From an optimization exercise on the open Yosys and OpenROAD flow, aimed at small area; shortcuts taken in it are not production practice.
RTL that was checked went through simulation tests only; none was proved equivalent to the original.
Some runs may be left out. An edit can pass the tests and still lose a function that they never use.
For run 6, only the layout was checked, not whether the RTL still works.
Power figures rest on the tool's default switching activity, not on a simulated workload.

**flow/run.sh**
```bash
#!/bin/bash
# synth_recipe.tcl (not shown) runs the flow's synth.tcl, then flattens the netlist and writes it again
# the make line also repeats each setting of config.mk as NAME=value (left out here)
make -C /OpenROAD-flow-scripts/flow DESIGN_CONFIG=/design/flow/config.mk WORK_HOME=/design/flow/orfs CLKGATE_MAP_FILE= SYNTH_SCRIPT=/design/flow/synth_recipe.tcl finish
```
**flow/config.mk**
```make
export PLATFORM = sky130hd
export DESIGN_NAME = uart_codec
export DESIGN_NICKNAME = uart_codec
export VERILOG_FILES = /design/flow/design.v
export SDC_FILE = /design/flow/constraint.sdc
export NUM_CORES = 4
export LEC_CHECK = 0
export CAP_MARGIN = 20
export CORE_MARGIN = 2
export CORE_UTILIZATION = 40
export PLACE_DENSITY = 0.6
export SLEW_MARGIN = 20
```
**flow/constraint.sdc**
```tcl
create_clock -name core_clock -period 10.0 [get_ports {clk}]
set_input_delay 2.0000 -clock core_clock [delete_from_list [all_inputs] [get_ports {clk}]]
set_output_delay 2.0000 -clock core_clock [all_outputs]
set_load 0.01 [all_outputs]
```
**flow/design.v**
```verilog
module ascii2hex
(
    input 	rst,  
    input 	clk,   
    input 	[7:0] pd0,pd1,pd2,pd3,
    output 	[15:0] rpd
);
reg [3:0] nb0,nb1,nb2,nb3;
assign rpd = {nb0,nb1,nb2,nb3};
always@(negedge rst, posedge clk)
begin
	if (rst == 0)    
		begin
			nb0 <= 0;	nb1 <= 0;	nb2 <= 0;	nb3 <= 0;
		end
	else
		begin
			if ((pd0[7:4] == 3) & (pd0[3:0] < 10))
				nb0 <= pd0[3:0];
			else if ((pd0[7:4] == 4) & (pd0[3:0] > 0) & (pd0[3:0] < 7))
				nb0 <= pd0[3:0] + 9;
			if ((pd1[7:4] == 3) & (pd1[3:0] < 10))
				nb1 <= pd1[3:0];
			else if ((pd1[7:4] == 4) & (pd1[3:0] > 0) & (pd1[3:0] < 7))
				nb1 <= pd1[3:0] + 9;
			if ((pd2[7:4] == 3) & (pd2[3:0] < 10))
				nb2 <= pd2[3:0];
			else if ((pd2[7:4] == 4) & (pd2[3:0] > 0) & (pd2[3:0] < 7))
				nb2 <= pd2[3:0] + 9;
			if ((pd3[7:4] == 3) & (pd3[3:0] < 10))
				nb3 <= pd3[3:0];
			else if ((pd3[7:4] == 4) & (pd3[3:0] > 0) & (pd3[3:0] < 7))
				nb3 <= pd3[3:0] + 9;
		end
end
endmodule
module hex2ascii
(
    input 	rst,  
    input 	clk,   
    input 	[15:0] sw,
    output 	reg [7:0] pd0,pd1,pd2,pd3
);
wire [3:0] nb0,nb1,nb2,nb3;
assign nb0 = sw[15:12];
assign nb1 = sw[11:08];
assign nb2 = sw[07:04];
assign nb3 = sw[03:00];
always@(negedge rst, posedge clk)
begin
	if (rst == 0)    
		begin
			pd0 <= 8'hff;	pd1 <= 8'hff;	pd2 <= 8'hff;	pd3 <= 8'hff;
		end
	else
		begin
			if (nb0 < 10)	
				pd0 <= {4'h3, nb0};
			else
				begin
					pd0[7:4] <= 4'h4; 
					pd0[3:0] <= (nb0 - 9);
				end
			if (nb1 < 10)	
				pd1 <= {4'h3, nb1};
			else	
				begin
					pd1[7:4] <= 4'h4; 
					pd1[3:0] <= (nb1 - 9);
				end
			if (nb2 < 10)	
				pd2 <= {4'h3, nb2};
			else
				begin
					pd2[7:4] <= 4'h4; 
					pd2[3:0] <= (nb2 - 9);
				end
			if (nb3 < 10)	
				pd3 <= {4'h3, nb3};
			else			
				begin
					pd3[7:4] <= 4'h4; 
					pd3[3:0] <= (nb3 - 9);
				end
		end
end
endmodule
module debounce(
    input rst,clk,
    input btnr,
    output reg key
    );
reg [15:0] cnt;  
reg pls_1k0,pls_1k1;
reg btn0,btn1;
reg [4:0] btn_cnt;  
always@(negedge rst, posedge clk)
begin
    if (rst == 0)
        begin
            btn0 <= 0;  btn1 <= 0;  btn_cnt <= 0;   key <= 0;         
        end
    else if (pls_1k0 & ~pls_1k1)
        begin
            btn0 <= btnr;   btn1 <= btn0;
            if (btn0 ^ btn1)
                btn_cnt <= 0;
            else if (btn_cnt < 30)
                btn_cnt <= btn_cnt + 1;
            if (btn_cnt == 29)
                key <= btn1;
        end
end
always@(negedge rst, posedge clk)
begin
    if (rst == 0)
        begin
            cnt <= 60000;   pls_1k0 <= 0; pls_1k1 <= 0;
        end
    else 
        begin
            pls_1k1 <= pls_1k0;
            if (cnt < 49)    
                cnt <= cnt + 1;
            else
                begin
                    cnt <= 0;
                    pls_1k0 <= ~pls_1k0;    
                end   
        end         
end    
endmodule
module tx232(
    input   rst,clk,
    input   txck,tstart,
    input   [7:0] txpd,
    output  reg txsd
    );
reg [7:0] tpd;
reg [3:0] bcnt;
reg tc0,tc1;
wire tcenr,tcenf;
reg st0,st1;
wire sten;
always@(negedge rst, posedge clk)
begin
    if (rst == 0)
        begin
            tc0 <= 0;   tc1 <= 0;
        end
    else
        begin
            tc0 <= txck;   tc1 <= tc0;
        end
end        
assign tcenr = (tc0 & ~tc1);     
assign tcenf = (tc1 & ~tc0);         
always@(negedge rst, posedge clk)
begin
    if (rst == 0)
        begin
            st0 <= 0;   st1 <= 0;
        end
    else if (tcenf)
        begin
            st0 <= tstart;   st1 <= st0;
        end
end        
assign sten = (st0 & ~st1);
always@(negedge rst, posedge clk)
begin
    if (rst == 0)
        tpd <= 8'hff;
    else if (tcenr & sten)
        tpd <= txpd;
end
always@(negedge rst, posedge clk)
begin
    if (rst == 0)
        bcnt <= 4'hf;
    else if (tcenr)
        if (sten)
            bcnt <= 0;
        else if (bcnt < 9)
            bcnt <= bcnt + 1;
        else
            bcnt <= 4'hf;
end
always@(negedge rst, posedge clk)
begin
    if (rst == 0)
        txsd <= 1;
    else if (tcenf)
        case (bcnt)
        4'd0    :   txsd <= 0;
        4'd1    :   txsd <= tpd[0];
        4'd2    :   txsd <= tpd[1];
        4'd3    :   txsd <= tpd[2];
        4'd4    :   txsd <= tpd[3];
        4'd5    :   txsd <= tpd[4];
        4'd6    :   txsd <= tpd[5];
        4'd7    :   txsd <= tpd[6];
        4'd8    :   txsd <= tpd[7];
        default :   txsd <= 1;
        endcase
end       
endmodule
module tx232_ctl(
    input   rst,clk,
    input   txck,start,
    input   [7:0] pd0,pd1,pd2,pd3,
    output  reg tstart,
    output  reg [7:0] txpd
    );
reg [3:0] bcnt;
reg [2:0] bycnt;
reg tc0,tc1;
wire tcenf,tcenr;
reg st0,st1;
wire sten;
always@(negedge rst, posedge clk)
begin
    if (rst == 0)
        begin
            tc0 <= 0;   tc1 <= 0;
        end
    else
        begin
            tc0 <= txck;   tc1 <= tc0;
        end
end        
assign tcenr = (tc0 & ~tc1);     
assign tcenf = (tc1 & ~tc0);         
always@(negedge rst, posedge clk)
begin
    if (rst == 0)
        begin
            st0 <= 0;   st1 <= 0;
        end
    else if (tcenf)
        begin
            st0 <= start;   st1 <= st0;
        end
end        
assign sten = (st0 & ~st1);  
always@(negedge rst, posedge clk)
begin
    if (rst == 0)
        begin
            bcnt <= 4'hf;   bycnt <= 3'h7;
        end
    else if (tcenr)
        if (sten)
            begin
                bcnt <= 4'h0;   bycnt <= 3'h0;
            end
        else if (bcnt < 9)
            bcnt <= bcnt + 1;
        else
            if (bycnt < 3)
                begin
                    bcnt <= 0;  bycnt <= bycnt + 1;
                end
            else
                begin
                    bcnt <= 4'hf;   bycnt <= 3'h7;
                end                
end
always@(negedge rst, posedge clk)
begin
    if (rst == 0)
        begin
            txpd <= 8'hff;  tstart <= 0;
        end
    else if (tcenf)
        begin
            case (bycnt)
            3'h0    : txpd <= pd0;
            3'h1    : txpd <= pd1;
            3'h2    : txpd <= pd2;
            3'h3    : txpd <= pd3;
            default : txpd <= 8'hff;
            endcase
            if ((bcnt >= 4) & (bcnt <= 5))
                tstart <= 1;
            else
                tstart <= 0;
        end
end
endmodule
module uart_tx(
    input   rst,clk,
    input   txck,start,
    input   [7:0] pd0,pd1,pd2,pd3,
    output  txsd
    );
wire tstart;
wire [7:0] txpd;
tx232_ctl u_tx232_ctl
(
.rst    (rst    ),
.clk    (clk    ),
.txck   (txck   ),
.start  (start  ),
.pd0    (pd0    ),
.pd1    (pd1    ),
.pd2    (pd2    ),
.pd3    (pd3    ),
.tstart (tstart ),
.txpd   (txpd   )
);
tx232 u_tx232
(
.rst    (rst    ),
.clk    (clk    ),
.txck   (txck   ),
.tstart (tstart ),
.txpd   (txpd   ),
.txsd   (txsd   )
);
endmodule
module rx232_pd
    (
    input   rst,clk,
    input   rxck,rxsd,
    output  reg rxen,rnpd,
    output  reg [7:0] rxpd
    );
reg [7:0] pd;
reg rxc0,rxc1;
reg [3:0] bcnt,rcnt;
reg rxsdi;
always@(negedge rst, posedge clk)
begin
    if (rst == 0)
        begin
            rxc0 <= 0;   rxc1 <= 0;
        end
    else
        begin
            rxc0 <= rxck;   rxc1 <= rxc0;
        end
end          
always@(negedge rst, posedge clk)
begin
    if (rst == 0)
        begin
            bcnt <= 4'hf;   rxsdi <= 1;
        end
    else if (rxc0 & ~rxc1)
        begin
            rxsdi <= rxsd;
            if ((bcnt >= 9) & (rxsd == 0))
                bcnt <= 0;
            else if (bcnt < 15)
                bcnt <= bcnt + 1;
        end
end
always@(negedge rst, posedge clk)
begin
    if (rst == 0)
        pd <= 8'hff;
    else if (rxc1 & ~rxc0)
        case (bcnt)
        4'd1    :   pd[0] <= rxsdi;
        4'd2    :   pd[1] <= rxsdi;
        4'd3    :   pd[2] <= rxsdi;
        4'd4    :   pd[3] <= rxsdi;
        4'd5    :   pd[4] <= rxsdi;
        4'd6    :   pd[5] <= rxsdi;
        4'd7    :   pd[6] <= rxsdi;
        4'd8    :   pd[7] <= rxsdi;
        endcase
end     
always@(negedge rst, posedge clk)
begin
    if (rst == 0)
        rcnt <= 4'hf;   
    else if (rxc1 & ~rxc0)
        if ((bcnt == 9) & (rxsd == 1))   
            rcnt <= 0;
        else if (rcnt < 15)
            rcnt <= rcnt + 1;
end
always@(negedge rst, posedge clk)
begin
    if (rst == 0)
        begin
            rxen <= 0;   
            rnpd <= 0;   
            rxpd <= 8'hff;
        end
    else if (rxc0 & ~rxc1)
        begin
            if (rcnt < 10)  
                rxen <= 1;
            else  
                rxen <= 0;
            if ((rcnt >= 3) & (rcnt <= 4))
                rnpd <= 1;
            else
                rnpd <= 0;
            if (rcnt == 0)
                rxpd <= pd;
            else if (rcnt > 9)
                rxpd <= 8'hff;
        end 
end
endmodule
module rx232_rcv
    (
    input   rst,clk,
    input   rxen,rnpd,
    input   [7:0] rxpd,
    output  reg rcv_done,
    output  reg [7:0] rpd0,rpd1,rpd2,rpd3
    );
reg [7:0] pd0,pd1,pd2;
reg rx0,rx1;
reg rn0,rn1;
reg [2:0] bycnt;
always@(negedge rst, posedge clk)
begin
    if (rst == 0)
        begin
            rx0 <= 0;   rx1 <= 0;
            rn0 <= 0;   rn1 <= 0;            
        end
    else
        begin
            rx0 <= rxen;   rx1 <= rx0;
            rn0 <= rnpd;   rn1 <= rn0;
        end
end          
always@(negedge rst, posedge clk)
begin
    if (rst == 0)
        bycnt <= 3'h7;
    else 
        if (rx0 & ~rx1)
            bycnt <= 0;
        else if (rn1 & ~rn0)
            bycnt <= bycnt + 1;
        else if (rxen == 0)
            bycnt <= 3'h7;
end
always@(negedge rst, posedge clk)
begin
    if (rst == 0)
        begin
            pd0 <= 8'hff;   pd1 <= 8'hff;   pd2 <= 8'hff;   
        end
    else 
        if (rn0 & ~rn1)
            case (bycnt)
            3'd0    : pd0 <= rxpd;
            3'd1    : pd1 <= rxpd;
            3'd2    : pd2 <= rxpd;
            endcase
end     
always@(negedge rst, posedge clk)
begin
    if (rst == 0)
        begin
            rpd0 <= 8'hff;   rpd1 <= 8'hff;   rpd2 <= 8'hff;   rpd3 <= 8'hff;    
        end
    else 
        if ((rn0 & ~rn1) & (bycnt == 3))
            begin
                rpd0 <= pd0;   
                rpd1 <= pd1;   
                rpd2 <= pd2;   
                rpd3 <= rxpd; 
            end
end     
always@(negedge rst, posedge clk)
begin
    if (rst == 0)
        rcv_done <= 0;   
    else if (bycnt == 4)
        rcv_done <= 1;
    else 
        rcv_done <= 0; 
end     
endmodule
module uart_rx(
    input   rst,clk,
    input   rxck,rxsd,
    output  rcv_done,
    output  [7:0] rpd0,rpd1,rpd2,rpd3
    );
wire rxen,rnpd;
wire [7:0] rxpd;
rx232_pd u_rx232_pd
(
.rst    (rst    ),
.clk    (clk    ),
.rxck   (rxck   ),
.rxsd   (rxsd   ),
.rxen   (rxen   ),
.rnpd   (rnpd   ),
.rxpd   (rxpd   )
);
rx232_rcv u_rx232_rcv
(
.rst        (rst    ),
.clk        (clk    ),
.rxen       (rxen   ),
.rnpd       (rnpd   ),
.rxpd       (rxpd   ),
.rcv_done   (rcv_done   ),
.rpd0       (rpd0       ),
.rpd1       (rpd1       ),
.rpd2       (rpd2       ),
.rpd3       (rpd3       )
);
endmodule
module uart_codec
    (    input 	btnl,  
    input 	clk,   
    input 	btnr,  
    input 	btnd,  
    input 	[15:0] sw,
    input	rxsd,rxck,
    output  reg txck,
    output  txsd,
    output	[6:0] seg,
    output  dp,
    output	[3:0] an,
    output 	reg [15:0] led
    );
wire 	rst;
wire 	key;
reg 	k0,k1,lsel;
wire   [7:0] pd0,pd1,pd2,pd3;
reg   	[5:0] cnt;	 
wire 	rcv_done;
wire 	start;
wire 	[7:0]	rlength,rpd0,rpd1,rpd2,rpd3;
wire 	[15:0]	rpd;
assign seg = 7'b1111111;	 
assign dp = 0;	 
assign an = {lsel,~lsel,~lsel,lsel};
always@(negedge rst, posedge clk)
begin
	if (rst == 0)
		led <= 0;	
	else if (lsel == 0)
		led <= sw;
	else
		led = rpd;
end
always@(negedge rst, posedge clk)
begin
	if (rst == 0)
		begin
			cnt <= 0;	txck <= 0;
		end
	else 
		if (cnt < 49)
			cnt <= cnt + 1;
		else	
			begin	
				cnt <= 0;
				txck <= ~txck;
			end
end
always@(negedge rst, posedge clk)
begin
	if (rst == 0)
		begin
			lsel <= 0;	k0 <= 0;	k1 <= 0;
		end
	else 
		begin
			k0 <= key;	k1 <= k0;
			if (k0 & ~k1)
				lsel <= ~lsel;
		end
end
ascii2hex u_ascii2hex
(
.rst		(rst		),
.clk		(clk		),
.pd0		(rpd0		),
.pd1		(rpd1		),
.pd2		(rpd2		),
.pd3		(rpd3		),
.rpd		(rpd		)
);
uart_rx u_uart_rx
(
.rst    (rst    ),
.clk    (clk    ),
.rxck   (rxck   ),
.rxsd   (rxsd   ),
.rcv_done   (rcv_done   ),
.rpd0       (rpd0       ),
.rpd1       (rpd1       ),
.rpd2       (rpd2       ),
.rpd3       (rpd3       )
);
hex2ascii u_hex2ascii
(
.rst		(rst		),
.clk		(clk		),
.sw	    	(sw	    	),
.pd0		(pd0		),
.pd1		(pd1		),
.pd2		(pd2		),
.pd3		(pd3		)
);
uart_tx u_uart_tx
(
.rst    (rst    ),
.clk    (clk    ),
.txck   (txck   ),
.start  (start  ),
.pd0    (pd0    ),
.pd1    (pd1    ),
.pd2    (pd2    ),
.pd3    (pd3    ),
.txsd   (txsd   )
);
debounce u_debounce0
(
.rst        (rst        ),
.clk        (clk        ),
.btnr  		(btnr  		),
.key  		(start  	)
);
debounce u_debounce1
(
.rst        (rst        ),
.clk        (clk        ),
.btnr  		(btnd  		),
.key  		(key	  	)
);
assign rst = ~btnl;
endmodule
```
==> run_1/power_grid.png <==
Scale: 3 px per um. Pins as bars on the die edge.
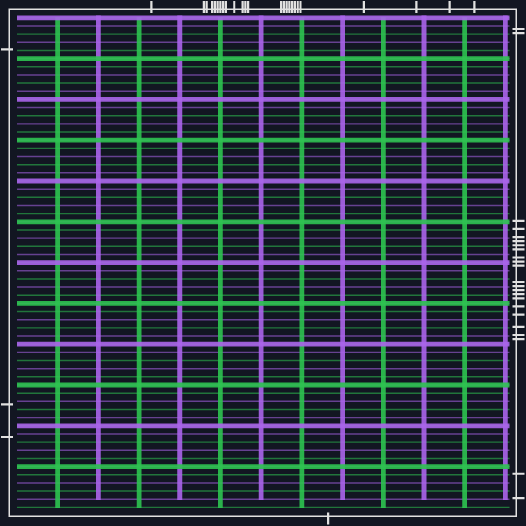
Key: VSS = green; VDD = purple
12 straps on met4. 12 straps on met5. 52 signal pins sit on the boundary. The core has 60 rows.
Max VDD drop: 0.131 mV
Core ar.: 26800 sq um
Die H: 169 um

==> run_1/placement_by_type.png <==
Scale: 3 px per um.
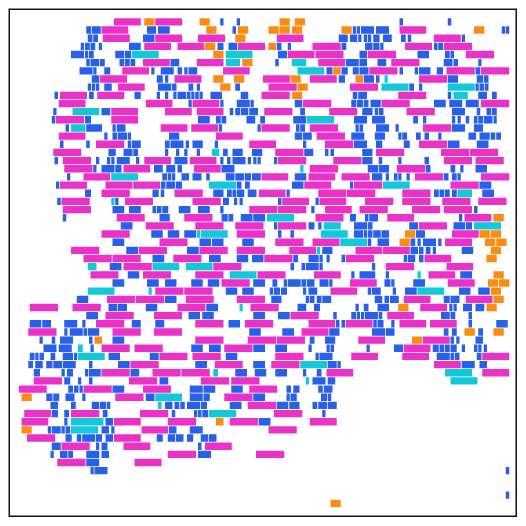
Key: combinational and other logic = blue [cells 646, share of their area 37%]; other buffers and delay cells = orange [cells 48, share of their area 3.9%]; flops = magenta [cells 244, share of their area 52%]; clock drivers and dummy loads = cyan [cells 48, share of their area 7.1%]
fraction of area in registers: 50.4%
fin util: 46.6%
number of cell rows: 60

==> impl_metrics.env, run 1 <==
export IMPL_status="timing/DRC/antenna clean"
export IMPL_syn_inst=895
export IMPL_postLayoutCellArea_sq_um=12500
export IMPL_post_cts_buffers=0
export IMPL_endpoint_kind="output port"
export IMPL_yosysWarnings=8
export IMPL_synth_seq_cells=244
export IMPL_gp_congestion=0.746
export IMPL_setup_viol=0
export IMPL_cp_slowest_cell="dfrtp_1"
export IMPL_vias=6674
export IMPL_powerDensity_nw_per_um2=223
export IMPL_r2r_end="u_ascii2hex.nb0[0]"
export IMPL_start_util_pct=40.4
export IMPL_rsz0062_at_grt="false"
export IMPL_post_dp_hpwl_um=13100
export IMPL_maxCapViolations=0
export IMPL_track_usage_pct=14.2
export IMPL_crit_arrival_ns=2.21
export IMPL_hp_class="reg -> reg"
export IMPL_antenna_cells=0
export IMPL_final_antenna_net_count=0
export IMPL_period_share_pct=42.1
export IMPL_area_growth_pct=15.4
export IMPL_grt_pass1_vias=6693
export IMPL_drc=0
export IMPL_synth_cell_type_count=57
export IMPL_drtIter0Drc=302
export IMPL_routed_via_density=5.03
==> run_1/clk_routes.png <==
Scale: 3 px per um.
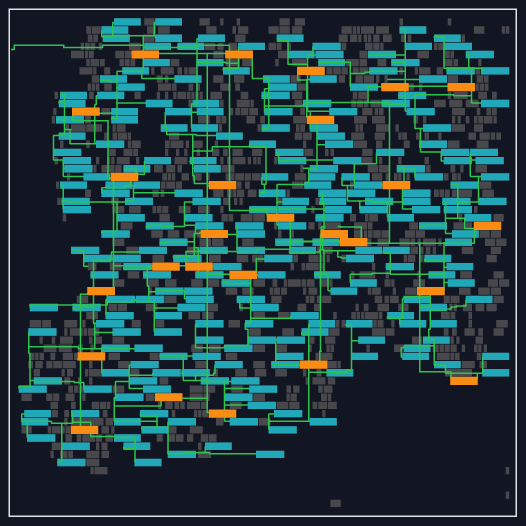
Key: clock drivers = orange [count 26]; flip-flops = cyan [count 244]; clock wires = green [length 3090 um]
Position of the flops: all over the die. There are 27 routed clock nets.
clk pwr: 0.945 mW
clock skew: 0.0136 ns
worst skew pair latency: 0.53 ns
clock share of power: 33.9%

[run 1: per-stage QoR]
stage / setup slack, ns / utilization, % / total power, mW / instances
2_1_floorplan: 1.55 / - / 1.73 / 922
3_3_place_gp: 5.90 / 43.4 / 1.85 / 1279
3_5_place_dp: 5.90 / 43.4 / 1.86 / 1279
4_1_cts: 5.74 / 46.6 / 2.83 / 1327
5_1_grt: 5.57 / 46.6 / 2.95 / 1327
6_report: 5.79 / 46.6 / 2.79 / 1327
[run 1: sequential cells by signal (all words and copies together), names as in the netlist, 7 cells and up]
name / flops
u_uart_tx.u_tx232_ctl.txpd: 7
u_hex2ascii.pd0: 7
u_uart_rx.u_rx232_rcv.rpd1: 8
u_uart_tx.u_tx232.tpd: 7
u_uart_rx.u_rx232_rcv.pd1: 8
u_uart_rx.u_rx232_rcv.rpd3: 8
led: 16
u_uart_rx.u_rx232_rcv.pd0: 8
u_debounce0.cnt: 16
u_uart_rx.u_rx232_pd.pd: 8
u_uart_rx.u_rx232_rcv.rpd2: 8
u_uart_rx.u_rx232_rcv.rpd0: 8
u_uart_rx.u_rx232_rcv.pd2: 8
u_debounce1.cnt: 16
u_uart_rx.u_rx232_pd.rxpd: 8
[run 1: critical path, delay by kind of cell, from the launching register on]
family | cells | cell delay, ns
buf+inv | 2 | 0.73
flops | 1 | 0.95
[run 1: power breakdown]
group          switching [mW]  total, mW  internal, mW
combinational           0.195      0.410         0.216
clock                   0.385      0.945         0.560
sequential              0.164       1.43          1.27
[run 1: how the worst max path moves through the flow]
stage / endpoint / slack [ns] / depth (start not counted)
global placement: u_ascii2hex.nb0[2] / 5.90 / 3
detailed placement: u_ascii2hex.nb0[3] / 5.90 / 3
finish: an[1] / 5.79 / 2
CTS: an[1] / 5.74 / 2
floorplan: cnt[0] / 1.55 / 1
global route: an[1] / 5.57 / 2
[run 1: cell families after synthesis]
| logic type | share of synthesized area [%] |
|---|---|
| and+or+nand+nor | 10.0 |
| xor gates and xnor gates | 2.18 |
| adders and majority gates | 5.55 |
| DFF | 58.1 |
| muxes | 9.72 |
| AOI/OAI and AO/OA | 10.4 |
| buffers and inverters | 3.94 |
| other | 0.0694 |
[run 1: cell usage in the layout, fill, tap and decap left out, types with 6 or more instances in the layout]
cell type and count:
a21oi_1 51, a222oi_1 7, a41oi_1 6, clkbuf_1 8, clkbuf_16 27, clkdlybuf4s50_1 43, conb_1 29, dfrtp_1 95
dfstp_2 149, ha_1 48, inv_1 62, mux2_2 85, nand2_1 60, nand2b_1 7, nand3_1 23, nand4_1 6
nor2_1 63, nor2b_1 21, nor3b_1 10, o21ai_0 32, o22a_1 12, o31ai_1 11, xnor2_1 18, xor2_1 9
[run 1: final cells by class]
class                   count  area, sq um
multi-input cells         583         4210
clock inverters             8         80.1
flip-flops and latches    244         6290
well taps                 341          427
fillers                  2443        14300
clock buffers              40          774
inverters                  63          244
repair buffers             48          468
[run 1: synth_stat cells, types with 6 or more instances]
library cell,instances,share of area [%]
ha_1,48,5.5
nand2_1,60,2.1
buf_4,14,0.97
nor3b_1,10,0.69
o22a_1,12,0.97
a21oi_1,51,2.4
dfstp_2,149,36
xnor2_1,18,1.5
o31ai_1,11,0.76
dfrtp_1,95,22
buf_2,14,0.65
inv_1,63,2.2
xor2_1,9,0.73
mux2_2,85,8.8
nand2b_1,7,0.40
nand4_1,6,0.35
a41oi_1,6,0.49
nor2_1,63,2.2
a222oi_1,7,0.65
nand3_1,23,1.1
o21ai_0,32,1.5
nor2b_1,21,1.2
[run 1: metal layers]
metal	global-route usage [%]	share of wire [%]
met1	19.8	47
met2	23.7	48
met3	2.17	3.0
met4	3.19	2.2
met5	0	0
## Run 2: files that changed since run 1, shown whole
==> flow/design.v <==
module uart_codec
    (    input 	btnl,  
    input 	clk,   
    input 	btnr,  
    input 	btnd,  
    input 	[15:0] sw,
    input	rxsd,rxck,
    output  reg txck,
    output  reg txsd,
    output	[6:0] seg,
    output  dp,
    output	[3:0] an,
    output 	reg [15:0] led
    );
wire rst = btnl;
reg [5:0] cnt;
wire tick_g = (cnt == 6'd0) & ~txck;    
wire tick_f = (cnt == 6'd1) & ~txck;    
wire tick_r = (cnt == 6'd1) &  txck;    
wire tick_l = (cnt == 6'd3) & ~txck;    
always @(posedge clk or posedge rst)
    if (rst) begin
        cnt <= 0; txck <= 0;
    end else if (cnt == 6'd49) begin
        cnt <= 0; txck <= ~txck;
    end else
        cnt <= cnt + 1'b1;
reg r0, r1, rkey; reg [4:0] rbc;
reg d0, d1, dkey; reg [4:0] dbc;
always @(posedge clk or posedge rst)
    if (rst) begin
        r0 <= 0; r1 <= 0; rbc <= 0; rkey <= 0;
        d0 <= 0; d1 <= 0; dbc <= 0; dkey <= 0;
    end else if (tick_f) begin
        r0 <= btnr; r1 <= r0;
        if (r0 ^ r1) rbc <= 0; else if (rbc != 5'd29) rbc <= rbc + 1'b1;
        if (rbc == 5'd29) rkey <= r1;
        d0 <= btnd; d1 <= d0;
        if (d0 ^ d1) dbc <= 0; else if (dbc != 5'd29) dbc <= dbc + 1'b1;
        if (dbc == 5'd29) dkey <= d1;
    end
reg k0, k1, lsel;
always @(posedge clk or posedge rst)
    if (rst) begin
        k0 <= 0; k1 <= 0; lsel <= 0;
    end else begin
        k0 <= dkey; k1 <= k0;
        if (k0 & ~k1) lsel <= ~lsel;
    end
assign seg = 7'b1111111;
assign dp  = 1'b0;
assign an  = {lsel, ~lsel, ~lsel, lsel};
reg st0, st1;
always @(posedge clk or posedge rst)
    if (rst) begin
        st0 <= 0; st1 <= 0;
    end else if (tick_f) begin
        st0 <= rkey; st1 <= st0;
    end
wire sten = st0 & ~st1;
reg [3:0] tb; reg [1:0] tby;
wire tld = (tb == 4'd5) | (tb == 4'd10);
always @(posedge clk or posedge rst)
    if (rst) begin
        tb <= 4'd15; tby <= 0;
    end else if (tick_r) begin
        if (sten) begin
            tb <= (tb == 4'd4) ? 4'd10 : 4'd0; tby <= 0;
        end else if (tb == 4'd10)
            tb <= 4'd1;
        else if (tb < 4'd9)
            tb <= tb + 1'b1;
        else if (tb == 4'd9) begin
            if (tby != 2'd3) begin
                tb <= 0; tby <= tby + 1'b1;
            end else
                tb <= 4'd15;
        end
    end
reg [3:0] tc;       
reg [3:0] tnib;
reg tnx;
wire [3:0] sw_nib = (tby == 2'd0) ? sw[15:12] : (tby == 2'd1) ? sw[11:8] :
                    (tby == 2'd2) ? sw[7:4] : sw[3:0];
wire       tlet = (tnib > 4'd9);
wire [3:0] tlo  = tlet ? (tnib - 4'd9) : tnib;
wire [7:0] tch  = {1'b0, tlet, ~tlet, ~tlet, tlo};
reg tbit;
always @* begin
    case (tc)
    4'd0: tbit = 1'b0;
    4'd1: tbit = tch[0];
    4'd2: tbit = tch[1];
    4'd3: tbit = tch[2];
    4'd4: tbit = tch[3];
    4'd5: tbit = tch[4];
    4'd6: tbit = tch[5];
    4'd7: tbit = tch[6];
    4'd8: tbit = tch[7];
    default: tbit = 1'b1;
    endcase
end
always @(posedge clk)
    if (tick_g) begin
        tnx <= tbit;
        if (tld) tnib <= sw_nib;
    end
always @(posedge clk or posedge rst)
    if (rst) begin
        tc <= 4'd9; txsd <= 1'b1;
    end else begin
        if (tick_f) txsd <= tnx;
        if (tick_r) begin
            if (tld) tc <= 0;
            else if (tc != 4'd9) tc <= tc + 1'b1;
        end
    end
reg rxc0, rxc1, rxsdi;
reg [3:0] rb;       
reg [3:0] rc;       
reg [7:0] pd;
reg rxen, rnpd;
reg rxv; reg [3:0] rxn;    
wire rrise = rxc0 & ~rxc1;
wire rfall = rxc1 & ~rxc0;
wire pd_dig = (pd[7:4] == 4'd3) & (pd[3:0] < 4'd10);
wire pd_let = (pd[7:4] == 4'd4) & (pd[3:0] > 4'd0) & (pd[3:0] < 4'd7);
always @(posedge clk or posedge rst)
    if (rst) begin
        rxc0 <= 0; rxc1 <= 0;
        rxsdi <= 1; rb <= 4'd10; rc <= 4'd10;
        rxen <= 0; rnpd <= 0; rxv <= 0;
    end else begin
        rxc0 <= rxck; rxc1 <= rxc0;
        if (rrise) begin
            rxsdi <= rxsd;
            if ((rb >= 4'd9) & ~rxsd) rb <= 0;
            else if (rb != 4'd10) rb <= rb + 1'b1;
            rxen <= (rc < 4'd10);
            rnpd <= (rc == 4'd3) | (rc == 4'd4);
            if (rc == 4'd0) rxv <= pd_dig | pd_let;
            else if (rc == 4'd10) rxv <= 1'b0;
        end
        if (rfall) begin
            if ((rb == 4'd9) & rxsd) rc <= 0;
            else if (rc != 4'd10) rc <= rc + 1'b1;
        end
    end
always @(posedge clk) begin
    if (rfall)
        case (rb)
        4'd1: pd[0] <= rxsdi;
        4'd2: pd[1] <= rxsdi;
        4'd3: pd[2] <= rxsdi;
        4'd4: pd[3] <= rxsdi;
        4'd5: pd[4] <= rxsdi;
        4'd6: pd[5] <= rxsdi;
        4'd7: pd[6] <= rxsdi;
        4'd8: pd[7] <= rxsdi;
        default: ;
        endcase
    if (rrise & (rc == 4'd0))
        rxn <= pd_let ? (pd[3:0] + 4'd9) : pd[3:0];
end
reg rx0, rx1, rn0, rn1, upd;
reg [2:0] rby;
reg v0, v1, v2;
reg [3:0] n0, n1, n2;
reg [3:0] nb0, nb1, nb2, nb3;
wire rnr = rn0 & ~rn1;
always @(posedge clk or posedge rst)
    if (rst) begin
        rx0 <= 0; rx1 <= 0; rn0 <= 0; rn1 <= 0; upd <= 0;
        rby <= 3'd7; v0 <= 0; v1 <= 0; v2 <= 0;
        nb0 <= 0; nb1 <= 0; nb2 <= 0; nb3 <= 0;
    end else begin
        rx0 <= rxen; rx1 <= rx0; rn0 <= rnpd; rn1 <= rn0;
        if (rx0 & ~rx1) rby <= 0;
        else if (rn1 & ~rn0) rby <= rby + 1'b1;
        else if (~rxen) rby <= 3'd7;
        if (rnr) begin
            if (rby == 3'd0) v0 <= rxv;
            if (rby == 3'd1) v1 <= rxv;
            if (rby == 3'd2) v2 <= rxv;
        end
        upd <= rnr & (rby == 3'd3);
        if (upd) begin
            if (v0) nb0 <= n0;
            if (v1) nb1 <= n1;
            if (v2) nb2 <= n2;
            if (rxv) nb3 <= rxn;
        end
    end
always @(posedge clk)
    if (rnr) begin
        if (rby == 3'd0) n0 <= rxn;
        if (rby == 3'd1) n1 <= rxn;
        if (rby == 3'd2) n2 <= rxn;
    end
always @(posedge clk or posedge rst)
    if (rst) led <= 0;
    else if (lsel) led <= {nb0, nb1, nb2, nb3};
    else led <= sw;
endmodule
==> flow/config.mk <==
export PLATFORM = sky130hd
export DESIGN_NAME = uart_codec
export DESIGN_NICKNAME = uart_codec
export VERILOG_FILES = /design/flow/design.v
export SDC_FILE = /design/flow/constraint.sdc
export NUM_CORES = 4
export LEC_CHECK = 0
export CAP_MARGIN = 20
export CORE_MARGIN = 2
export CORE_UTILIZATION = 85
export PLACE_DENSITY = 0.9
export SLEW_MARGIN = 20
==> impl_metrics.env, run 2 <==
export IMPL_status="aborted with a tool error"
export IMPL_lastStage="global placement"
export IMPL_error="[ERROR GPL-0301] Utilization 100.683 % exceeds 100%."
export IMPL_yosysWarnings=1
export IMPL_portBuffers=43
export IMPL_die_w_um=88.3
export IMPL_synth_seq_cells=125
export IMPL_yosys_top_cells_area="dfrtp_1, edfxtp_1, mux2_2"
export IMPL_start_util_pct=88.5
export IMPL_avgSynthCellArea_sq_um=11.6
export IMPL_synth_most_common_cell="dfrtp_1"
export IMPL_synth_top_area_share_pct=33.5
export IMPL_synthArstFlopShare_pct=76.8
export IMPL_synth_ff_type="dfrtp_1"
export IMPL_yosys_area_top_type="dfrtp_1"
export IMPL_io_pins=52
export IMPL_netlist_area_sq_um=6050
export IMPL_synth_cell_type_count=65
export IMPL_ys_seq_area_share_pct=54.4
export IMPL_num_rows=30
export IMPL_die_h_um=88.3
export IMPL_synthTopCellsByCount="dfrtp_1, nand2_1, mux2_2"
export IMPL_synth_edf_count=29
export IMPL_syn_inst=523
## run 2: kinds of logic after synthesis
| kind of cell | Yosys count | share of synthesized area [%] |
|---|---|---|
| simple gates | 152 | 13.7 |
| flops | 125 | 54.4 |
| compound gates | 93 | 9.81 |
| buf+inv | 58 | 4.37 |
| mux | 49 | 8.98 |
| fa+ha+maj | 35 | 7.24 |
| xor+xnor | 9 | 1.30 |
| other cells | 2 | 0.124 |
==> run 2 -> run 3 <==
--- a/flow/config.mk
+++ b/flow/config.mk
@@ -7,6 +7,6 @@
 export LEC_CHECK = 0
 export CAP_MARGIN = 20
 export CORE_MARGIN = 2
-export CORE_UTILIZATION = 85
-export PLACE_DENSITY = 0.9
+export CORE_UTILIZATION = 70
+export PLACE_DENSITY = 0.8
 export SLEW_MARGIN = 20
==> run_3/power_grid.png <==
Scale: 4 px per um. Pins as bars on the die edge.
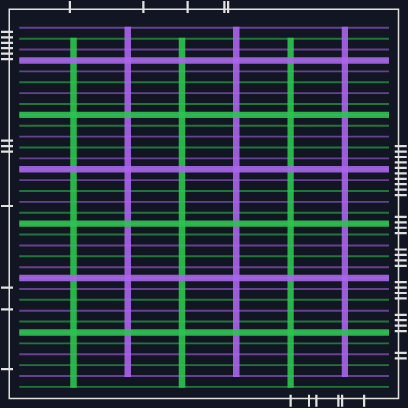
Key: VDD = purple; VSS = green
52 signal pins sit on the boundary. 6 straps on met4. The core has 33 rows. 6 straps on met5. 34 met1 rails follow the rows.
Max VDD drop: 0.144 mV
chip width: 96.9 um
Core ar.: 8300 sq um
Die H: 96.9 um

==> impl_metrics.env, run 3 <==
export IMPL_status="timing/DRC/antenna clean"
export IMPL_ff_latch_area_sq_um=3290
export IMPL_area_growth_pct=17.8
export IMPL_placed_area_sq_um=6510
export IMPL_ys_seq_area_share_pct=54.4
export IMPL_slew_violations=0
export IMPL_r2r_cells=5
export IMPL_cts_resized=0
export IMPL_layout_min_cycle_time_ns=4.18
export IMPL_tns_ns=0
export IMPL_hold_violations=0
export IMPL_powerDensity_nw_per_um2=192
export IMPL_post_cts_buffers=0
export IMPL_routed_wl_um=11600
export IMPL_yosysWarnings=1
export IMPL_yosys_top_cells_area="dfrtp_1, edfxtp_1, mux2_2"
export IMPL_critPathRequiredTime_ns=8.00
export IMPL_layout_common_cells="dfrtp_1, nand2_1, clkdlybuf4s50_1"
export IMPL_crit_type="reg -> out"
export IMPL_num_rows=33
export IMPL_clock_latency_ns=0.51
export IMPL_clock_tree_buffer_depth=2
export IMPL_fillers=418
export IMPL_post_dp_hpwl_um=7710
export IMPL_synthArstFlopShare_pct=76.8
export IMPL_grt_pass1_vias=4276
export IMPL_cts_buffers=17
export IMPL_synth_cell_type_count=65
export IMPL_routed_via_density=5.99
export IMPL_synth_most_common_cell="dfrtp_1"
export IMPL_synthTopCellsByCount="dfrtp_1, nand2_1, mux2_2"
export IMPL_portBuffers=43
export IMPL_yosys_area_top_type="dfrtp_1"
export IMPL_crit_arrival_ns=2.18
export IMPL_netlist_area_sq_um=6050
export IMPL_cts_tree="done"
export IMPL_avgSynthCellArea_sq_um=11.6
export IMPL_clockRootBuffer="clkbuf_8"
export IMPL_gp_congestion=0.890
export IMPL_io_pins=52
export IMPL_synth_ff_type="dfrtp_1"
export IMPL_grt_overflow=0
export IMPL_grt_max_degree=51
export IMPL_cts_sinks=125
export IMPL_reg_largest_list="led: 16 flops, pd: 8 flops, cnt: 6 flops"
export IMPL_drive_gt1_share_pct=16.9
export IMPL_synth_edf_count=29
export IMPL_syn_inst=523
export IMPL_endpoint_kind="output port"
export IMPL_critPathLaunch="lsel"
export IMPL_final_antenna_net_count=0
export IMPL_synth_top_area_share_pct=33.5
export IMPL_synth_seq_cells=125
export IMPL_maxCapViolations=0
export IMPL_reg2reg_slack_ns=7.86
export IMPL_antenna_found_initial=0
export IMPL_start_util_pct=72.8
==> run_3/routing.png <==
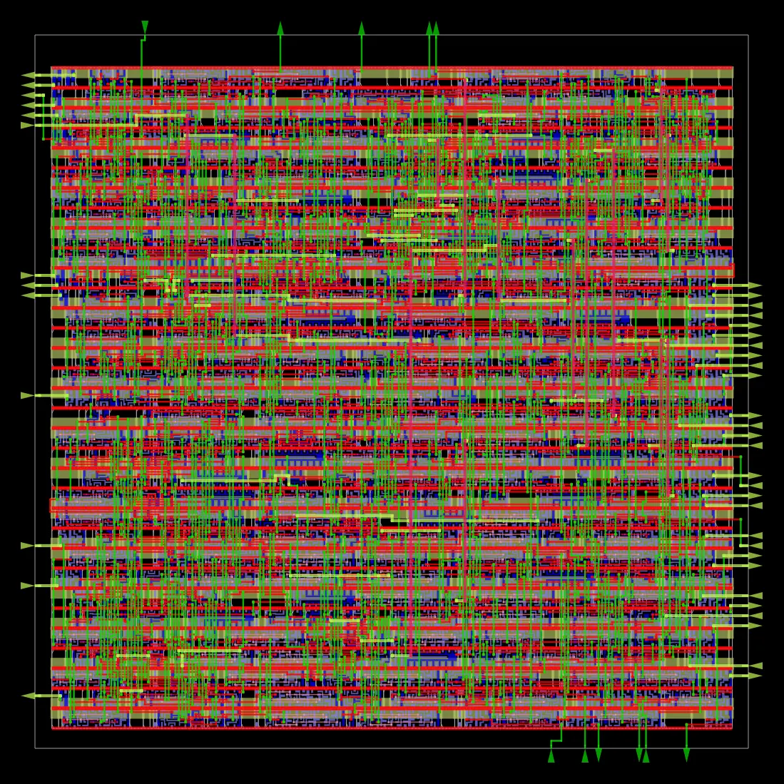
routed via count: 4101
gr usage total: 26.5%

run 3: cell counts after synthesis:
Identical to the previous run, type by type.
run 3: worst min path at each step:
stage | start | endpoint | slack, ns | cells past startpoint
3_5_place_dp | rnpd | rn0 | 0.36 | 0
6_report | k0 | k1 | 0.37 | 0
5_1_grt | rx0 | rx1 | 0.39 | 0
2_1_floorplan | k0 | k1 | 0.35 | 0
3_3_place_gp | k0 | k1 | 0.35 | 0
4_1_cts | rx0 | rx1 | 0.37 | 0
run 3: final cells by class:
class	count	share of cell area [%]
Inverter	34	1.81
Clock inverter	12	2.21
Timing Repair Buffer	44	6.15
Clock buffer	19	6.36
Tap cell	105	1.85
Sequential cell	125	46.2
Multi-Input combinational cell	346	35.4
run 3: kinds of logic (layout without fill, tap and decap cells):
| group | after synthesis | in the layout | share of synthesized area (%) |
|---|---|---|---|
| buffers and inverters | 58 | 109 | 4.37 |
| adders and majority gates | 35 | 35 | 7.24 |
| muxes | 49 | 49 | 8.98 |
| other | 2 | 8 | 0.124 |
| AOI/OAI and AO/OA | 93 | 93 | 9.81 |
| DFF | 125 | 125 | 54.4 |
| xor gates and xnor gates | 9 | 9 | 1.30 |
| and+or+nand+nor | 152 | 152 | 13.7 |
run 3: worst max-delay path, stage by stage, from the launching register on:
cell and delay [ns]:
dfrtp_1 0.86, inv_1 0.25, clkdlybuf4s50_1 0.55
run 3: per-stage QoR:
| stage | hold slack, ns | instances | power (mW) | utilization, % | worst slack, ns |
|---|---|---|---|---|---|
| detailed placement | 0.364 | 654 | 0.747 | 78.4 | 6.34 |
| finish | 0.374 | 685 | 1.37 | 85.8 | 5.82 |
| global route | 0.388 | 685 | 1.42 | 85.8 | 5.74 |
| CTS | 0.374 | 685 | 1.38 | 85.8 | 5.86 |
| floorplan | 0.347 | 529 | 0.699 | - | 5.52 |
| global placement | 0.354 | 654 | 0.733 | 78.4 | 6.41 |
run 3: metal layers:
| layer | wire (um) | GRT usage (%) | share of wire, % |
|---|---|---|---|
| met4 | 342 | 12.0 | 2.9 |
| met5 | 0 | 0 | 0 |
| met3 | 478 | 5.78 | 4.1 |
| met2 | 5920 | 45.2 | 51 |
| met1 | 4890 | 32.4 | 42 |
run 3: power by group:
group	internal, mW	leakage [nW]	switching [mW]
clock	0.402	0.301	0.224
combinational	0.0648	1.31	0.0725
sequential	0.566	1.46	0.0402
total	1.03	3.07	0.336
==> run_3/wires.png <==
Scale: 4 px per um.
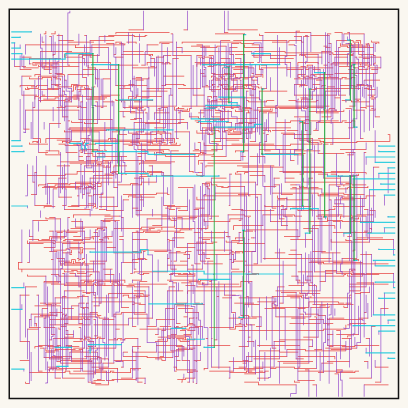

==> run 3 -> run 4 <==
--- a/flow/config.mk
+++ b/flow/config.mk
@@ -8,5 +8,8 @@
 export CAP_MARGIN = 20
 export CORE_MARGIN = 2
 export CORE_UTILIZATION = 70
+export CTS_BUF_LIST = sky130_fd_sc_hd__clkbuf_8
+export CTS_CLUSTER_DIAMETER = 300
+export CTS_CLUSTER_SIZE = 60
 export PLACE_DENSITY = 0.8
 export SLEW_MARGIN = 20
==> run_4/wires.png <==
Scale: 4 px per um.
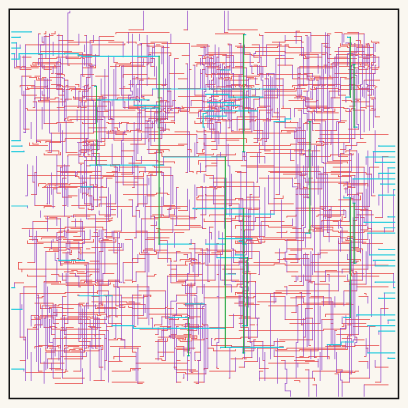
Key: metal 3 = cyan [wire length 484 um]; metal 4 = green [wire length 309 um]; metal 1 = red [wire length 4750 um]; metal 2 = purple [wire length 5640 um]
routed via count: 4038
wire length per cell: 16.3 um
routed wire length: 11200 um
gr usage total: 25.6%

==> run_4/routing.png <==
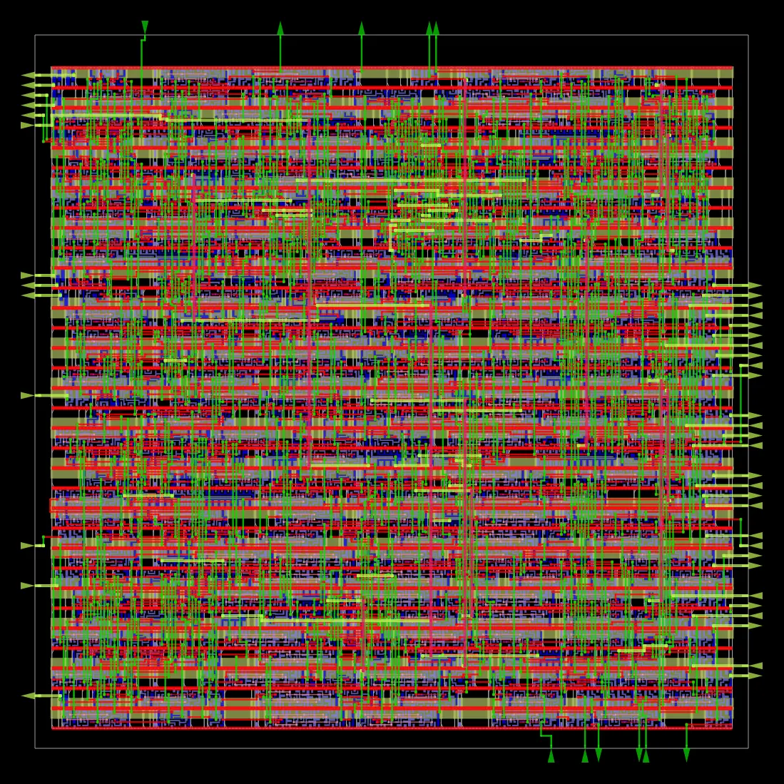
M1 wire length: 4750 um
met2 WL: 5640 um
top layer in use: met4
Met3 Wirelength: 484 um

==> impl_metrics.env, run 4 <==
export IMPL_status="timing/DRC/antenna clean"
export IMPL_die_w_um=96.9
export IMPL_vdd_ir_drop_max_mv=0.127
export IMPL_start_util_pct=72.8
export IMPL_antenna_found_initial=0
export IMPL_routed_via_density=5.89
export IMPL_cts_sinks=125
export IMPL_clockRootBuffer="clkbuf_8"
export IMPL_slew_violations=0
export IMPL_area_growth_pct=14.9
export IMPL_num_rows=33
export IMPL_coreArea_sq_um=8300
export IMPL_synth_most_common_cell="dfrtp_1"
export IMPL_avgSynthCellArea_sq_um=11.6
export IMPL_layout_common_cells="dfrtp_1, nand2_1, clkdlybuf4s50_1"
export IMPL_yosys_area_top_type="dfrtp_1"
export IMPL_grt_pass1_vias=4205
export IMPL_post_cts_buffers=0
export IMPL_drive_gt1_share_pct=16.9
export IMPL_syn_inst=523
export IMPL_yosys_top_cells_area="dfrtp_1, edfxtp_1, mux2_2"
export IMPL_portBuffers=43
export IMPL_clock_latency_ns=0.43
export IMPL_tns_ns=0
export IMPL_layout_min_cycle_time_ns=4.03
export IMPL_io_pins=52
export IMPL_reg_largest_list="led: 16 flops, pd: 8 flops, cnt: 6 flops"
export IMPL_ys_seq_area_share_pct=54.4
export IMPL_utilization_pct=83.7
export IMPL_cts_tree="done"
export IMPL_cts_buffers=17
export IMPL_grt_max_degree=51
export IMPL_synth_ff_type="dfrtp_1"
export IMPL_synthTopCellsByCount="dfrtp_1, nand2_1, mux2_2"
export IMPL_endpoint_kind="output port"
export IMPL_synth_seq_cells=125
export IMPL_cts_resized=0
export IMPL_top_register="led"
export IMPL_maxCapViolations=0
export IMPL_critPathRequiredTime_ns=8.00
export IMPL_final_antenna_net_count=0
export IMPL_crit_arrival_ns=2.03
export IMPL_die_h_um=96.9
==> run 4: cell counts after synthesis <==
Identical to the previous run, type by type.
==> run 4: where the power goes <==
group / internal, mW / leakage [nW] / switching (mW)
sequential: 0.565 / 1.46 / 0.0380
clock: 0.279 / 0.220 / 0.202
combinational: 0.0640 / 1.31 / 0.0691
==> run 4: metal layers <==
metal / GRT usage, % / share of wire [%] / up-vias
met5: 0 / 0 / -
met4: 11.1 / 2.8 / 0
met3: 6.36 / 4.3 / 30
met2: 43.1 / 50 / 116
met1: 31.5 / 42 / 1965
li1: - / - / 1927
==> run 4: cells by family after synthesis <==
| logic type | synth area share [%] |
|---|---|
| buffers and inverters | 4.37 |
| other | 0.124 |
| multiplexers | 8.98 |
| XOR/XNOR | 1.30 |
| AO/OA/AOI/OAI | 9.81 |
| flip-flops | 54.4 |
| AND/OR/NAND/NOR | 13.7 |
| adder cells (fa/ha/maj) | 7.24 |
==> run 4: stage by stage <==
| stage | instance area [sq um] | hold WS [ns] | power [mW] | setup slack, ns | instances |
|---|---|---|---|---|---|
| floorplan | 6070 | 0.347 | 0.699 | 5.52 | 529 |
| global placement | 6500 | 0.354 | 0.733 | 6.41 | 654 |
| detailed placement | 6510 | 0.364 | 0.747 | 6.34 | 654 |
| CTS | 6940 | 0.380 | 1.22 | 5.96 | 685 |
| global route | 6940 | 0.389 | 1.27 | 5.86 | 685 |
| finish | 6940 | 0.375 | 1.22 | 5.97 | 685 |
==> run 4: layout make-up <==
cell class | count | area, sq um
Sequential cell | 125 | 3290
Multi-Input combinational cell | 346 | 2520
Clock buffer | 18 | 248
Fill cell | 456 | 1360
Clock inverter | 13 | 188
Inverter | 34 | 129
Timing Repair Buffer | 44 | 438
Tap cell | 105 | 131
==> run 4: path summary, 6_finish.rpt <==
check                         end  slack (ns)  start  cells after the start
max                         an[1]        5.97   lsel                      2
min                           rx1        0.37    rx0                      0
max reg2reg                tby[1]        7.82  tb[0]                      5
min reg2reg                   rx1        0.37    rx0                      0
max in group asynchronous  nb0[3]        6.90   btnl                      3
min in group asynchronous   rc[0]        2.04   btnl                      2
==> run 4: critical path, stage by stage, from the launching register on <==
cell             delay (ns)
dfrtp_1                0.83
inv_1                  0.24
clkdlybuf4s50_1        0.55
==> run 4 -> run 5 <==
--- a/flow/config.mk
+++ b/flow/config.mk
@@ -8,8 +8,8 @@
 export CAP_MARGIN = 20
 export CORE_MARGIN = 2
 export CORE_UTILIZATION = 70
-export CTS_BUF_LIST = sky130_fd_sc_hd__clkbuf_8
-export CTS_CLUSTER_DIAMETER = 300
-export CTS_CLUSTER_SIZE = 60
+export CTS_BUF_LIST = sky130_fd_sc_hd__clkbuf_4
+export CTS_CLUSTER_DIAMETER = 150
+export CTS_CLUSTER_SIZE = 30
 export PLACE_DENSITY = 0.8
 export SLEW_MARGIN = 20
==> run_5/clk_routes.png <==
Scale: 6 px per um.
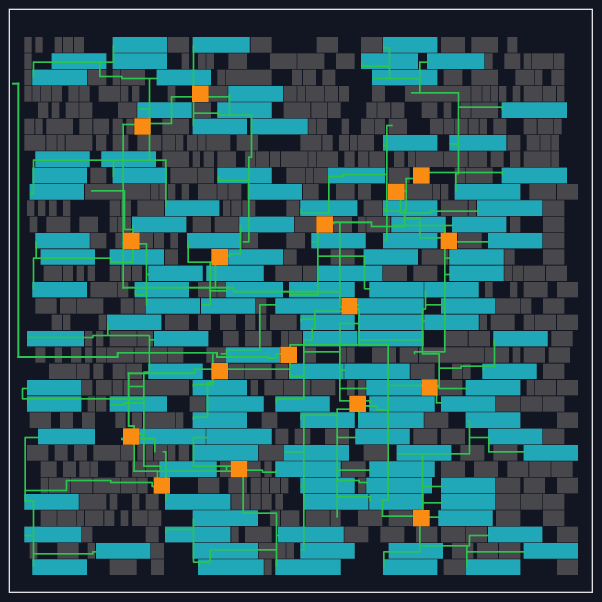
Key: clock drivers = orange [count 17]; flip-flops = cyan [count 125]; clock wires = green [length 1390 um]
There are 18 routed clock nets. Position of the flops: all over the die.
clock skew: 0.0173 ns
clk pwr: 0.390 mW
worst skew pair latency: 0.51 ns
clock share of power: 34.6%

==> impl_metrics.env, run 5 <==
export IMPL_status="timing/DRC/antenna clean"
export IMPL_cp_slowest_cell="dfrtp_1"
export IMPL_dp_cells=654
export IMPL_final_cells=685
export IMPL_power_frac_seq_pct=53.5
export IMPL_synth_seq_cells=125
export IMPL_crit_arrival_ns=2.12
export IMPL_portBuffers=43
export IMPL_cts_resized=0
export IMPL_maxCapViolations=0
export IMPL_top_register="led"
export IMPL_grt_max_degree=51
export IMPL_drive_gt1_share_pct=16.7
export IMPL_antenna_found_initial=0
export IMPL_yosys_area_top_type="dfrtp_1"
export IMPL_critPathRequiredTime_ns=8.00
export IMPL_slew_violations=0
export IMPL_num_rows=33
export IMPL_coreArea_sq_um=8300
export IMPL_start_util_pct=72.8
export IMPL_layout_common_cells="dfrtp_1, nand2_1, clkdlybuf4s50_1"
export IMPL_worst_slack_ns=5.88
export IMPL_synthTopCellsByCount="dfrtp_1, nand2_1, mux2_2"
export IMPL_ys_seq_area_share_pct=54.4
export IMPL_synth_most_common_cell="dfrtp_1"
export IMPL_reg_largest_list="led: 16 flops, pd: 8 flops, cnt: 6 flops"
export IMPL_avgSynthCellArea_sq_um=11.6
export IMPL_yosys_top_cells_area="dfrtp_1, edfxtp_1, mux2_2"
export IMPL_cts_tree="done"
export IMPL_cts_buffers=17
export IMPL_vdd_ir_drop_max_mv=0.128
export IMPL_die_h_um=96.9
export IMPL_utilization_pct=82.3
export IMPL_grt_pass1_vias=4108
export IMPL_fillers=498
export IMPL_cts_sinks=125
export IMPL_routed_via_density=5.91
export IMPL_postLayoutCellArea_sq_um=6830
export IMPL_post_cts_buffers=0
export IMPL_intPower_mw=0.828
export IMPL_place_ws_ns=6.34
export IMPL_placed_area_sq_um=6510
export IMPL_p_comb_share_pct=11.9
export IMPL_p_sw_mw=0.299
export IMPL_vias=4049
export IMPL_cp_cell_sequence="inv_1 > clkdlybuf4s50_1"
export IMPL_track_usage_pct=25.0
export IMPL_tns_ns=0
export IMPL_io_pins=52
export IMPL_syn_inst=523
==> run_5/routing.png <==
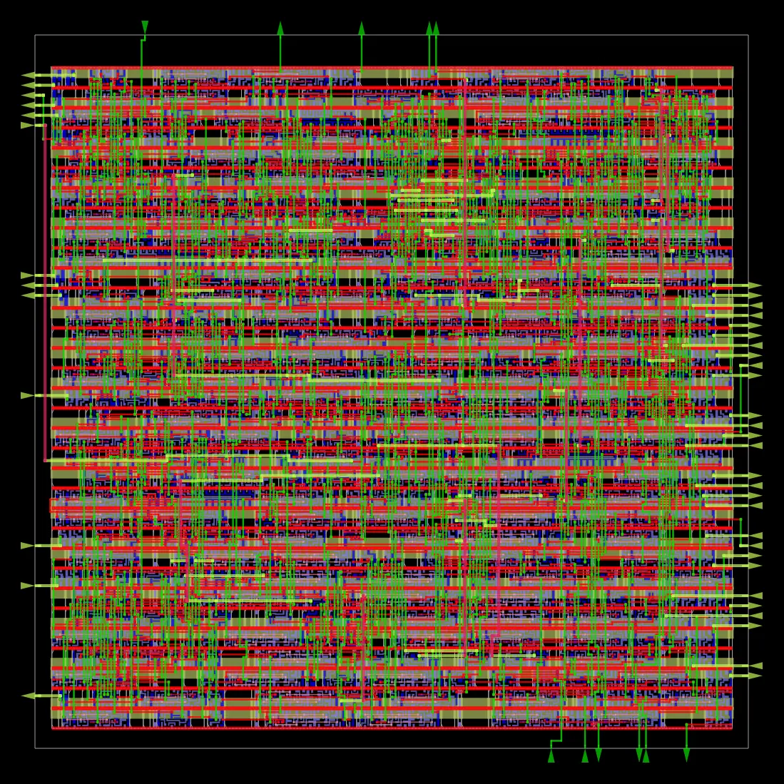
wire length per cell: 16.0 um
M1 wire length: 4740 um
met2 WL: 5440 um
routed wire length: 10900 um
Met3 Wirelength: 495 um

-- run 5: cell types whose count changed in the layout (fill, tap and decap cells not counted) --
cell,previous run,this run
clkbuf_8,18,0
clkbuf_4,0,17
clkinv_1,0,1
-- run 5: power groups by stage --
stage | Clock (mW) | Combinational, mW | Sequential [mW]
after CTS | 0.395 | 0.136 | 0.603
after global placement | 0 | 0.125 | 0.608
after detailed placement | 0 | 0.134 | 0.613
final | 0.390 | 0.135 | 0.603
after floorplan | 0 | 0.101 | 0.598
after global routing | 0.416 | 0.156 | 0.609
-- run 5: per-stage QoR --
| step | hold WS [ns] | power, mW |
|---|---|---|
| floorplan | 0.347 | 0.699 |
| global placement | 0.354 | 0.733 |
| detailed placement | 0.364 | 0.747 |
| CTS | 0.377 | 1.13 |
| global route | 0.400 | 1.18 |
| finish | 0.367 | 1.13 |
-- run 5: final timing paths --
kind / start / to / slack, ns / cells past startpoint
min in group asynchronous: btnl / rc[0] / 1.94 / 2
hold reg to reg: k0 / k1 / 0.37 / 0
setup / recovery: lsel / an[1] / 5.88 / 2
setup reg to reg: tb[0] / tby[1] / 7.81 / 5
max in group asynchronous: btnl / st1 / 6.96 / 3
hold / removal: k0 / k1 / 0.37 / 0
-- run 5: logic make-up after synthesis --
family | after synthesis | synth area share (%)
buf+inv | 58 | 4.37
simple gates | 152 | 13.7
fa+ha+maj | 35 | 7.24
flops | 125 | 54.4
compound gates | 93 | 9.81
xor+xnor | 9 | 1.30
mux | 49 | 8.98
other cells | 2 | 0.124
-- run 5: per-layer routing --
metal | vias up | wire, um | track usage (%)
met5 | - | 0 | 0
met4 | 0 | 275 | 10.9
met3 | 29 | 495 | 6.14
met2 | 115 | 5440 | 40.8
met1 | 1972 | 4740 | 32.1
li1 | 1933 | - | -
-- run 5: worst max-delay path: cells and delay by family, from the launching register on --
kind	cells	cell delay (ns)
buf+inv	2	0.79
flops	1	0.83
-- run 5: final cells by class --
cell class / instances / area, sq um / share of cell area (%)
inverter: 34 / 129 / 1.89
multi-input combinational: 346 / 2520 / 36.9
timing repair buffer: 44 / 438 / 6.41
tap: 105 / 131 / 1.92
sequential: 125 / 3290 / 48.2
clock inverter: 14 / 191 / 2.80
clock buffer: 17 / 128 / 1.87
==> run 6: a larger rewrite; changed files in full <==
removed: flow/run.sh
==> flow/design.v <==
module debounce(
    input  rst, clk, tick,
    input  btn,
    output reg key
    );
reg b0, b1;
reg [4:0] cnt;
always @(posedge clk or posedge rst)
    if (rst) begin
        b0 <= 0; b1 <= 0; cnt <= 0; key <= 0;
    end else if (tick) begin
        b0 <= btn; b1 <= b0;
        if (b0 ^ b1) cnt <= 0;
        else if (cnt != 5'd29) cnt <= cnt + 1'b1;
        if (cnt == 5'd29) key <= b1;
    end
endmodule
module uart_tx(
    input  rst, clk,
    input  tick_g, tick_f, tick_r,
    input  start,
    input  [15:0] sw,
    output reg txsd
    );
reg st0, st1;
always @(posedge clk or posedge rst)
    if (rst) begin
        st0 <= 0; st1 <= 0;
    end else if (tick_f) begin
        st0 <= start; st1 <= st0;
    end
wire sten = st0 & ~st1;
reg [3:0] tb; reg [1:0] tby;
wire tld = (tb == 4'd5) | (tb == 4'd10);
always @(posedge clk or posedge rst)
    if (rst) begin
        tb <= 4'd15; tby <= 0;
    end else if (tick_r) begin
        if (sten) begin
            tb <= (tb == 4'd4) ? 4'd10 : 4'd0; tby <= 0;
        end else if (tb == 4'd10)
            tb <= 4'd1;
        else if (tb < 4'd9)
            tb <= tb + 1'b1;
        else if (tb == 4'd9) begin
            if (tby != 2'd3) begin
                tb <= 0; tby <= tby + 1'b1;
            end else
                tb <= 4'd15;
        end
    end
reg [3:0] tc;
reg [3:0] tnib;
reg tnx;
wire [3:0] sw_nib = (tby == 2'd0) ? sw[15:12] : (tby == 2'd1) ? sw[11:8] :
                    (tby == 2'd2) ? sw[7:4] : sw[3:0];
wire       tlet = (tnib > 4'd9);
wire [3:0] tlo  = tlet ? (tnib - 4'd9) : tnib;
wire [7:0] tch  = {1'b0, tlet, ~tlet, ~tlet, tlo};
reg tbit;
always @* begin
    case (tc)
    4'd0: tbit = 1'b0;
    4'd1: tbit = tch[0];
    4'd2: tbit = tch[1];
    4'd3: tbit = tch[2];
    4'd4: tbit = tch[3];
    4'd5: tbit = tch[4];
    4'd6: tbit = tch[5];
    4'd7: tbit = tch[6];
    4'd8: tbit = tch[7];
    default: tbit = 1'b1;
    endcase
end
always @(posedge clk)
    if (tick_g) begin
        tnx <= tbit;
        if (tld) tnib <= sw_nib;
    end
always @(posedge clk or posedge rst)
    if (rst) begin
        tc <= 4'd9; txsd <= 1'b1;
    end else begin
        if (tick_f) txsd <= tnx;
        if (tick_r) begin
            if (tld) tc <= 0;
            else if (tc != 4'd9) tc <= tc + 1'b1;
        end
    end
endmodule
module uart_rx(
    input  rst, clk,
    input  rxck, rxsd,
    output [15:0] rpd
    );
reg rxc0, rxc1, rxsdi;
reg [3:0] rb;       
reg [3:0] rc;
reg [7:0] pd;
reg rxv; reg [3:0] rxn;    
wire rrise = rxc0 & ~rxc1;
wire rfall = rxc1 & ~rxc0;
wire rc_z  = (rc == 4'd0) | (rc == 4'd12);
wire rc_hi = (rc == 4'd10) | (rc == 4'd11);
wire rxen  = rxc1 ? ~rc_hi : ~((rc == 4'd11) | (rc == 4'd12));
wire rnpd  = rxc1 ? ((rc == 4'd3) | (rc == 4'd4)) : ((rc == 4'd4) | (rc == 4'd5));
wire pd_dig = (pd[7:4] == 4'd3) & (pd[3:0] < 4'd10);
wire pd_let = (pd[7:4] == 4'd4) & (pd[3:0] > 4'd0) & (pd[3:0] < 4'd7);
always @(posedge clk or posedge rst)
    if (rst) begin
        rxc0 <= 0; rxc1 <= 0;
        rxsdi <= 1; rb <= 4'd10; rc <= 4'd11;
        rxv <= 0;
    end else begin
        rxc0 <= rxck; rxc1 <= rxc0;
        if (rrise) begin
            rxsdi <= rxsd;
            if ((rb >= 4'd9) & ~rxsd) rb <= 0;
            else if (rb != 4'd10) rb <= rb + 1'b1;
            if (rc_z) rxv <= pd_dig | pd_let;
            else if (rc_hi) rxv <= 1'b0;
        end
        if (rfall) begin
            if ((rb == 4'd9) & rxsd) rc <= rc_hi ? 4'd12 : 4'd0;
            else if (rc_z) rc <= 4'd1;
            else if (rc != 4'd11) rc <= rc + 1'b1;
        end
    end
always @(posedge clk) begin
    if (rfall)
        case (rb)
        4'd1: pd[0] <= rxsdi;
        4'd2: pd[1] <= rxsdi;
        4'd3: pd[2] <= rxsdi;
        4'd4: pd[3] <= rxsdi;
        4'd5: pd[4] <= rxsdi;
        4'd6: pd[5] <= rxsdi;
        4'd7: pd[6] <= rxsdi;
        4'd8: pd[7] <= rxsdi;
        default: ;
        endcase
    if (rrise & rc_z)
        rxn <= pd_let ? (pd[3:0] + 4'd9) : pd[3:0];
end
reg rx0, rx1, rn0, rn1, upd;
reg [2:0] rby;
reg v0, v1, v2;
reg [3:0] n0, n1, n2;
reg [3:0] nb0, nb1, nb2, nb3;
wire rnr = rn0 & ~rn1;
always @(posedge clk or posedge rst)
    if (rst) begin
        rx0 <= 0; rx1 <= 0; rn0 <= 0; rn1 <= 0; upd <= 0;
        rby <= 3'd7; v0 <= 0; v1 <= 0; v2 <= 0;
        nb0 <= 0; nb1 <= 0; nb2 <= 0; nb3 <= 0;
    end else begin
        rx0 <= rxen; rx1 <= rx0; rn0 <= rnpd; rn1 <= rn0;
        if (rx0 & ~rx1) rby <= 0;
        else if (rn1 & ~rn0) rby <= rby + 1'b1;
        else if (~rxen) rby <= 3'd7;
        if (rnr) begin
            if (rby == 3'd0) v0 <= rxv;
            if (rby == 3'd1) v1 <= rxv;
            if (rby == 3'd2) v2 <= rxv;
        end
        upd <= rnr & (rby == 3'd3);
        if (upd) begin
            if (v0) nb0 <= n0;
            if (v1) nb1 <= n1;
            if (v2) nb2 <= n2;
            if (rxv) nb3 <= rxn;
        end
    end
always @(posedge clk)
    if (rnr) begin
        if (rby == 3'd0) n0 <= rxn;
        if (rby == 3'd1) n1 <= rxn;
        if (rby == 3'd2) n2 <= rxn;
    end
assign rpd = {nb0, nb1, nb2, nb3};
endmodule
module uart_codec
    (    input 	btnl,  
    input 	clk,   
    input 	btnr,  
    input 	btnd,  
    input 	[15:0] sw,
    input	rxsd,rxck,
    output  reg txck,
    output  txsd,
    output	[6:0] seg,
    output  dp,
    output	[3:0] an,
    output 	reg [15:0] led
    );
wire rst = btnl;
reg [5:0] cnt;
wire tick_g = (cnt == 6'd0) & ~txck;    
wire tick_f = (cnt == 6'd1) & ~txck;    
wire tick_r = (cnt == 6'd1) &  txck;    
wire tick_l = (cnt == 6'd3) & ~txck;    
always @(posedge clk or posedge rst)
    if (rst) begin
        cnt <= 0; txck <= 0;
    end else if (cnt == 6'd49) begin
        cnt <= 0; txck <= ~txck;
    end else
        cnt <= cnt + 1'b1;
wire start, key;
debounce u_debounce0 (.rst(rst), .clk(clk), .tick(tick_f), .btn(btnr), .key(start));
debounce u_debounce1 (.rst(rst), .clk(clk), .tick(tick_f), .btn(btnd), .key(key));
reg kp, lsel;
always @(posedge clk or posedge rst)
    if (rst) begin
        kp <= 0; lsel <= 0;
    end else if (tick_l) begin
        kp <= key;
        if (key & ~kp) lsel <= ~lsel;
    end
assign seg = 7'b1111111;
assign dp  = 1'b0;
assign an  = {lsel, ~lsel, ~lsel, lsel};
uart_tx u_uart_tx (.rst(rst), .clk(clk), .tick_g(tick_g), .tick_f(tick_f), .tick_r(tick_r),
                   .start(start), .sw(sw), .txsd(txsd));
wire [15:0] rpd;
uart_rx u_uart_rx (.rst(rst), .clk(clk), .rxck(rxck), .rxsd(rxsd), .rpd(rpd));
always @(posedge clk or posedge rst)
    if (rst) led <= 0;
    else if (lsel) led <= rpd;
    else led <= sw;
endmodule
==> flow/flow/run.sh <==
#!/bin/bash
# Standard layout, with two changes: ports buffered with the smallest
# buffer, and clock tree synthesis without dummy balancing loads.
set -euo pipefail
bash standard.sh finish \
  "BUFFER_PORTS_ARGS=-buffer_cell sky130_fd_sc_hd__buf_1" \
  "CTS_ARGS=-sink_clustering_enable -repair_clock_nets -dont_use_dummy_load -sink_clustering_size 30 -sink_clustering_max_diameter 150 -buf_list sky130_fd_sc_hd__clkbuf_8" \
  > standard_flow.log 2>&1
==> flow/standard.sh <==
#!/bin/bash
# synth_recipe.tcl (not shown) runs the flow's synth.tcl, then flattens the netlist and writes it again
# the make line also repeats each setting of config.mk as NAME=value (left out here)
make -C /OpenROAD-flow-scripts/flow DESIGN_CONFIG=/design/flow/config.mk WORK_HOME=/design/flow/orfs CLKGATE_MAP_FILE= SYNTH_SCRIPT=/design/flow/synth_recipe.tcl "${@:-finish}"
==> run_6/power_grid.png <==
Scale: 4 px per um. Pins as bars on the die edge.
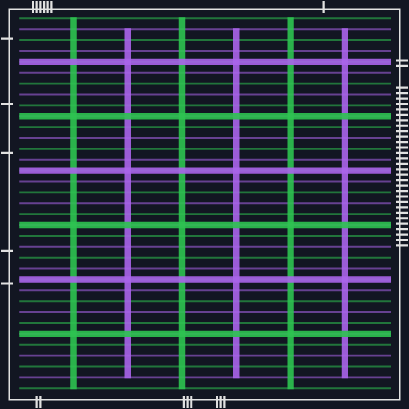
Key: VSS = green; VDD = purple
6 straps on met4. 6 straps on met5.
Max VDD drop: 0.132 mV
Die H: 97.3 um
Core ar.: 8590 sq um
chip width: 97.3 um

==> impl_metrics.env, run 6 <==
export IMPL_status="timing/DRC/antenna clean"
export IMPL_reg_largest_list="led: 16 flops, u_uart_rx.pd: 8 flops, cnt: 6 flops"
export IMPL_synth_compound_area_share_pct=11.0
export IMPL_yosys_top_cells_area="dfrtp_1, edfxtp_1, mux2_2"
export IMPL_cts_sinks=122
export IMPL_synth_most_common_cell="dfrtp_1"
export IMPL_met1_usage_pct=30.5
export IMPL_avgSynthCellArea_sq_um=11.7
export IMPL_ff_latch_area_sq_um=3220
export IMPL_synth_fa_ha_area_share_pct=7.19
export IMPL_grt_max_degree=54
export IMPL_path_buf_inv=2
export IMPL_top_usage_layer="met2"
export IMPL_grt_pass1_vias=3862
export IMPL_cts_tree="done"
export IMPL_routed_wl_um=10600
export IMPL_setup_worst_path_end="an[1]"
export IMPL_synthMuxAreaShare_pct=10.0
export IMPL_cpLargestDelayFamily="flip-flops"
export IMPL_synth_seq_cells=122
export IMPL_post_cts_buffers=0
export IMPL_portBuffers=43
export IMPL_vias=3984
export IMPL_grtUsageMet3_pct=5.83
export IMPL_fillers=588
export IMPL_critPathLaunch="lsel"
export IMPL_drive_gt1_share_pct=16.8
export IMPL_top_register="led"
export IMPL_crit_arrival_ns=1.69
export IMPL_syn_inst=520
export IMPL_start_util_pct=70.9
export IMPL_num_rows=34
export IMPL_utilization_pct=75.7
export IMPL_cp_cell_sequence="inv_1 > buf_1"
export IMPL_io_pins=52
export IMPL_multi_input_comb_area_sq_um=2610
export IMPL_ys_seq_area_share_pct=52.8
export IMPL_worstSetupPathDepth=2
export IMPL_gr_usage_met2_pct=38.0
export IMPL_r2r_end="u_uart_tx.tby[0]"
export IMPL_reg2reg_from="cnt[1]"
export IMPL_yosys_area_top_type="dfrtp_1"
export IMPL_hold_slack_ns=0.378
export IMPL_r2r_cells=6
export IMPL_slew_violations=0
export IMPL_reg2reg_slack_ns=7.67
export IMPL_cts_buffers=17
==> run_6/clk_routes.png <==
Scale: 6 px per um.
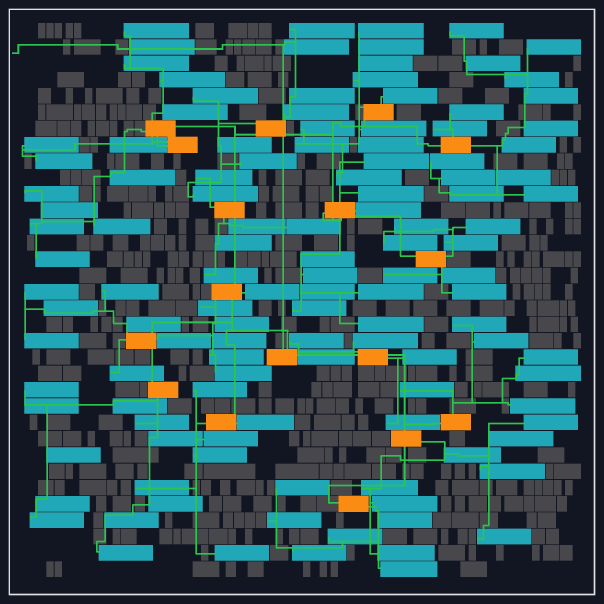
Key: clock wires = green [length 1270 um]; flip-flops = cyan [count 122]; clock drivers = orange [count 17]
There are 18 routed clock nets. Position of the flops: all over the die.
clk pwr: 0.299 mW
worst skew pair latency: 0.43 ns
clock skew: 0.0291 ns
clock share of power: 28.0%

==> run 6: cell count changes after synthesis, sizes merged, moves of 3 or more <==
cell	previous run	this run
nor3	8	11
o22ai	3	6
nand2	43	28
dfrtp	81	77
a31oi	5	8
nor2	18	25
o21ai	27	22
inv	34	37
mux2	42	48
==> run 6: cells by family (layout without fill, tap and decap cells) <==
logic type,Yosys count,in the layout
other cells,2,8
fa+ha+maj,35,35
compound gates,99,99
simple gates,136,136
flops,122,122
buf+inv,60,98
mux,55,55
xor+xnor,11,11
==> run 6: layer usage <==
layer,part of all wire [%],wire [um],vias up
li1,-,-,1929
met1,45,4720,1936
met2,49,5160,102
met3,4.3,456,17
met4,2.0,208,0
met5,0,0,-
==> run 6: where the power goes <==
group,internal (mW),switching [mW],total [mW]
logic,0.0645,0.0924,0.157
clock network,0.149,0.151,0.299
registers,0.571,0.0442,0.615
==> run 6: how the worst min path moves through the flow <==
stage	startpoint	end	slack, ns	depth (start not counted)
CTS	u_uart_rx.rx0	u_uart_rx.rx1	0.38	0
floorplan	u_uart_rx.rx0	u_uart_rx.rx1	0.35	0
global placement	u_uart_rx.rx0	u_uart_rx.rx1	0.36	0
detailed placement	u_uart_rx.rx0	u_uart_rx.rx1	0.37	0
global route	u_uart_rx.rx0	u_uart_rx.rx1	0.39	0
finish	u_uart_rx.rx0	u_uart_rx.rx1	0.38	0
==> run 6: cell type report <==
cell class | instances | share of cell area, %
flip-flops and latches | 122 | 49.5
multi-input cells | 344 | 40.1
repair buffers | 44 | 2.60
clock buffers | 17 | 3.60
well taps | 108 | 2.08
inverters | 37 | 2.15
==> run 6: metrics by stage <==
stage                     cell area [sq um]  worst slack (ns)  total power [mW]  std cells
final                                  6510              6.31              1.07        672
after global routing                   6510              6.18              1.13        672
after CTS                              6510              6.26              1.08        672
after detailed placement               6270              6.71             0.779        655
after global placement                 6270              6.74             0.770        655
after floorplan                        6110              5.61             0.735        526
==> run 6 -> run 7 <==
--- a/flow/design.v
+++ b/flow/design.v
@@ -5,14 +5,15 @@
     );
 reg b0, b1;
 reg [4:0] cnt;
+wire c29 = (cnt == 5'b11000);
 always @(posedge clk or posedge rst)
     if (rst) begin
         b0 <= 0; b1 <= 0; cnt <= 0; key <= 0;
     end else if (tick) begin
         b0 <= btn; b1 <= b0;
         if (b0 ^ b1) cnt <= 0;
-        else if (cnt != 5'd29) cnt <= cnt + 1'b1;
-        if (cnt == 5'd29) key <= b1;
+        else if (~c29) cnt <= {cnt[3:0], ~(cnt[4] ^ cnt[2])};
+        if (c29) key <= b1;
     end
 endmodule
 module uart_tx(
@@ -93,7 +94,7 @@
     input  rxck, rxsd,
     output [15:0] rpd
     );
-reg rxc0, rxc1, rxsdi;
+reg rxc0, rxc1;
 reg [3:0] rb;       
 reg [3:0] rc;
 reg [7:0] pd;
@@ -109,16 +110,12 @@
 always @(posedge clk or posedge rst)
     if (rst) begin
         rxc0 <= 0; rxc1 <= 0;
-        rxsdi <= 1; rb <= 4'd10; rc <= 4'd11;
-        rxv <= 0;
+        rb <= 4'd10; rc <= 4'd11;
     end else begin
         rxc0 <= rxck; rxc1 <= rxc0;
         if (rrise) begin
-            rxsdi <= rxsd;
             if ((rb >= 4'd9) & ~rxsd) rb <= 0;
             else if (rb != 4'd10) rb <= rb + 1'b1;
-            if (rc_z) rxv <= pd_dig | pd_let;
-            else if (rc_hi) rxv <= 1'b0;
         end
         if (rfall) begin
             if ((rb == 4'd9) & rxsd) rc <= rc_hi ? 4'd12 : 4'd0;
@@ -127,20 +124,14 @@
         end
     end
 always @(posedge clk) begin
-    if (rfall)
-        case (rb)
-        4'd1: pd[0] <= rxsdi;
-        4'd2: pd[1] <= rxsdi;
-        4'd3: pd[2] <= rxsdi;
-        4'd4: pd[3] <= rxsdi;
-        4'd5: pd[4] <= rxsdi;
-        4'd6: pd[5] <= rxsdi;
-        4'd7: pd[6] <= rxsdi;
-        4'd8: pd[7] <= rxsdi;
-        default: ;
-        endcase
+    if (rrise & (rb < 4'd8))
+        pd <= {rxsd, pd[7:1]};
     if (rrise & rc_z)
         rxn <= pd_let ? (pd[3:0] + 4'd9) : pd[3:0];
+    if (rrise & rc_z)
+        rxv <= pd_dig | pd_let;
+    else if (rrise & rc_hi)
+        rxv <= 1'b0;
 end
 reg rx0, rx1, rn0, rn1, upd;
 reg [2:0] rby;
@@ -195,17 +186,18 @@
     );
 wire rst = btnl;
 reg [5:0] cnt;
-wire tick_g = (cnt == 6'd0) & ~txck;    
-wire tick_f = (cnt == 6'd1) & ~txck;    
-wire tick_r = (cnt == 6'd1) &  txck;    
-wire tick_l = (cnt == 6'd3) & ~txck;    
+wire c49 = (cnt == 6'b100000);
+wire tick_g = (cnt == 6'b000000) & ~txck;    
+wire tick_f = (cnt == 6'b000001) & ~txck;    
+wire tick_r = (cnt == 6'b000001) &  txck;    
+wire tick_l = (cnt == 6'b000111) & ~txck;    
 always @(posedge clk or posedge rst)
     if (rst) begin
         cnt <= 0; txck <= 0;
-    end else if (cnt == 6'd49) begin
-        cnt <= 0; txck <= ~txck;
-    end else
-        cnt <= cnt + 1'b1;
+    end else begin
+        cnt <= {cnt[4:0], ~(cnt[5] ^ cnt[4]) ^ (cnt == 6'b110001)};
+        if (c49) txck <= ~txck;
+    end
 wire start, key;
 debounce u_debounce0 (.rst(rst), .clk(clk), .tick(tick_f), .btn(btnr), .key(start));
 debounce u_debounce1 (.rst(rst), .clk(clk), .tick(tick_f), .btn(btnd), .key(key));
==> flow/flow/run.sh (replaced) <==
#!/bin/bash
# The standard layout (standard.sh), with three changes:
#  - synthesis maps combinational logic with an area-oriented ABC script
#    (flow/my_synth.tcl; otherwise the standard synthesis script),
#  - every port is buffered with the smallest buffer, sky130_fd_sc_hd__buf_1,
#  - clock tree synthesis inserts no dummy balancing loads.
# Output of the whole run goes to standard_flow.log; each tool's own log is
# under orfs/logs/.
set -euo pipefail
bash standard.sh finish \
  "SYNTH_SCRIPT=$PWD/flow/my_synth.tcl" \
  "BUFFER_PORTS_ARGS=-buffer_cell sky130_fd_sc_hd__buf_1" \
  "CTS_ARGS=${CTS_ARGS_OVERRIDE:--sink_clustering_enable -repair_clock_nets -dont_use_dummy_load -buf_list sky130_fd_sc_hd__clkbuf_4 sky130_fd_sc_hd__clkbuf_8}" \
  > standard_flow.log 2>&1
==> flow/flow/my_synth.tcl (new file) <==
# synth_recipe.tcl (the standard synthesis) with one change: the combinational
# mapping uses an area-oriented ABC script. Flip-flop mapping is unchanged.
proc synth {args} { yosys synth -nofsm -noshare {*}$args }
proc abc {args} {
  set out {}
  set skip 0
  foreach a $args {
    if {$skip} { set skip 0; continue }
    if {$a in {-script -D -constr}} { set skip 1; continue }
    lappend out $a
  }
  yosys abc -script "+strash;dc2;dch,-f;amap" {*}$out
}
source $::env(SCRIPTS_DIR)/synth.tcl
# left out here: clear keep_hierarchy, flatten, clean up, hide names made inside functions, write 1_2_yosys.v
==> flow/config.mk (replaced) <==
export PLATFORM = sky130hd
export DESIGN_NAME = uart_codec
export DESIGN_NICKNAME = uart_codec
export VERILOG_FILES = /design/flow/design.v
export SDC_FILE = /design/flow/constraint.sdc
export NUM_CORES = 4
export LEC_CHECK = 0
export CAP_MARGIN = 20
export CORE_MARGIN = 2
export CORE_UTILIZATION = 60
export PLACE_DENSITY = 0.7
export SLEW_MARGIN = 20
==> impl_metrics.env, run 7 <==
export IMPL_status="aborted with a tool error"
export IMPL_lastStage="clock tree synthesis"
export IMPL_error="[ERROR STA-0564] clock_tree_synthesis positional arguments not supported."
export IMPL_post_dp_hpwl_um=6840
export IMPL_synthArstFlopShare_pct=75.2
export IMPL_avgSynthCellArea_sq_um=10.2
export IMPL_synth_most_common_cell="clkinv_1"
export IMPL_gp_congestion=0.919
export IMPL_synth_seq_cells=121
export IMPL_yosys_top_cells_area="dfrtp_1, edfxtp_1, dfstp_2"
export IMPL_die_h_um=99.8
export IMPL_ys_seq_area_share_pct=58.1
export IMPL_synth_edf_count=30
export IMPL_synth_top_area_share_pct=34.5
export IMPL_synth_cell_type_count=38
export IMPL_netlist_area_sq_um=5510
export IMPL_portBuffers=43
export IMPL_yosys_area_top_type="dfrtp_1"
export IMPL_yosysWarnings=4
export IMPL_synthTopCellsByCount="clkinv_1, dfrtp_1, nor2_1"
export IMPL_synth_ff_type="dfrtp_1"
export IMPL_io_pins=52
export IMPL_num_rows=34
export IMPL_placed_area_sq_um=5750
export IMPL_die_w_um=99.8
export IMPL_start_util_pct=62.5
export IMPL_syn_inst=542
==> run 7: cell count changes after synthesis, sizes merged, moves of 15 or more <==
cell	previous run	this run
clkinv	0	92
mux2	48	0
o22ai	6	21
inv	37	0
nand2	28	44
nor2	25	68
a21oi	24	42
==> run 7: power groups by stage <==
stage / Combinational (mW) / Sequential (mW) / Clock, mW
after floorplan: 0.151 / 0.633 / 0
after global placement: 0.184 / 0.640 / 0
after detailed placement: 0.193 / 0.643 / 0
==> run 7: kinds of logic after synthesis <==
family	after synthesis	share of synthesized area [%]
other	2	0.136
and+or+nand+nor	146	11.3
DFF	121	58.1
adders and majority gates	31	7.05
AOI/OAI and AO/OA	139	15.6
buffers and inverters	103	7.77
==> run 7: worst min-delay path by stage <==
stage,slack (ns),to
floorplan,0.35,u_uart_rx.rx1
global placement,0.36,u_uart_rx.rx1
detailed placement,0.37,u_uart_rx.rx1
==> run 7: per-stage QoR <==
stage          setup WS [ns]  hold WS, ns  power [mW]  instances
2_1_floorplan           6.49        0.347       0.784        548
3_3_place_gp            6.67        0.356       0.824        689
3_5_place_dp            6.50        0.374       0.836        689
==> run 7 -> run 8 <==
--- a/flow/flow/run.sh
+++ b/flow/flow/run.sh
@@ -10,5 +10,5 @@
 bash standard.sh finish \
   "SYNTH_SCRIPT=$PWD/flow/my_synth.tcl" \
   "BUFFER_PORTS_ARGS=-buffer_cell sky130_fd_sc_hd__buf_1" \
-  "CTS_ARGS=${CTS_ARGS_OVERRIDE:--sink_clustering_enable -repair_clock_nets -dont_use_dummy_load -buf_list sky130_fd_sc_hd__clkbuf_4 sky130_fd_sc_hd__clkbuf_8}" \
+  "CTS_ARGS=${CTS_ARGS_OVERRIDE:--sink_clustering_enable -repair_clock_nets -dont_use_dummy_load -buf_list sky130_fd_sc_hd__clkbuf_4 -sink_buffer_max_cap_derate 0.7}" \
   > standard_flow.log 2>&1
==> run_8/routing.png <==
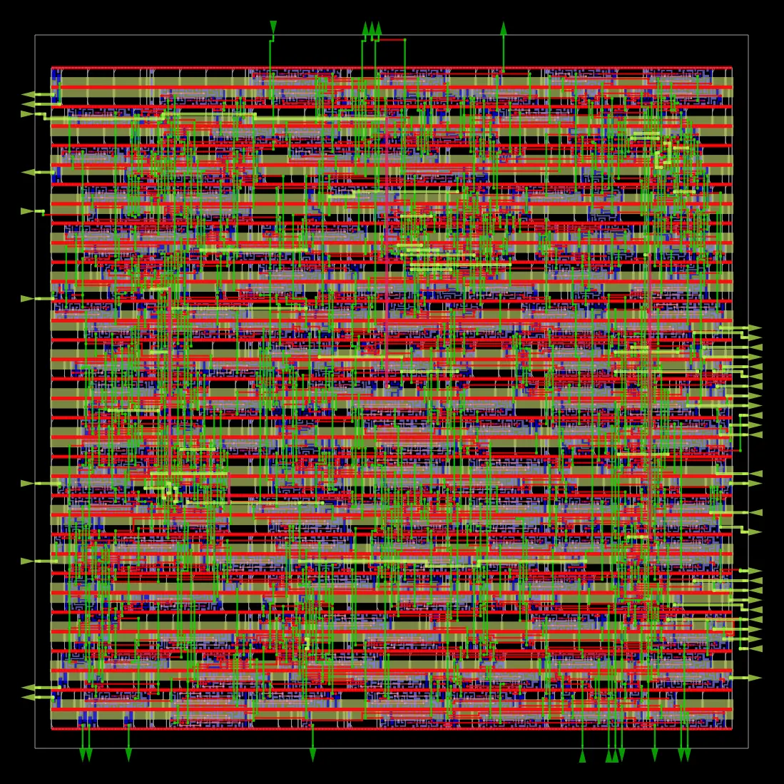
gr usage total: 21.2%
routed wire length: 9420 um
met2 WL: 4420 um

==> impl_metrics.env, run 8 <==
export IMPL_clock_latency_ns=0.49
export IMPL_io_pins=52
export IMPL_status="timing/DRC/antenna clean"
export IMPL_num_rows=34
export IMPL_yosys_area_top_type="dfrtp_1"
export IMPL_start_util_pct=62.5
export IMPL_hold_violations=0
export IMPL_synthTopCellsByCount="clkinv_1, dfrtp_1, nor2_1"
export IMPL_yosys_top_cells_area="dfrtp_1, edfxtp_1, dfstp_2"
export IMPL_syn_inst=542
export IMPL_htreeDepth=4
export IMPL_synth_cell_type_count=38
export IMPL_placed_area_sq_um=5750
export IMPL_met1_usage_pct=28.3
export IMPL_synth_top_area_share_pct=34.5
export IMPL_place_ws_ns=6.50
export IMPL_powerDensity_nw_per_um2=178
export IMPL_synth_most_common_cell="clkinv_1"
export IMPL_portBuffers=43
export IMPL_slew_headroom_pct=47.8
export IMPL_ys_seq_area_share_pct=58.1
export IMPL_die_h_um=99.8
export IMPL_netlist_area_sq_um=5510
export IMPL_synth_edf_count=30
export IMPL_die_w_um=99.8
export IMPL_tns_ns=0
export IMPL_clkPwrFrac_pct=21.2
export IMPL_yosysWarnings=4
export IMPL_synthArstFlopShare_pct=75.2
export IMPL_reg_largest_list="led: 16 flops, u_uart_rx.pd: 8 flops, cnt: 6 flops"
export IMPL_total_power_mw=1.05
export IMPL_synth_seq_cells=121
export IMPL_worst_slew_pin_slew_ns=0.779
export IMPL_cts_resized=0
export IMPL_avgSynthCellArea_sq_um=10.2
export IMPL_post_dp_hpwl_um=6840
export IMPL_skew_ns=0.0344
export IMPL_multi_input_comb_area_sq_um=1900
export IMPL_synth_ff_type="dfrtp_1"
export IMPL_worstPathMaxFanout=32
export IMPL_dp_cells=689
==> run_8/wires.png <==
Scale: 4 px per um.
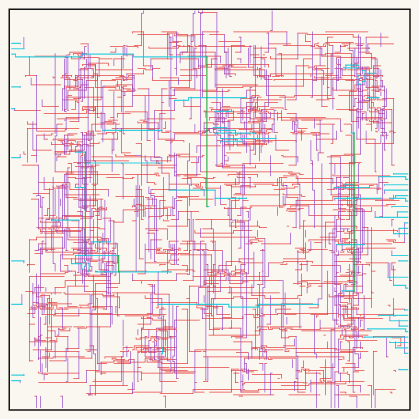
Key: metal 3 = cyan [wire length 447 um]; metal 4 = green [wire length 107 um]; metal 1 = red [wire length 4440 um]; metal 2 = purple [wire length 4420 um]
wire length per cell: 13.3 um
routed via count: 3863

[run 8: cell counts after synthesis]
Identical to the previous run, type by type.
[run 8: metal layers]
metal,vias to the layer above,wire length [um]
met2,103,4420
met3,10,446
met1,1788,4440
met4,0,106
met5,-,0
li1,1962,-
[run 8: layout make-up]
| class | count | area share, % |
|---|---|---|
| clock buffers | 17 | 2.17 |
| repair buffers | 44 | 2.87 |
| flip-flops and latches | 121 | 54.4 |
| well taps | 108 | 2.30 |
| multi-input cells | 324 | 32.4 |
| inverters | 92 | 5.90 |
[run 8: worst max path at each step]
stage / endpoint / startpoint / slack [ns] / cells past startpoint
after detailed placement: u_uart_rx.rc[2] / rxsd / 6.50 / 6
final: an[2] / lsel / 6.08 / 2
after global routing: an[2] / lsel / 5.88 / 2
after floorplan: cnt[0] / btnl / 6.49 / 1
after CTS: an[2] / lsel / 6.05 / 2
after global placement: an[1] / lsel / 6.67 / 2
[run 8: power groups by stage]
stage	Sequential, mW	Clock, mW	Combinational, mW
after floorplan	0.633	0	0.151
after global placement	0.640	0	0.184
after detailed placement	0.643	0	0.193
after CTS	0.633	0.229	0.194
after global routing	0.643	0.248	0.226
final	0.634	0.222	0.191
[run 8: cell families after synthesis]
kind of cell	synth area share (%)
AND/OR/NAND/NOR	11.3
flip-flops	58.1
buffers and inverters	7.77
other	0.136
AO/OA/AOI/OAI	15.6
adder cells (fa/ha/maj)	7.05
==> run 8 -> run 9 <==
--- a/flow/flow/run.sh
+++ b/flow/flow/run.sh
@@ -10,5 +10,5 @@
 bash standard.sh finish \
   "SYNTH_SCRIPT=$PWD/flow/my_synth.tcl" \
   "BUFFER_PORTS_ARGS=-buffer_cell sky130_fd_sc_hd__buf_1" \
-  "CTS_ARGS=${CTS_ARGS_OVERRIDE:--sink_clustering_enable -repair_clock_nets -dont_use_dummy_load -buf_list sky130_fd_sc_hd__clkbuf_4 -sink_buffer_max_cap_derate 0.7}" \
+  "CTS_ARGS=-sink_clustering_enable -repair_clock_nets -dont_use_dummy_load -buf_list sky130_fd_sc_hd__clkbuf_4 -sink_buffer_max_cap_derate 0.7" \
   > standard_flow.log 2>&1
--- a/flow/flow/my_synth.tcl
+++ b/flow/flow/my_synth.tcl
@@ -9,7 +9,7 @@
     if {$a in {-script -D -constr}} { set skip 1; continue }
     lappend out $a
   }
-  yosys abc -script "+strash;dc2;dch,-f;amap" {*}$out
+  yosys abc -script "+strash;dc2;dch,-f;amap;strash;dc2;dch,-f;amap" {*}$out
 }
 source $::env(SCRIPTS_DIR)/synth.tcl
 # left out here: clear keep_hierarchy, flatten, clean up, hide names made inside functions, write 1_2_yosys.v
==> run_9/routing.png <==
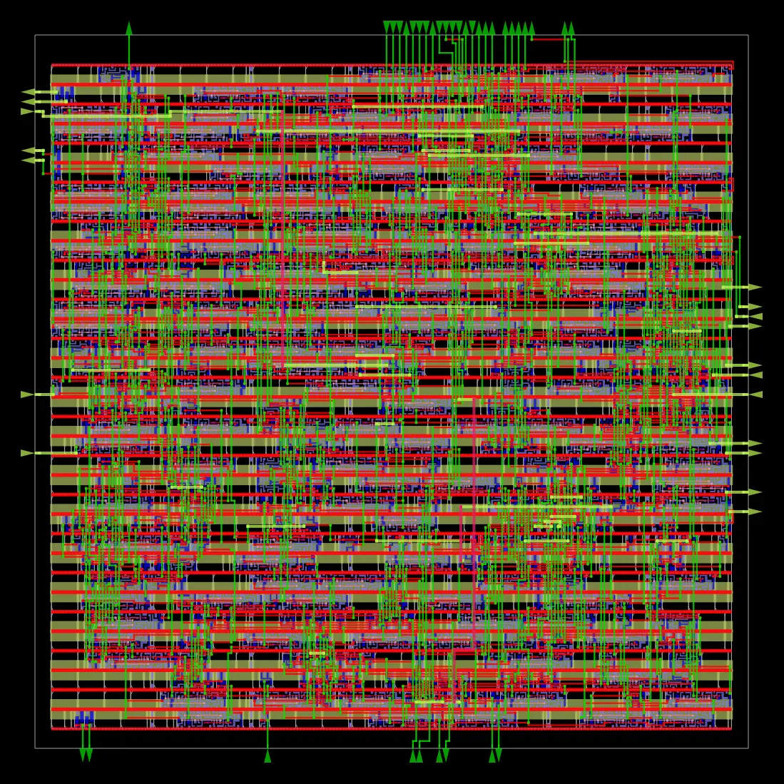
M1 wire length: 4580 um
Met3 Wirelength: 366 um

==> run_9/clk_routes.png <==
Scale: 6 px per um.
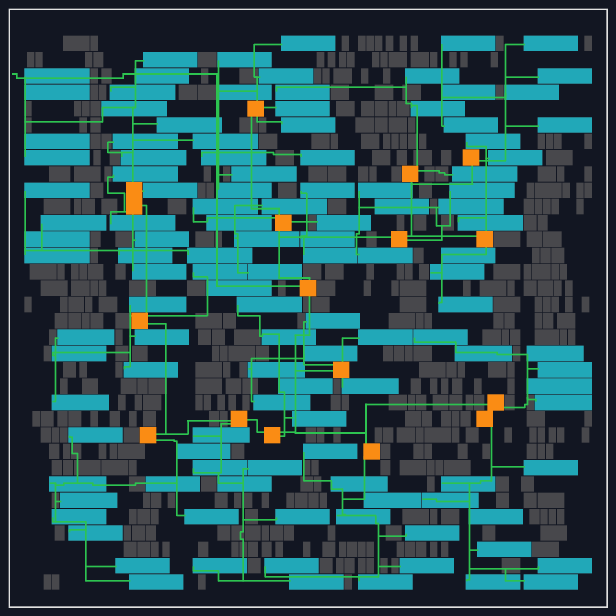
Key: flip-flops = cyan [count 121]; clock drivers = orange [count 17]; clock wires = green [length 1310 um]
Position of the flops: all over the die. There are 18 routed clock nets.
clk pwr: 0.218 mW
clock share of power: 20.9%
clock skew: 0.0529 ns
worst skew pair latency: 0.49 ns

==> impl_metrics.env, run 9 <==
export IMPL_syn_inst=503
export IMPL_vias=3797
export IMPL_powerDensity_nw_per_um2=179
export IMPL_synth_cell_type_count=40
export IMPL_synthArstFlopShare_pct=75.2
export IMPL_portBuffers=43
export IMPL_synth_most_common_cell="clkinv_1"
export IMPL_wl_per_cell_um=15.2
export IMPL_die_w_um=99.4
export IMPL_die_h_um=99.4
export IMPL_reg2reg_slack_ns=7.21
export IMPL_num_rows=34
export IMPL_reg_largest_list="led: 16 flops, u_uart_rx.pd: 8 flops, cnt: 6 flops"
export IMPL_synth_top_area_share_pct=34.8
export IMPL_synth_edf_count=30
export IMPL_tns_ns=0
export IMPL_gr_usage_met2_pct=37.0
export IMPL_ys_seq_area_share_pct=58.5
export IMPL_cts_resized=0
export IMPL_status="timing/DRC/antenna clean"
export IMPL_slew_headroom_pct=37.9
export IMPL_worst_slew_pin_slew_ns=0.919
export IMPL_routed_wl_um=10100
export IMPL_htreeDepth=4
export IMPL_yosys_area_top_type="dfrtp_1"
export IMPL_yosys_top_cells_area="dfrtp_1, edfxtp_1, dfstp_2"
export IMPL_synth_ff_type="dfrtp_1"
export IMPL_netlist_area_sq_um=5460
export IMPL_synth_seq_cells=121
export IMPL_placed_area_sq_um=5710
export IMPL_io_pins=52
export IMPL_met1_usage_pct=28.6
export IMPL_synthTopCellsByCount="clkinv_1, dfrtp_1, nand2_1, nor2_1, o21ai_0"
[run 9: cell count changes in the layout (fill, tap and decap cells not counted), moves of 7 or more]
cell / change
a22o_1: +12
clkinv_1: -8
nor2_1: -31
o22a_1: +18
a21oi_1: -25
nand2_1: -7
nor3_1: +8
[run 9: cells by family after synthesis]
logic type	count (synthesis)	share of synthesized area [%]
AND/OR/NAND/NOR	117	9.81
AO/OA/AOI/OAI	137	17.1
flip-flops	121	58.5
buffers and inverters	95	7.29
other	2	0.138
adder cells (fa/ha/maj)	31	7.10
[run 9: stage by stage]
stage          power, mW  utilization [%]  instances  setup WS [ns]
2_1_floorplan      0.779                -        509           6.49
3_3_place_gp       0.826             65.1        650           6.60
3_5_place_dp       0.837             65.1        650           6.52
4_1_cts             1.06             66.6        667           6.02
5_1_grt             1.11             66.6        667           5.85
6_report            1.04             66.6        667           6.04
[run 9: report_power, final]
part | switching, mW | total (mW) | internal, mW | leakage, nW
Combinational | 0.103 | 0.182 | 0.0783 | 0.893
Sequential | 0.0540 | 0.642 | 0.588 | 1.39
Clock | 0.140 | 0.218 | 0.0778 | 0.0782
[run 9: how the worst max path moves through the flow]
stage / cells past startpoint / slack (ns) / startpoint / to
floorplan: 1 / 6.49 / btnl / cnt[0]
global placement: 2 / 6.60 / lsel / an[2]
detailed placement: 7 / 6.52 / rxsd / u_uart_rx.rc[0]
CTS: 2 / 6.02 / lsel / an[1]
global route: 2 / 5.85 / lsel / an[1]
finish: 2 / 6.04 / lsel / an[1]
[run 9: per-layer routing]
layer  share of wire (%)  vias up
met5                   0        -
met4                0.86        0
met3                 3.6        7
met2                  50       76
met1                  45     1836
li1                    -     1878
[run 9: layout make-up]
cell class              instances  area (sq um)  share of cell area, %
flip-flops and latches        121          3200                   54.8
multi-input cells             293          1890                   32.4
inverters                      84           317                   5.43
repair buffers                 44           169                   2.90
well taps                     108           135                   2.32
clock buffers                  17           128                   2.19
==> run_9/power_grid.png <==
Scale: 4 px per um. Pins as bars on the die edge.
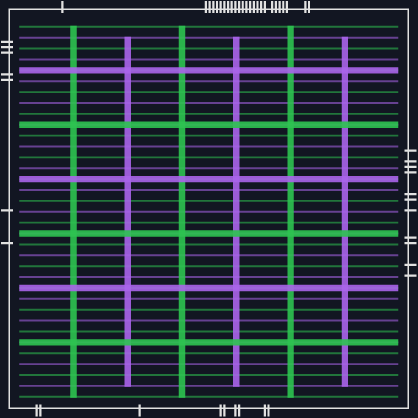

## Run 10: files that changed since run 9, shown whole
==> flow/design.v <==
module debounce(
    input  rst, clk, tick,
    input  btn,
    output reg key
    );
reg b0, b1;
reg [4:0] cnt;
wire c29 = (cnt == 5'b11000);
always @(posedge clk or posedge rst)
    if (rst) begin
        b0 <= 0; b1 <= 0; cnt <= 0; key <= 0;
    end else if (tick) begin
        b0 <= btn; b1 <= b0;
        if (b0 ^ b1) cnt <= 0;
        else if (~c29) cnt <= {cnt[3:0], ~(cnt[4] ^ cnt[2])};
        if (c29) key <= b1;
    end
endmodule
module uart_tx(
    input  rst, clk,
    input  tick_g, tick_f, tick_r,
    input  start,
    input  [15:0] sw,
    output reg txsd
    );
reg st0;
localparam [3:0] S0 = 4'b0000, S4 = 4'b1110, S5 = 4'b1101, S6 = 4'b1011,
                 S7 = 4'b0110, S8 = 4'b1100, S9 = 4'b1001,
                 S1 = 4'b0001, S2 = 4'b0011, S3 = 4'b0111,
                 TB_P = 4'b1000, TB_I = 4'b1111;
reg [3:0] tb;
reg [2:0] tby;
always @(posedge clk or posedge rst)
    if (rst) begin
        st0 <= 0; tb <= TB_I; tby <= 0;
    end else if (tick_r) begin
        st0 <= start;
        if (tb == TB_I) begin
            if (start & ~st0) tb <= TB_P;
        end else if (tb == TB_P) begin
            tb <= S0; tby <= 0;
        end else if (tb == S9) begin
            tb <= S0; tby <= tby + 1'b1;
        end else if ((tb == S5) & (tby == 3'd4))
            tb <= TB_I;
        else
            tb <= {tb[2:0], ~(tb[3] ^ tb[2])};
    end
reg [3:0] tnib;
wire [3:0] sw_nib = (tby == 3'd0) ? sw[15:12] : (tby == 3'd1) ? sw[11:8] :
                    (tby == 3'd2) ? sw[7:4] : sw[3:0];
always @(posedge clk)
    if (tick_g & (tb == S5)) tnib <= sw_nib;
wire       tlet = (tnib > 4'd9);
wire [3:0] tlo  = tlet ? (tnib - 4'd9) : tnib;
wire [7:0] tch  = {1'b0, tlet, ~tlet, ~tlet, tlo};
wire       tdat = (tby != 3'd0);    
reg tbit;
always @* begin
    case (tb)
    S6: tbit = 1'b0;
    S7: tbit = tch[0];
    S8: tbit = tch[1];
    S9: tbit = tch[2];
    S0: tbit = ~tdat | tch[3];
    S1: tbit = ~tdat | tch[4];
    S2: tbit = ~tdat | tch[5];
    S3: tbit = ~tdat | tch[6];
    S4: tbit = ~tdat | tch[7];
    default: tbit = 1'b1;
    endcase
end
always @(posedge clk or posedge rst)
    if (rst) txsd <= 1'b1;
    else if (tick_f) txsd <= tbit;
endmodule
module uart_rx(
    input  rst, clk,
    input  rxck, rxsd,
    output [15:0] rpd
    );
reg rxc0, rxc1;
reg [3:0] rb;       
reg [3:0] rc;
reg [3:0] lo;        
reg h0, h1;          
reg rxv; reg [3:0] rxn;    
wire rrise = rxc0 & ~rxc1;
wire rfall = rxc1 & ~rxc0;
wire rc_z  = (rc == 4'd0) | (rc == 4'd12);
wire rc_hi = (rc == 4'd10) | (rc == 4'd11);
wire rxen  = rxc1 ? ~rc_hi : ~((rc == 4'd11) | (rc == 4'd12));
wire rnpd  = rxc1 ? ((rc == 4'd3) | (rc == 4'd4)) : ((rc == 4'd4) | (rc == 4'd5));
wire pd_dig = h1 &  h0 & (lo < 4'd10);
wire pd_let = h1 & ~h0 & (lo > 4'd0) & (lo < 4'd7);
always @(posedge clk or posedge rst)
    if (rst) begin
        rxc0 <= 0; rxc1 <= 0;
        rb <= 4'd10; rc <= 4'd11;
    end else begin
        rxc0 <= rxck; rxc1 <= rxc0;
        if (rrise) begin
            if ((rb >= 4'd9) & ~rxsd) rb <= 0;
            else if (rb != 4'd10) rb <= rb + 1'b1;
        end
        if (rfall) begin
            if ((rb == 4'd9) & rxsd) rc <= rc_hi ? 4'd12 : 4'd0;
            else if (rc_z) rc <= 4'd1;
            else if (rc != 4'd11) rc <= rc + 1'b1;
        end
    end
always @(posedge clk) begin
    if (rrise & (rb < 4'd4))
        lo <= {rxsd, lo[3:1]};
    if (rrise & (rb == 4'd4)) begin
        h0 <= rxsd; h1 <= 1'b1;
    end
    if (rrise & (rb == 4'd5)) h1 <= h1 & (rxsd == h0);
    if (rrise & (rb == 4'd6)) h1 <= h1 & (rxsd != h0);
    if (rrise & (rb == 4'd7)) h1 <= h1 & ~rxsd;
    if (rrise & rc_z)
        rxn <= pd_let ? (lo + 4'd9) : lo;
    if (rrise & rc_z)
        rxv <= pd_dig | pd_let;
    else if (rrise & rc_hi)
        rxv <= 1'b0;
end
reg rx0, rx1, rn0, rn1, upd;
reg [2:0] rby;
reg v0, v1, v2;
reg [3:0] n0, n1, n2;
reg [3:0] nb0, nb1, nb2, nb3;
wire rnr = rn0 & ~rn1;
always @(posedge clk or posedge rst)
    if (rst) begin
        rx0 <= 0; rx1 <= 0; rn0 <= 0; rn1 <= 0; upd <= 0;
        rby <= 3'd7; v0 <= 0; v1 <= 0; v2 <= 0;
        nb0 <= 0; nb1 <= 0; nb2 <= 0; nb3 <= 0;
    end else begin
        rx0 <= rxen; rx1 <= rx0; rn0 <= rnpd; rn1 <= rn0;
        if (rx0 & ~rx1) rby <= 0;
        else if (rn1 & ~rn0) rby <= rby + 1'b1;
        else if (~rxen) rby <= 3'd7;
        if (rnr) begin
            if (rby == 3'd0) v0 <= rxv;
            if (rby == 3'd1) v1 <= rxv;
            if (rby == 3'd2) v2 <= rxv;
        end
        upd <= rnr & (rby == 3'd3);
        if (upd) begin
            if (v0) nb0 <= n0;
            if (v1) nb1 <= n1;
            if (v2) nb2 <= n2;
            if (rxv) nb3 <= rxn;
        end
    end
always @(posedge clk)
    if (rnr) begin
        if (rby == 3'd0) n0 <= rxn;
        if (rby == 3'd1) n1 <= rxn;
        if (rby == 3'd2) n2 <= rxn;
    end
assign rpd = {nb0, nb1, nb2, nb3};
endmodule
module uart_codec
    (    input 	btnl,  
    input 	clk,   
    input 	btnr,  
    input 	btnd,  
    input 	[15:0] sw,
    input	rxsd,rxck,
    output  reg txck,
    output  txsd,
    output	[6:0] seg,
    output  dp,
    output	[3:0] an,
    output 	reg [15:0] led
    );
wire rst = btnl;
reg [5:0] cnt;
wire c49 = (cnt == 6'b100000);
wire tick_g = (cnt == 6'b000000) & ~txck;    
wire tick_f = (cnt == 6'b000001) & ~txck;    
wire tick_r = (cnt == 6'b000001) &  txck;    
wire tick_l = (cnt == 6'b000111) & ~txck;    
always @(posedge clk or posedge rst)
    if (rst) begin
        cnt <= 0; txck <= 0;
    end else begin
        cnt <= {cnt[4:0], ~(cnt[5] ^ cnt[4]) ^ (cnt == 6'b110001)};
        if (c49) txck <= ~txck;
    end
wire start, key;
debounce u_debounce0 (.rst(rst), .clk(clk), .tick(tick_f), .btn(btnr), .key(start));
debounce u_debounce1 (.rst(rst), .clk(clk), .tick(tick_f), .btn(btnd), .key(key));
reg kp, lsel;
always @(posedge clk or posedge rst)
    if (rst) begin
        kp <= 0; lsel <= 0;
    end else if (tick_l) begin
        kp <= key;
        if (key & ~kp) lsel <= ~lsel;
    end
assign seg = 7'b1111111;
assign dp  = 1'b0;
assign an  = {lsel, ~lsel, ~lsel, lsel};
uart_tx u_uart_tx (.rst(rst), .clk(clk), .tick_g(tick_g), .tick_f(tick_f), .tick_r(tick_r),
                   .start(start), .sw(sw), .txsd(txsd));
wire [15:0] rpd;
uart_rx u_uart_rx (.rst(rst), .clk(clk), .rxck(rxck), .rxsd(rxsd), .rpd(rpd));
always @(posedge clk or posedge rst)
    if (rst) led <= 0;
    else if (lsel) led <= rpd;
    else led <= sw;
endmodule
==> flow/flow/run.sh <==
#!/bin/bash
# The standard layout (standard.sh), with three changes:
#  - synthesis maps combinational logic for area (no adder cells, an
#    area-oriented ABC script)
#    (flow/my_synth.tcl; otherwise the standard synthesis script),
#  - every port is buffered with the smallest buffer, sky130_fd_sc_hd__buf_1,
#  - clock tree synthesis inserts no dummy balancing loads.
# Output of the whole run goes to standard_flow.log; each tool's own log is
# under orfs/logs/.
set -euo pipefail
bash standard.sh finish \
  "SYNTH_SCRIPT=$PWD/flow/my_synth.tcl" \
  "BUFFER_PORTS_ARGS=-buffer_cell sky130_fd_sc_hd__buf_1" \
  "CTS_ARGS=-sink_clustering_enable -repair_clock_nets -dont_use_dummy_load -buf_list sky130_fd_sc_hd__clkbuf_8" \
  > standard_flow.log 2>&1
==> flow/flow/my_synth.tcl <==
# synth_recipe.tcl (the standard synthesis) with area-oriented changes to the
# combinational mapping only; flip-flop mapping, names and flattening are as in
# the standard synthesis:
#  - adders are left to ABC instead of being mapped to half/full adder cells
#    (no ADDER_MAP_FILE, no Kogge-Stone carry map),
#  - ABC maps with an area-oriented script.
proc synth {args} { yosys synth -nofsm -noshare {*}$args }
proc abc {args} {
  set out {}
  set skip 0
  foreach a $args {
    if {$skip} { set skip 0; continue }
    if {$a in {-script -D -constr}} { set skip 1; continue }
    lappend out $a
  }
  yosys abc -script "+strash;dc2;dch,-f;amap;strash;dc2;dch,-f;amap" {*}$out
}
set ::env(ADDER_MAP_FILE) ""
set ::env(SYNTH_OPERATIONS_ARGS) "-noshare"
source $::env(SCRIPTS_DIR)/synth.tcl
# left out here: clear keep_hierarchy, flatten, clean up, hide names made inside functions, write 1_2_yosys.v
==> run_10/power_grid.png <==
Scale: 4 px per um. Pins as bars on the die edge.
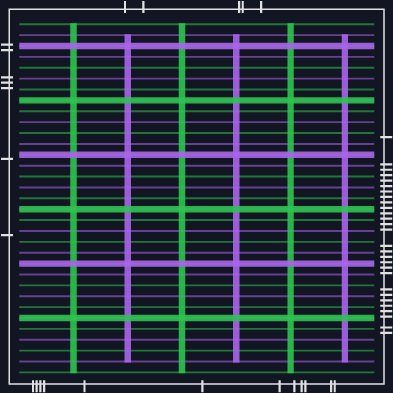
Key: VSS = green; VDD = purple
52 signal pins sit on the boundary. The core has 32 rows. 6 straps on met5. 6 straps on met4.
Die H: 93.3 um
chip width: 93.3 um
Max VDD drop: 0.132 mV

==> impl_metrics.env, run 10 <==
export IMPL_vias=3386
export IMPL_synthArstFlopShare_pct=76.3
export IMPL_synth_seq_cells=114
export IMPL_status="timing/DRC/antenna clean"
export IMPL_io_pins=52
export IMPL_syn_inst=461
export IMPL_synth_fa_ha_area_share_pct=0
export IMPL_routed_wl_um=8380
export IMPL_synth_xor_area_share_pct=0
export IMPL_synth_ff_type="dfrtp_1"
export IMPL_synth_edf_count=27
export IMPL_cts_resized=0
export IMPL_synth_most_common_cell="dfrtp_1"
export IMPL_reg2reg_slack_ns=7.32
export IMPL_num_rows=32
export IMPL_synthMuxAreaShare_pct=0
export IMPL_powerDensity_nw_per_um2=208
export IMPL_yosys_area_top_type="dfrtp_1"
export IMPL_synth_top_area_share_pct=38.7
export IMPL_netlist_area_sq_um=4790
export IMPL_grt_pass1_vias=3192
export IMPL_yosys_top_cells_area="dfrtp_1, edfxtp_1, dfstp_2"
export IMPL_yosys_area_share_simple_pct=12.7
export IMPL_worst_slew_pin_slew_ns=0.812
export IMPL_synth_cell_type_count=39
export IMPL_utilization_pct=68.1
export IMPL_synth_top_family_by_area="compound AO/OA/AOI/OAI gates"
export IMPL_wl_per_cell_um=13.5
==> run_10/clk_routes.png <==
Scale: 6 px per um.
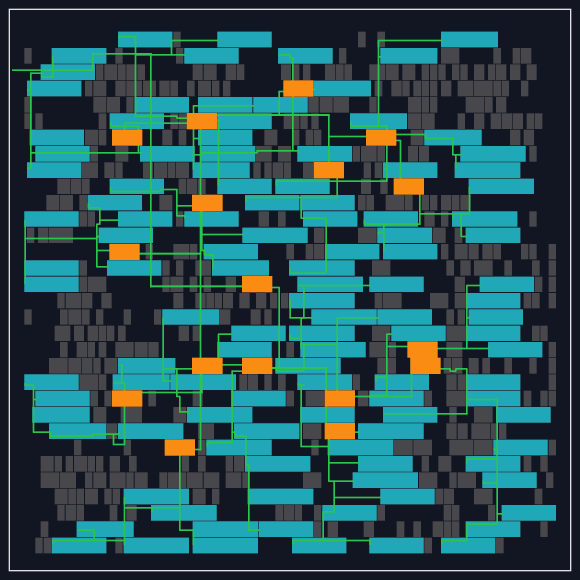
Key: flip-flops = cyan [count 114]; clock wires = green [length 1200 um]; clock drivers = orange [count 17]
There are 18 routed clock nets.
clk pwr: 0.292 mW
clock skew: 0.0201 ns
worst skew pair latency: 0.41 ns
clock share of power: 26.8%

-- run 10: per-stage QoR --
step,setup WS [ns],instances,area (sq um),power (mW)
finish,6.07,619,5260,1.09
global route,5.87,619,5260,1.15
floorplan,6.43,467,4810,0.756
detailed placement,5.93,602,5020,0.808
CTS,6.08,619,5260,1.10
global placement,6.04,602,5020,0.795
-- run 10: where the power goes --
group	switching [mW]	internal, mW
Sequential	0.0561	0.566
Combinational	0.104	0.0740
Clock	0.144	0.149
-- run 10: per-layer routing --
layer	GRT usage (%)	wire length, um	up-vias
met4	8.46	173	0
met3	6.53	366	15
met1	27.1	3890	1586
met2	33.0	3950	78
li1	-	-	1707
met5	0	0	-
-- run 10: area by class of cell --
class	instances	area [sq um]	area share (%)
flip-flops and latches	114	3000	57.1
multi-input cells	272	1460	27.7
inverters	70	264	5.02
clock buffers	17	234	4.45
repair buffers	44	173	3.28
well taps	102	128	2.43
-- run 10: kinds of logic (layout without fill, tap and decap cells) --
group,Yosys count,count (layout)
other cells,2,8
compound gates,126,126
buf+inv,81,131
simple gates,138,138
flops,114,114
-- run 10: how the worst max path moves through the flow --
stage                     from         endpoint  slack, ns
after floorplan           rxsd  u_uart_rx.rc[2]       6.43
after global placement    rxsd  u_uart_rx.rc[2]       6.04
after detailed placement  rxsd  u_uart_rx.rc[2]       5.93
after CTS                 lsel            an[2]       6.08
after global routing      lsel            an[1]       5.87
final                     lsel            an[2]       6.07
-- run 10: critical path: stages, from the launching register on --
cell      delay (ns)
dfrtp_1         0.68
clkinv_1        0.58
buf_1           0.27
==> run 10 -> run 11 <==
--- a/flow/flow/run.sh
+++ b/flow/flow/run.sh
@@ -11,5 +11,5 @@
 bash standard.sh finish \
   "SYNTH_SCRIPT=$PWD/flow/my_synth.tcl" \
   "BUFFER_PORTS_ARGS=-buffer_cell sky130_fd_sc_hd__buf_1" \
-  "CTS_ARGS=-sink_clustering_enable -repair_clock_nets -dont_use_dummy_load -buf_list sky130_fd_sc_hd__clkbuf_8" \
+  "CTS_ARGS=-sink_clustering_enable -repair_clock_nets -dont_use_dummy_load -buf_list sky130_fd_sc_hd__clkbuf_4 -sink_buffer_max_cap_derate 0.3" \
   > standard_flow.log 2>&1
==> impl_metrics.env, run 11 <==
export IMPL_yosys_top_cells_area="dfrtp_1, edfxtp_1, dfstp_2"
export IMPL_reg2reg_slack_ns=7.31
export IMPL_post_dp_hpwl_um=6090
export IMPL_routed_wl_um=8310
export IMPL_drive_gt1_share_pct=6.19
export IMPL_synth_top_area_share_pct=38.7
export IMPL_yosys_area_share_simple_pct=12.7
export IMPL_power_frac_seq_pct=61.6
export IMPL_synthMuxAreaShare_pct=0
export IMPL_top_register="led"
export IMPL_status="timing/DRC/antenna clean"
export IMPL_p_comb_share_pct=17.7
export IMPL_clkTransAtPathRegs_ns=0.07
export IMPL_synth_most_common_cell="dfrtp_1"
export IMPL_cts_sinks=114
export IMPL_clkPwrFrac_pct=20.7
export IMPL_drc=0
export IMPL_r2r_end="u_uart_tx.tb[2]"
export IMPL_grt_pass1_vias=3162
export IMPL_antenna_cells=0
export IMPL_worst_slew_pin_slew_ns=0.841
export IMPL_vdd_ir_drop_max_mv=0.123
export IMPL_routed_via_density=5.47
export IMPL_netlist_area_sq_um=4790
export IMPL_die_h_um=93.3
export IMPL_yosys_area_top_type="dfrtp_1"
export IMPL_syn_inst=461
export IMPL_placed_area_sq_um=5020
export IMPL_cts_buffers=17
export IMPL_critPathLaunchType="register"
export IMPL_final_cells=619
export IMPL_total_power_mw=1.01
export IMPL_synthArstFlopShare_pct=76.3
export IMPL_setup_viol=0
export IMPL_dp_cells=602
export IMPL_slew_headroom_pct=43.5
export IMPL_intPower_mw=0.716
export IMPL_final_common_cell="dfrtp_1"
export IMPL_p_sw_mw=0.291
export IMPL_synth_edf_count=27
export IMPL_powerDensity_nw_per_um2=195
export IMPL_io_pins=52
export IMPL_swShare_pct=28.9
export IMPL_synth_fa_ha_area_share_pct=0
export IMPL_cts_hold_buf=0
export IMPL_grt_max_degree=88
export IMPL_synth_seq_cells=114
export IMPL_skew_ns=0.0324
export IMPL_cts_resized=0
export IMPL_synth_top_family_by_area="compound AO/OA/AOI/OAI gates"
export IMPL_synth_cell_type_count=39
export IMPL_die_w_um=93.3
export IMPL_critPathRequiredTime_ns=8.00
export IMPL_synth_xor_area_share_pct=0
export IMPL_synth_ff_type="dfrtp_1"
export IMPL_clock_latency_ns=0.48
==> run 11: cell counts after synthesis <==
Identical to the previous run, type by type.
==> run 11: metal layers <==
metal | vias up | GRT usage (%) | routed length [um]
li1 | 1713 | - | -
met1 | 1572 | 27.0 | 3860
met2 | 84 | 32.6 | 3900
met3 | 20 | 5.56 | 360
met4 | 0 | 8.70 | 196
met5 | - | 0 | 0
==> run 11: power groups by stage <==
stage | Sequential, mW | Combinational [mW] | Clock [mW]
after floorplan | 0.613 | 0.144 | 0
after global placement | 0.625 | 0.170 | 0
after detailed placement | 0.629 | 0.179 | 0
after CTS | 0.619 | 0.180 | 0.216
after global routing | 0.629 | 0.202 | 0.236
final | 0.620 | 0.178 | 0.209
==> run 11: final cells by class <==
type	count	area (sq um)	area share [%]
sequential	114	3000	58.3
multi-input combinational	272	1460	28.3
inverter	70	264	5.12
timing repair buffer	44	173	3.35
clock buffer	17	128	2.48
tap	102	128	2.48
==> run 11: how the worst max path moves through the flow <==
stage | startpoint | end | cells past startpoint
final | lsel | an[2] | 2
after CTS | lsel | an[2] | 2
after floorplan | rxsd | u_uart_rx.rc[2] | 8
after global placement | rxsd | u_uart_rx.rc[2] | 9
after detailed placement | rxsd | u_uart_rx.rc[2] | 9
after global routing | lsel | an[1] | 2
==> run 11: worst max-delay path, stage by stage, from the launching register on <==
cell      delay (ns)
dfrtp_1         0.68
clkinv_1        0.58
buf_1           0.27
==> run 11: stage by stage <==
step,worst slack (ns),hold slack (ns)
2_1_floorplan,6.43,0.347
3_3_place_gp,6.04,0.357
3_5_place_dp,5.93,0.362
4_1_cts,6.00,0.380
5_1_grt,5.79,0.399
6_report,6.01,0.376
==> run 11: logic make-up (layout without fill, tap and decap cells) <==
kind of cell	Yosys count	after routing
and+or+nand+nor	138	138
AOI/OAI and AO/OA	126	126
DFF	114	114
buffers and inverters	81	131
other	2	8
==> run_11/placement_by_type.png <==
Scale: 4 px per um.
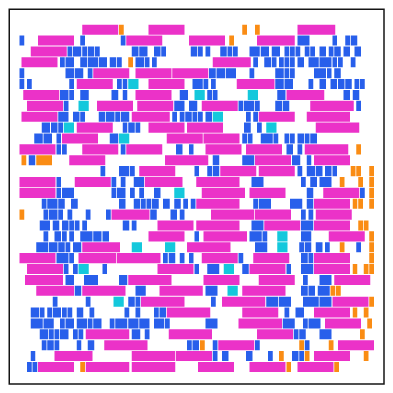
Key: combinational and other logic = blue [cells 342, share of their area 34%]; other buffers and delay cells = orange [cells 44, share of their area 3.4%]; flops = magenta [cells 114, share of their area 60%]; clock drivers = cyan [cells 17, share of their area 2.5%]
fin util: 66.7%
Core ar.: 7730 sq um
number of cell rows: 32
Final Instance Area: 5160 sq um

==> run_11/routing.png <==
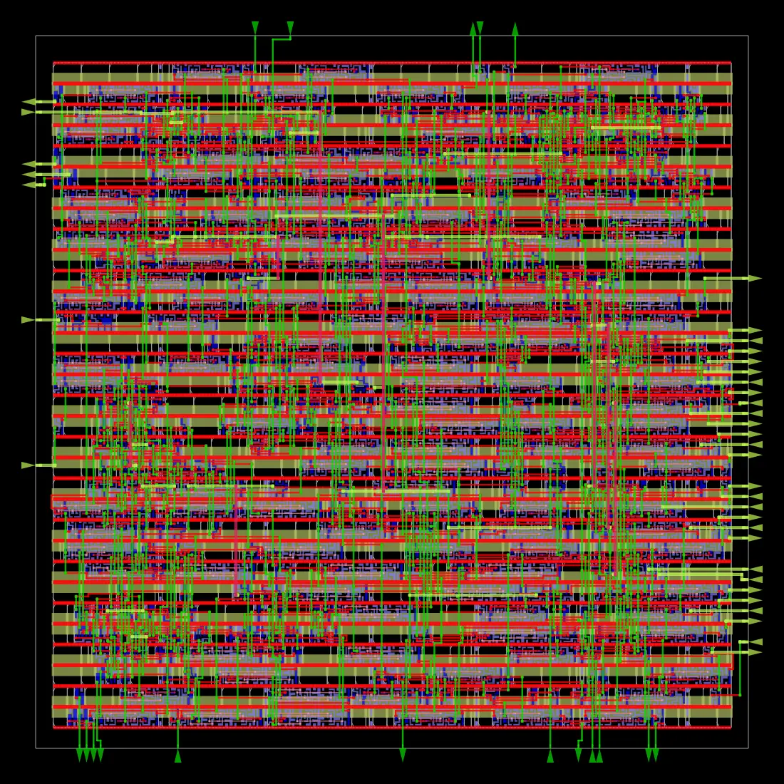
gr usage total: 20.6%
wire length per cell: 13.4 um
met2 WL: 3900 um
routed via count: 3389

==> run 11 -> run 12 <==
--- a/flow/flow/run.sh
+++ b/flow/flow/run.sh
@@ -11,5 +11,5 @@
 bash standard.sh finish \
   "SYNTH_SCRIPT=$PWD/flow/my_synth.tcl" \
   "BUFFER_PORTS_ARGS=-buffer_cell sky130_fd_sc_hd__buf_1" \
-  "CTS_ARGS=-sink_clustering_enable -repair_clock_nets -dont_use_dummy_load -buf_list sky130_fd_sc_hd__clkbuf_4 -sink_buffer_max_cap_derate 0.3" \
+  "CTS_ARGS=-sink_clustering_enable -repair_clock_nets -dont_use_dummy_load -buf_list sky130_fd_sc_hd__clkbuf_8 -sink_clustering_size 40 -sink_clustering_max_diameter 300 -sink_clustering_levels 1" \
   > standard_flow.log 2>&1
==> impl_metrics.env, run 12 <==
export IMPL_netlist_area_sq_um=4790
export IMPL_dp_cells=602
export IMPL_synthArstFlopShare_pct=76.3
export IMPL_cts_resized=0
export IMPL_powerDensity_nw_per_um2=208
export IMPL_post_dp_hpwl_um=6090
export IMPL_skew_ns=0.0201
export IMPL_synth_seq_cells=114
export IMPL_cts_sinks=114
export IMPL_critPathLaunchType="register"
export IMPL_grt_max_degree=88
export IMPL_drc=0
export IMPL_ff_latch_area_sq_um=3000
export IMPL_routed_via_density=5.47
export IMPL_drive_gt1_share_pct=6.19
export IMPL_yosys_top_cells_area="dfrtp_1, edfxtp_1, dfstp_2"
export IMPL_cp_cell_sequence="clkinv_1 > buf_1"
export IMPL_top_register="led"
export IMPL_cts_buffers=17
export IMPL_vdd_ir_drop_max_mv=0.132
export IMPL_synth_edf_count=27
export IMPL_die_h_um=93.3
export IMPL_layout_min_cycle_time_ns=3.93
export IMPL_io_pins=52
export IMPL_synth_most_common_cell="dfrtp_1"
export IMPL_cpLargestDelayFamily="buffers and inverters"
export IMPL_cp_slowest_cell="dfrtp_1"
export IMPL_path_buf_inv=2
export IMPL_synth_top_area_share_pct=38.7
export IMPL_synth_cell_type_count=39
export IMPL_clock_latency_ns=0.41
export IMPL_cts_hold_buf=0
export IMPL_max_stage_delay_ns=0.68
export IMPL_final_common_cell="dfrtp_1"
export IMPL_clkTransAtPathRegs_ns=0.05
export IMPL_num_rows=32
export IMPL_total_power_mw=1.09
export IMPL_slew_headroom_pct=45.5
export IMPL_grt_pass1_vias=3192
export IMPL_multi_input_comb_area_sq_um=1460
export IMPL_syn_inst=461
export IMPL_yosys_area_top_type="dfrtp_1"
export IMPL_status="timing/DRC/antenna clean"
export IMPL_die_w_um=93.3
export IMPL_antenna_cells=0
==> run 12: report_power, final <==
group          internal [mW]  switching, mW  leakage, nW
Sequential             0.566         0.0561         1.31
Combinational         0.0740          0.104        0.646
Clock                  0.149          0.144        0.122
Total                  0.788          0.304         2.07
==> run 12: cell families (layout without fill, tap and decap cells) <==
family	Yosys count	count (layout)	synth area share [%]
AO/OA/AOI/OAI	126	126	17.2
buffers and inverters	81	131	7.21
flip-flops	114	114	62.8
other	2	8	0.157
AND/OR/NAND/NOR	138	138	12.7
==> run 12: path summary, 6_finish.rpt <==
path,start,to,slack (ns),depth (start not counted)
worst min-delay path,u_uart_rx.rx0,u_uart_rx.rx1,0.37,0
max in group asynchronous,btnl,u_uart_rx.nb0[0],7.69,3
worst max-delay path,lsel,an[2],6.07,2
worst max register to register,cnt[3],u_uart_tx.tb[2],7.32,7
min in group asynchronous,btnl,cnt[2],1.78,3
worst min register to register,u_uart_rx.rx0,u_uart_rx.rx1,0.37,0
==> run 12: layout make-up <==
cell class                 count  area share [%]
clock buffer                  17            4.45
inverter                      70            5.02
multi-input combinational    272            27.7
sequential                   114            57.1
tap                          102            2.43
timing repair buffer          44            3.28
==> run 12: metal layers <==
metal / up-vias / global-route usage, % / wire, um
li1: 1707 / - / -
met1: 1586 / 27.1 / 3890
met2: 78 / 33.0 / 3950
met3: 15 / 6.53 / 366
met4: 0 / 8.46 / 173
met5: - / 0 / 0
==> run 12: through the flow <==
step / cell area [sq um] / utilization, % / setup slack (ns) / hold slack [ns]
final: 5260 / 68.1 / 6.07 / 0.370
after global routing: 5260 / 68.1 / 5.87 / 0.393
after CTS: 5260 / 68.1 / 6.08 / 0.374
after detailed placement: 5020 / 65.0 / 5.93 / 0.362
after global placement: 5020 / 65.0 / 6.04 / 0.357
after floorplan: 4810 / - / 6.43 / 0.347
==> run 12: worst register-to-register path, stage by stage, from the launching register on <==
cell      delay, ns
dfrtp_1        0.38
nand2b_1       0.15
or3_1          0.36
or3_1          0.42
o31ai_1        0.58
clkinv_1       0.18
or3_1          0.40
o22ai_1        0.14
==> run_12/wires.png <==
Scale: 4 px per um.
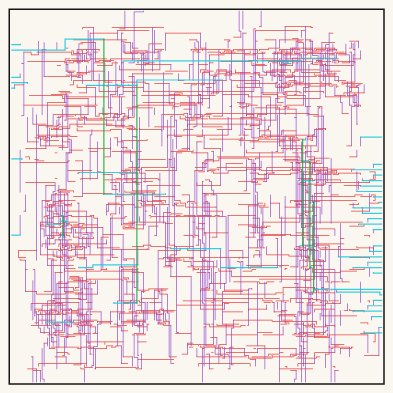
Key: metal 3 = cyan [wire length 366 um]; metal 1 = red [wire length 3890 um]; metal 2 = purple [wire length 3950 um]; metal 4 = green [wire length 173 um]
routed via count: 3386
routed wire length: 8380 um
gr usage total: 20.9%
wire length per cell: 13.5 um

==> run_12/placement_by_type.png <==
Scale: 4 px per um.
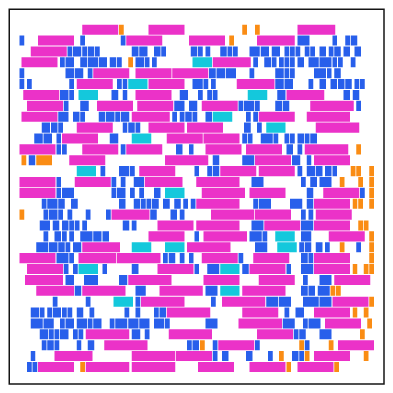
Key: other buffers and delay cells = orange [cells 44, share of their area 3.4%]; combinational and other logic = blue [cells 342, share of their area 34%]; clock drivers = cyan [cells 17, share of their area 4.6%]; flops = magenta [cells 114, share of their area 59%]
fin util: 68.1%
fraction of area in registers: 57.1%
Final Instance Area: 5260 sq um

==> run 12 -> run 13 <==
--- a/flow/flow/run.sh
+++ b/flow/flow/run.sh
@@ -11,5 +11,5 @@
 bash standard.sh finish \
   "SYNTH_SCRIPT=$PWD/flow/my_synth.tcl" \
   "BUFFER_PORTS_ARGS=-buffer_cell sky130_fd_sc_hd__buf_1" \
-  "CTS_ARGS=-sink_clustering_enable -repair_clock_nets -dont_use_dummy_load -buf_list sky130_fd_sc_hd__clkbuf_8 -sink_clustering_size 40 -sink_clustering_max_diameter 300 -sink_clustering_levels 1" \
+  "CTS_ARGS=-sink_clustering_enable -repair_clock_nets -dont_use_dummy_load -buf_list sky130_fd_sc_hd__clkbuf_16 -sink_clustering_size 40 -sink_clustering_max_diameter 300" \
   > standard_flow.log 2>&1
==> run_13/clk_routes.png <==
Scale: 6 px per um.
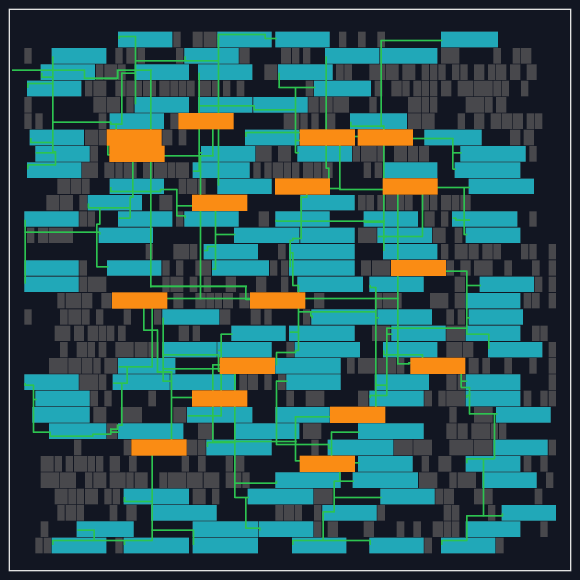
Key: clock drivers = orange [count 17]; flip-flops = cyan [count 114]; clock wires = green [length 1290 um]
Position of the flops: all over the die.
clock share of power: 36.3%
worst skew pair latency: 0.40 ns

==> impl_metrics.env, run 13 <==
export IMPL_syn_inst=461
export IMPL_wl_met1_um=3960
export IMPL_skew_ns=0.0176
export IMPL_slew_headroom_pct=43.1
export IMPL_synth_top_family_by_area="compound AO/OA/AOI/OAI gates"
export IMPL_io_pins=52
export IMPL_dr_wl_met2_um=4480
export IMPL_routed_via_density=5.60
export IMPL_place_ws_ns=5.93
export IMPL_netlist_area_sq_um=4790
export IMPL_drive_gt1_share_pct=6.19
export IMPL_cts_sinks=114
export IMPL_max_stage_delay_ns=0.67
export IMPL_cp_cell_sequence="clkinv_1 > buf_1"
export IMPL_synth_edf_count=27
export IMPL_die_h_um=93.3
export IMPL_die_w_um=93.3
export IMPL_worst_slack_ns=6.04
export IMPL_synth_cell_type_count=39
export IMPL_yosys_top_cells_area="dfrtp_1, edfxtp_1, dfstp_2"
export IMPL_cts_resized=0
export IMPL_synthMuxAreaShare_pct=0
export IMPL_status="timing/DRC/antenna clean"
export IMPL_post_dp_hpwl_um=6090
export IMPL_synth_top_area_share_pct=38.7
export IMPL_drc=0
export IMPL_clkTransAtPathRegs_ns=0.04
export IMPL_yosys_area_share_simple_pct=12.7
export IMPL_reg2reg_slack_ns=7.28
export IMPL_num_rows=32
export IMPL_cp_slowest_cell="dfrtp_1"
export IMPL_final_common_cell="dfrtp_1"
export IMPL_synth_seq_cells=114
export IMPL_layout_min_cycle_time_ns=3.96
export IMPL_cts_buffers=17
==> run_13/wires.png <==
Scale: 4 px per um.
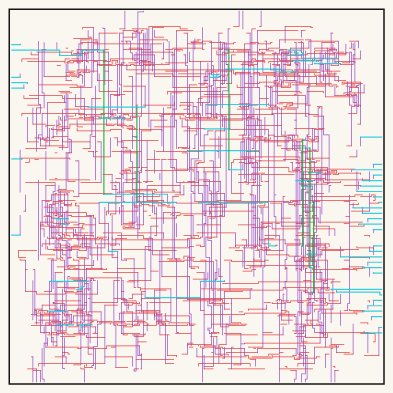
Key: metal 3 = cyan [wire length 413 um]; metal 1 = red [wire length 3960 um]; metal 4 = green [wire length 169 um]; metal 2 = purple [wire length 4480 um]
routed wire length: 9010 um
wire length per cell: 14.6 um
routed via count: 3467
gr usage total: 22.7%

run 13: cell counts after synthesis:
Identical to the previous run, type by type.
run 13: layout make-up:
type                            count  area [sq um]
Sequential cell                   114          3000
Inverter                           70           264
Timing Repair Buffer               44           173
Multi-Input combinational cell    272          1460
Fill cell                         571          2270
Tap cell                          102           128
Clock buffer                       17           425
run 13: path summary, 6_finish.rpt:
| path | startpoint | to | cells after the start |
|---|---|---|---|
| min in group asynchronous | btnl | u_debounce1.cnt[1] | 3 |
| max in group asynchronous | btnl | led[14] | 3 |
| hold reg to reg | u_uart_rx.rx0 | u_uart_rx.rx1 | 0 |
| hold / removal | u_uart_rx.rx0 | u_uart_rx.rx1 | 0 |
| setup / recovery | lsel | an[2] | 2 |
| setup reg to reg | cnt[3] | u_uart_tx.tb[2] | 7 |
run 13: per-stage QoR:
| step | area (sq um) | total power [mW] | hold WS (ns) | instances |
|---|---|---|---|---|
| floorplan | 4810 | 0.756 | 0.347 | 467 |
| global placement | 5020 | 0.795 | 0.357 | 602 |
| detailed placement | 5020 | 0.808 | 0.362 | 602 |
| CTS | 5450 | 1.28 | 0.372 | 619 |
| global route | 5450 | 1.33 | 0.391 | 619 |
| finish | 5450 | 1.26 | 0.370 | 619 |
run 13: critical path: cells and delay by family (launching register included):
family,cells,cell delay [ns]
flip-flops,1,0.67
buffers and inverters,2,0.90
run 13: per-layer routing:
layer	track usage (%)	up-vias
li1	-	1719
met2	36.4	110
met5	0	-
met4	9.80	0
met1	29.1	1625
met3	6.61	13
run 13: cells by family after synthesis:
group           after synthesis
simple gates                138
other cells                   2
flops                       114
buf+inv                      81
compound gates              126
run 13: report_power, final:
part | total (mW) | switching [mW] | internal, mW
combinational | 0.181 | 0.107 | 0.0742
sequential | 0.624 | 0.0575 | 0.567
clock | 0.459 | 0.168 | 0.292

-- static timing again, ports no longer ideal --
The results above use ideal ports. As a check the final layouts listed here were re-extracted and re-timed, cells and wires unchanged. Step 1 (the two cells are an assumption about what drives the block):
set clk [get_ports {clk}]
set_driving_cell -lib_cell sky130_fd_sc_hd__clkbuf_16 $clk
set_driving_cell -lib_cell sky130_fd_sc_hd__buf_2 [delete_from_list [all_inputs] $clk]
Step 2 adds t to the input delays and takes it off the output delays; t is the mean of the earliest and latest rising clock arrival at the registers after step 1. Input paths then give back, and output paths get back, about the clock's delay inside the block. Slacks: ideal / step 1 / step 2; pairs: ideal / step 1.
run | t (ns) | setup slack, ns | worst register clock-pin slew, ns | pins driven straight from the clock port
run 1 | 0.571 | 5.795 / 5.747 / 6.004 | 0.06 / 0.06 | 1
run 3 | 0.544 | 5.824 / 5.791 / 6.335 | 0.06 / 0.06 | 1
run 4 | 0.457 | 5.969 / 5.934 / 6.391 | 0.08 / 0.08 | 1
run 5 | 0.536 | 5.877 / 5.847 / 6.384 | 0.12 / 0.12 | 1
run 6 | 0.447 | 6.307 / 6.270 / 6.717 | 0.08 / 0.08 | 1
run 8 | 0.506 | 6.077 / 6.047 / 6.500 | 0.11 / 0.11 | 1
run 9 | 0.494 | 6.038 / 6.007 / 6.501 | 0.12 / 0.12 | 1
run 10 | 0.428 | 6.073 / 6.043 / 5.897 | 0.07 / 0.07 | 1
run 11 | 0.488 | 6.005 / 5.977 / 5.873 | 0.10 / 0.10 | 1
run 12 | 0.428 | 6.073 / 6.043 / 5.897 | 0.07 / 0.07 | 1
run 13 | 0.425 | 6.043 / 6.007 / 5.898 | 0.05 / 0.05 | 1
After both steps every run listed still meets setup and hold. Setup slack includes reset recovery checks.
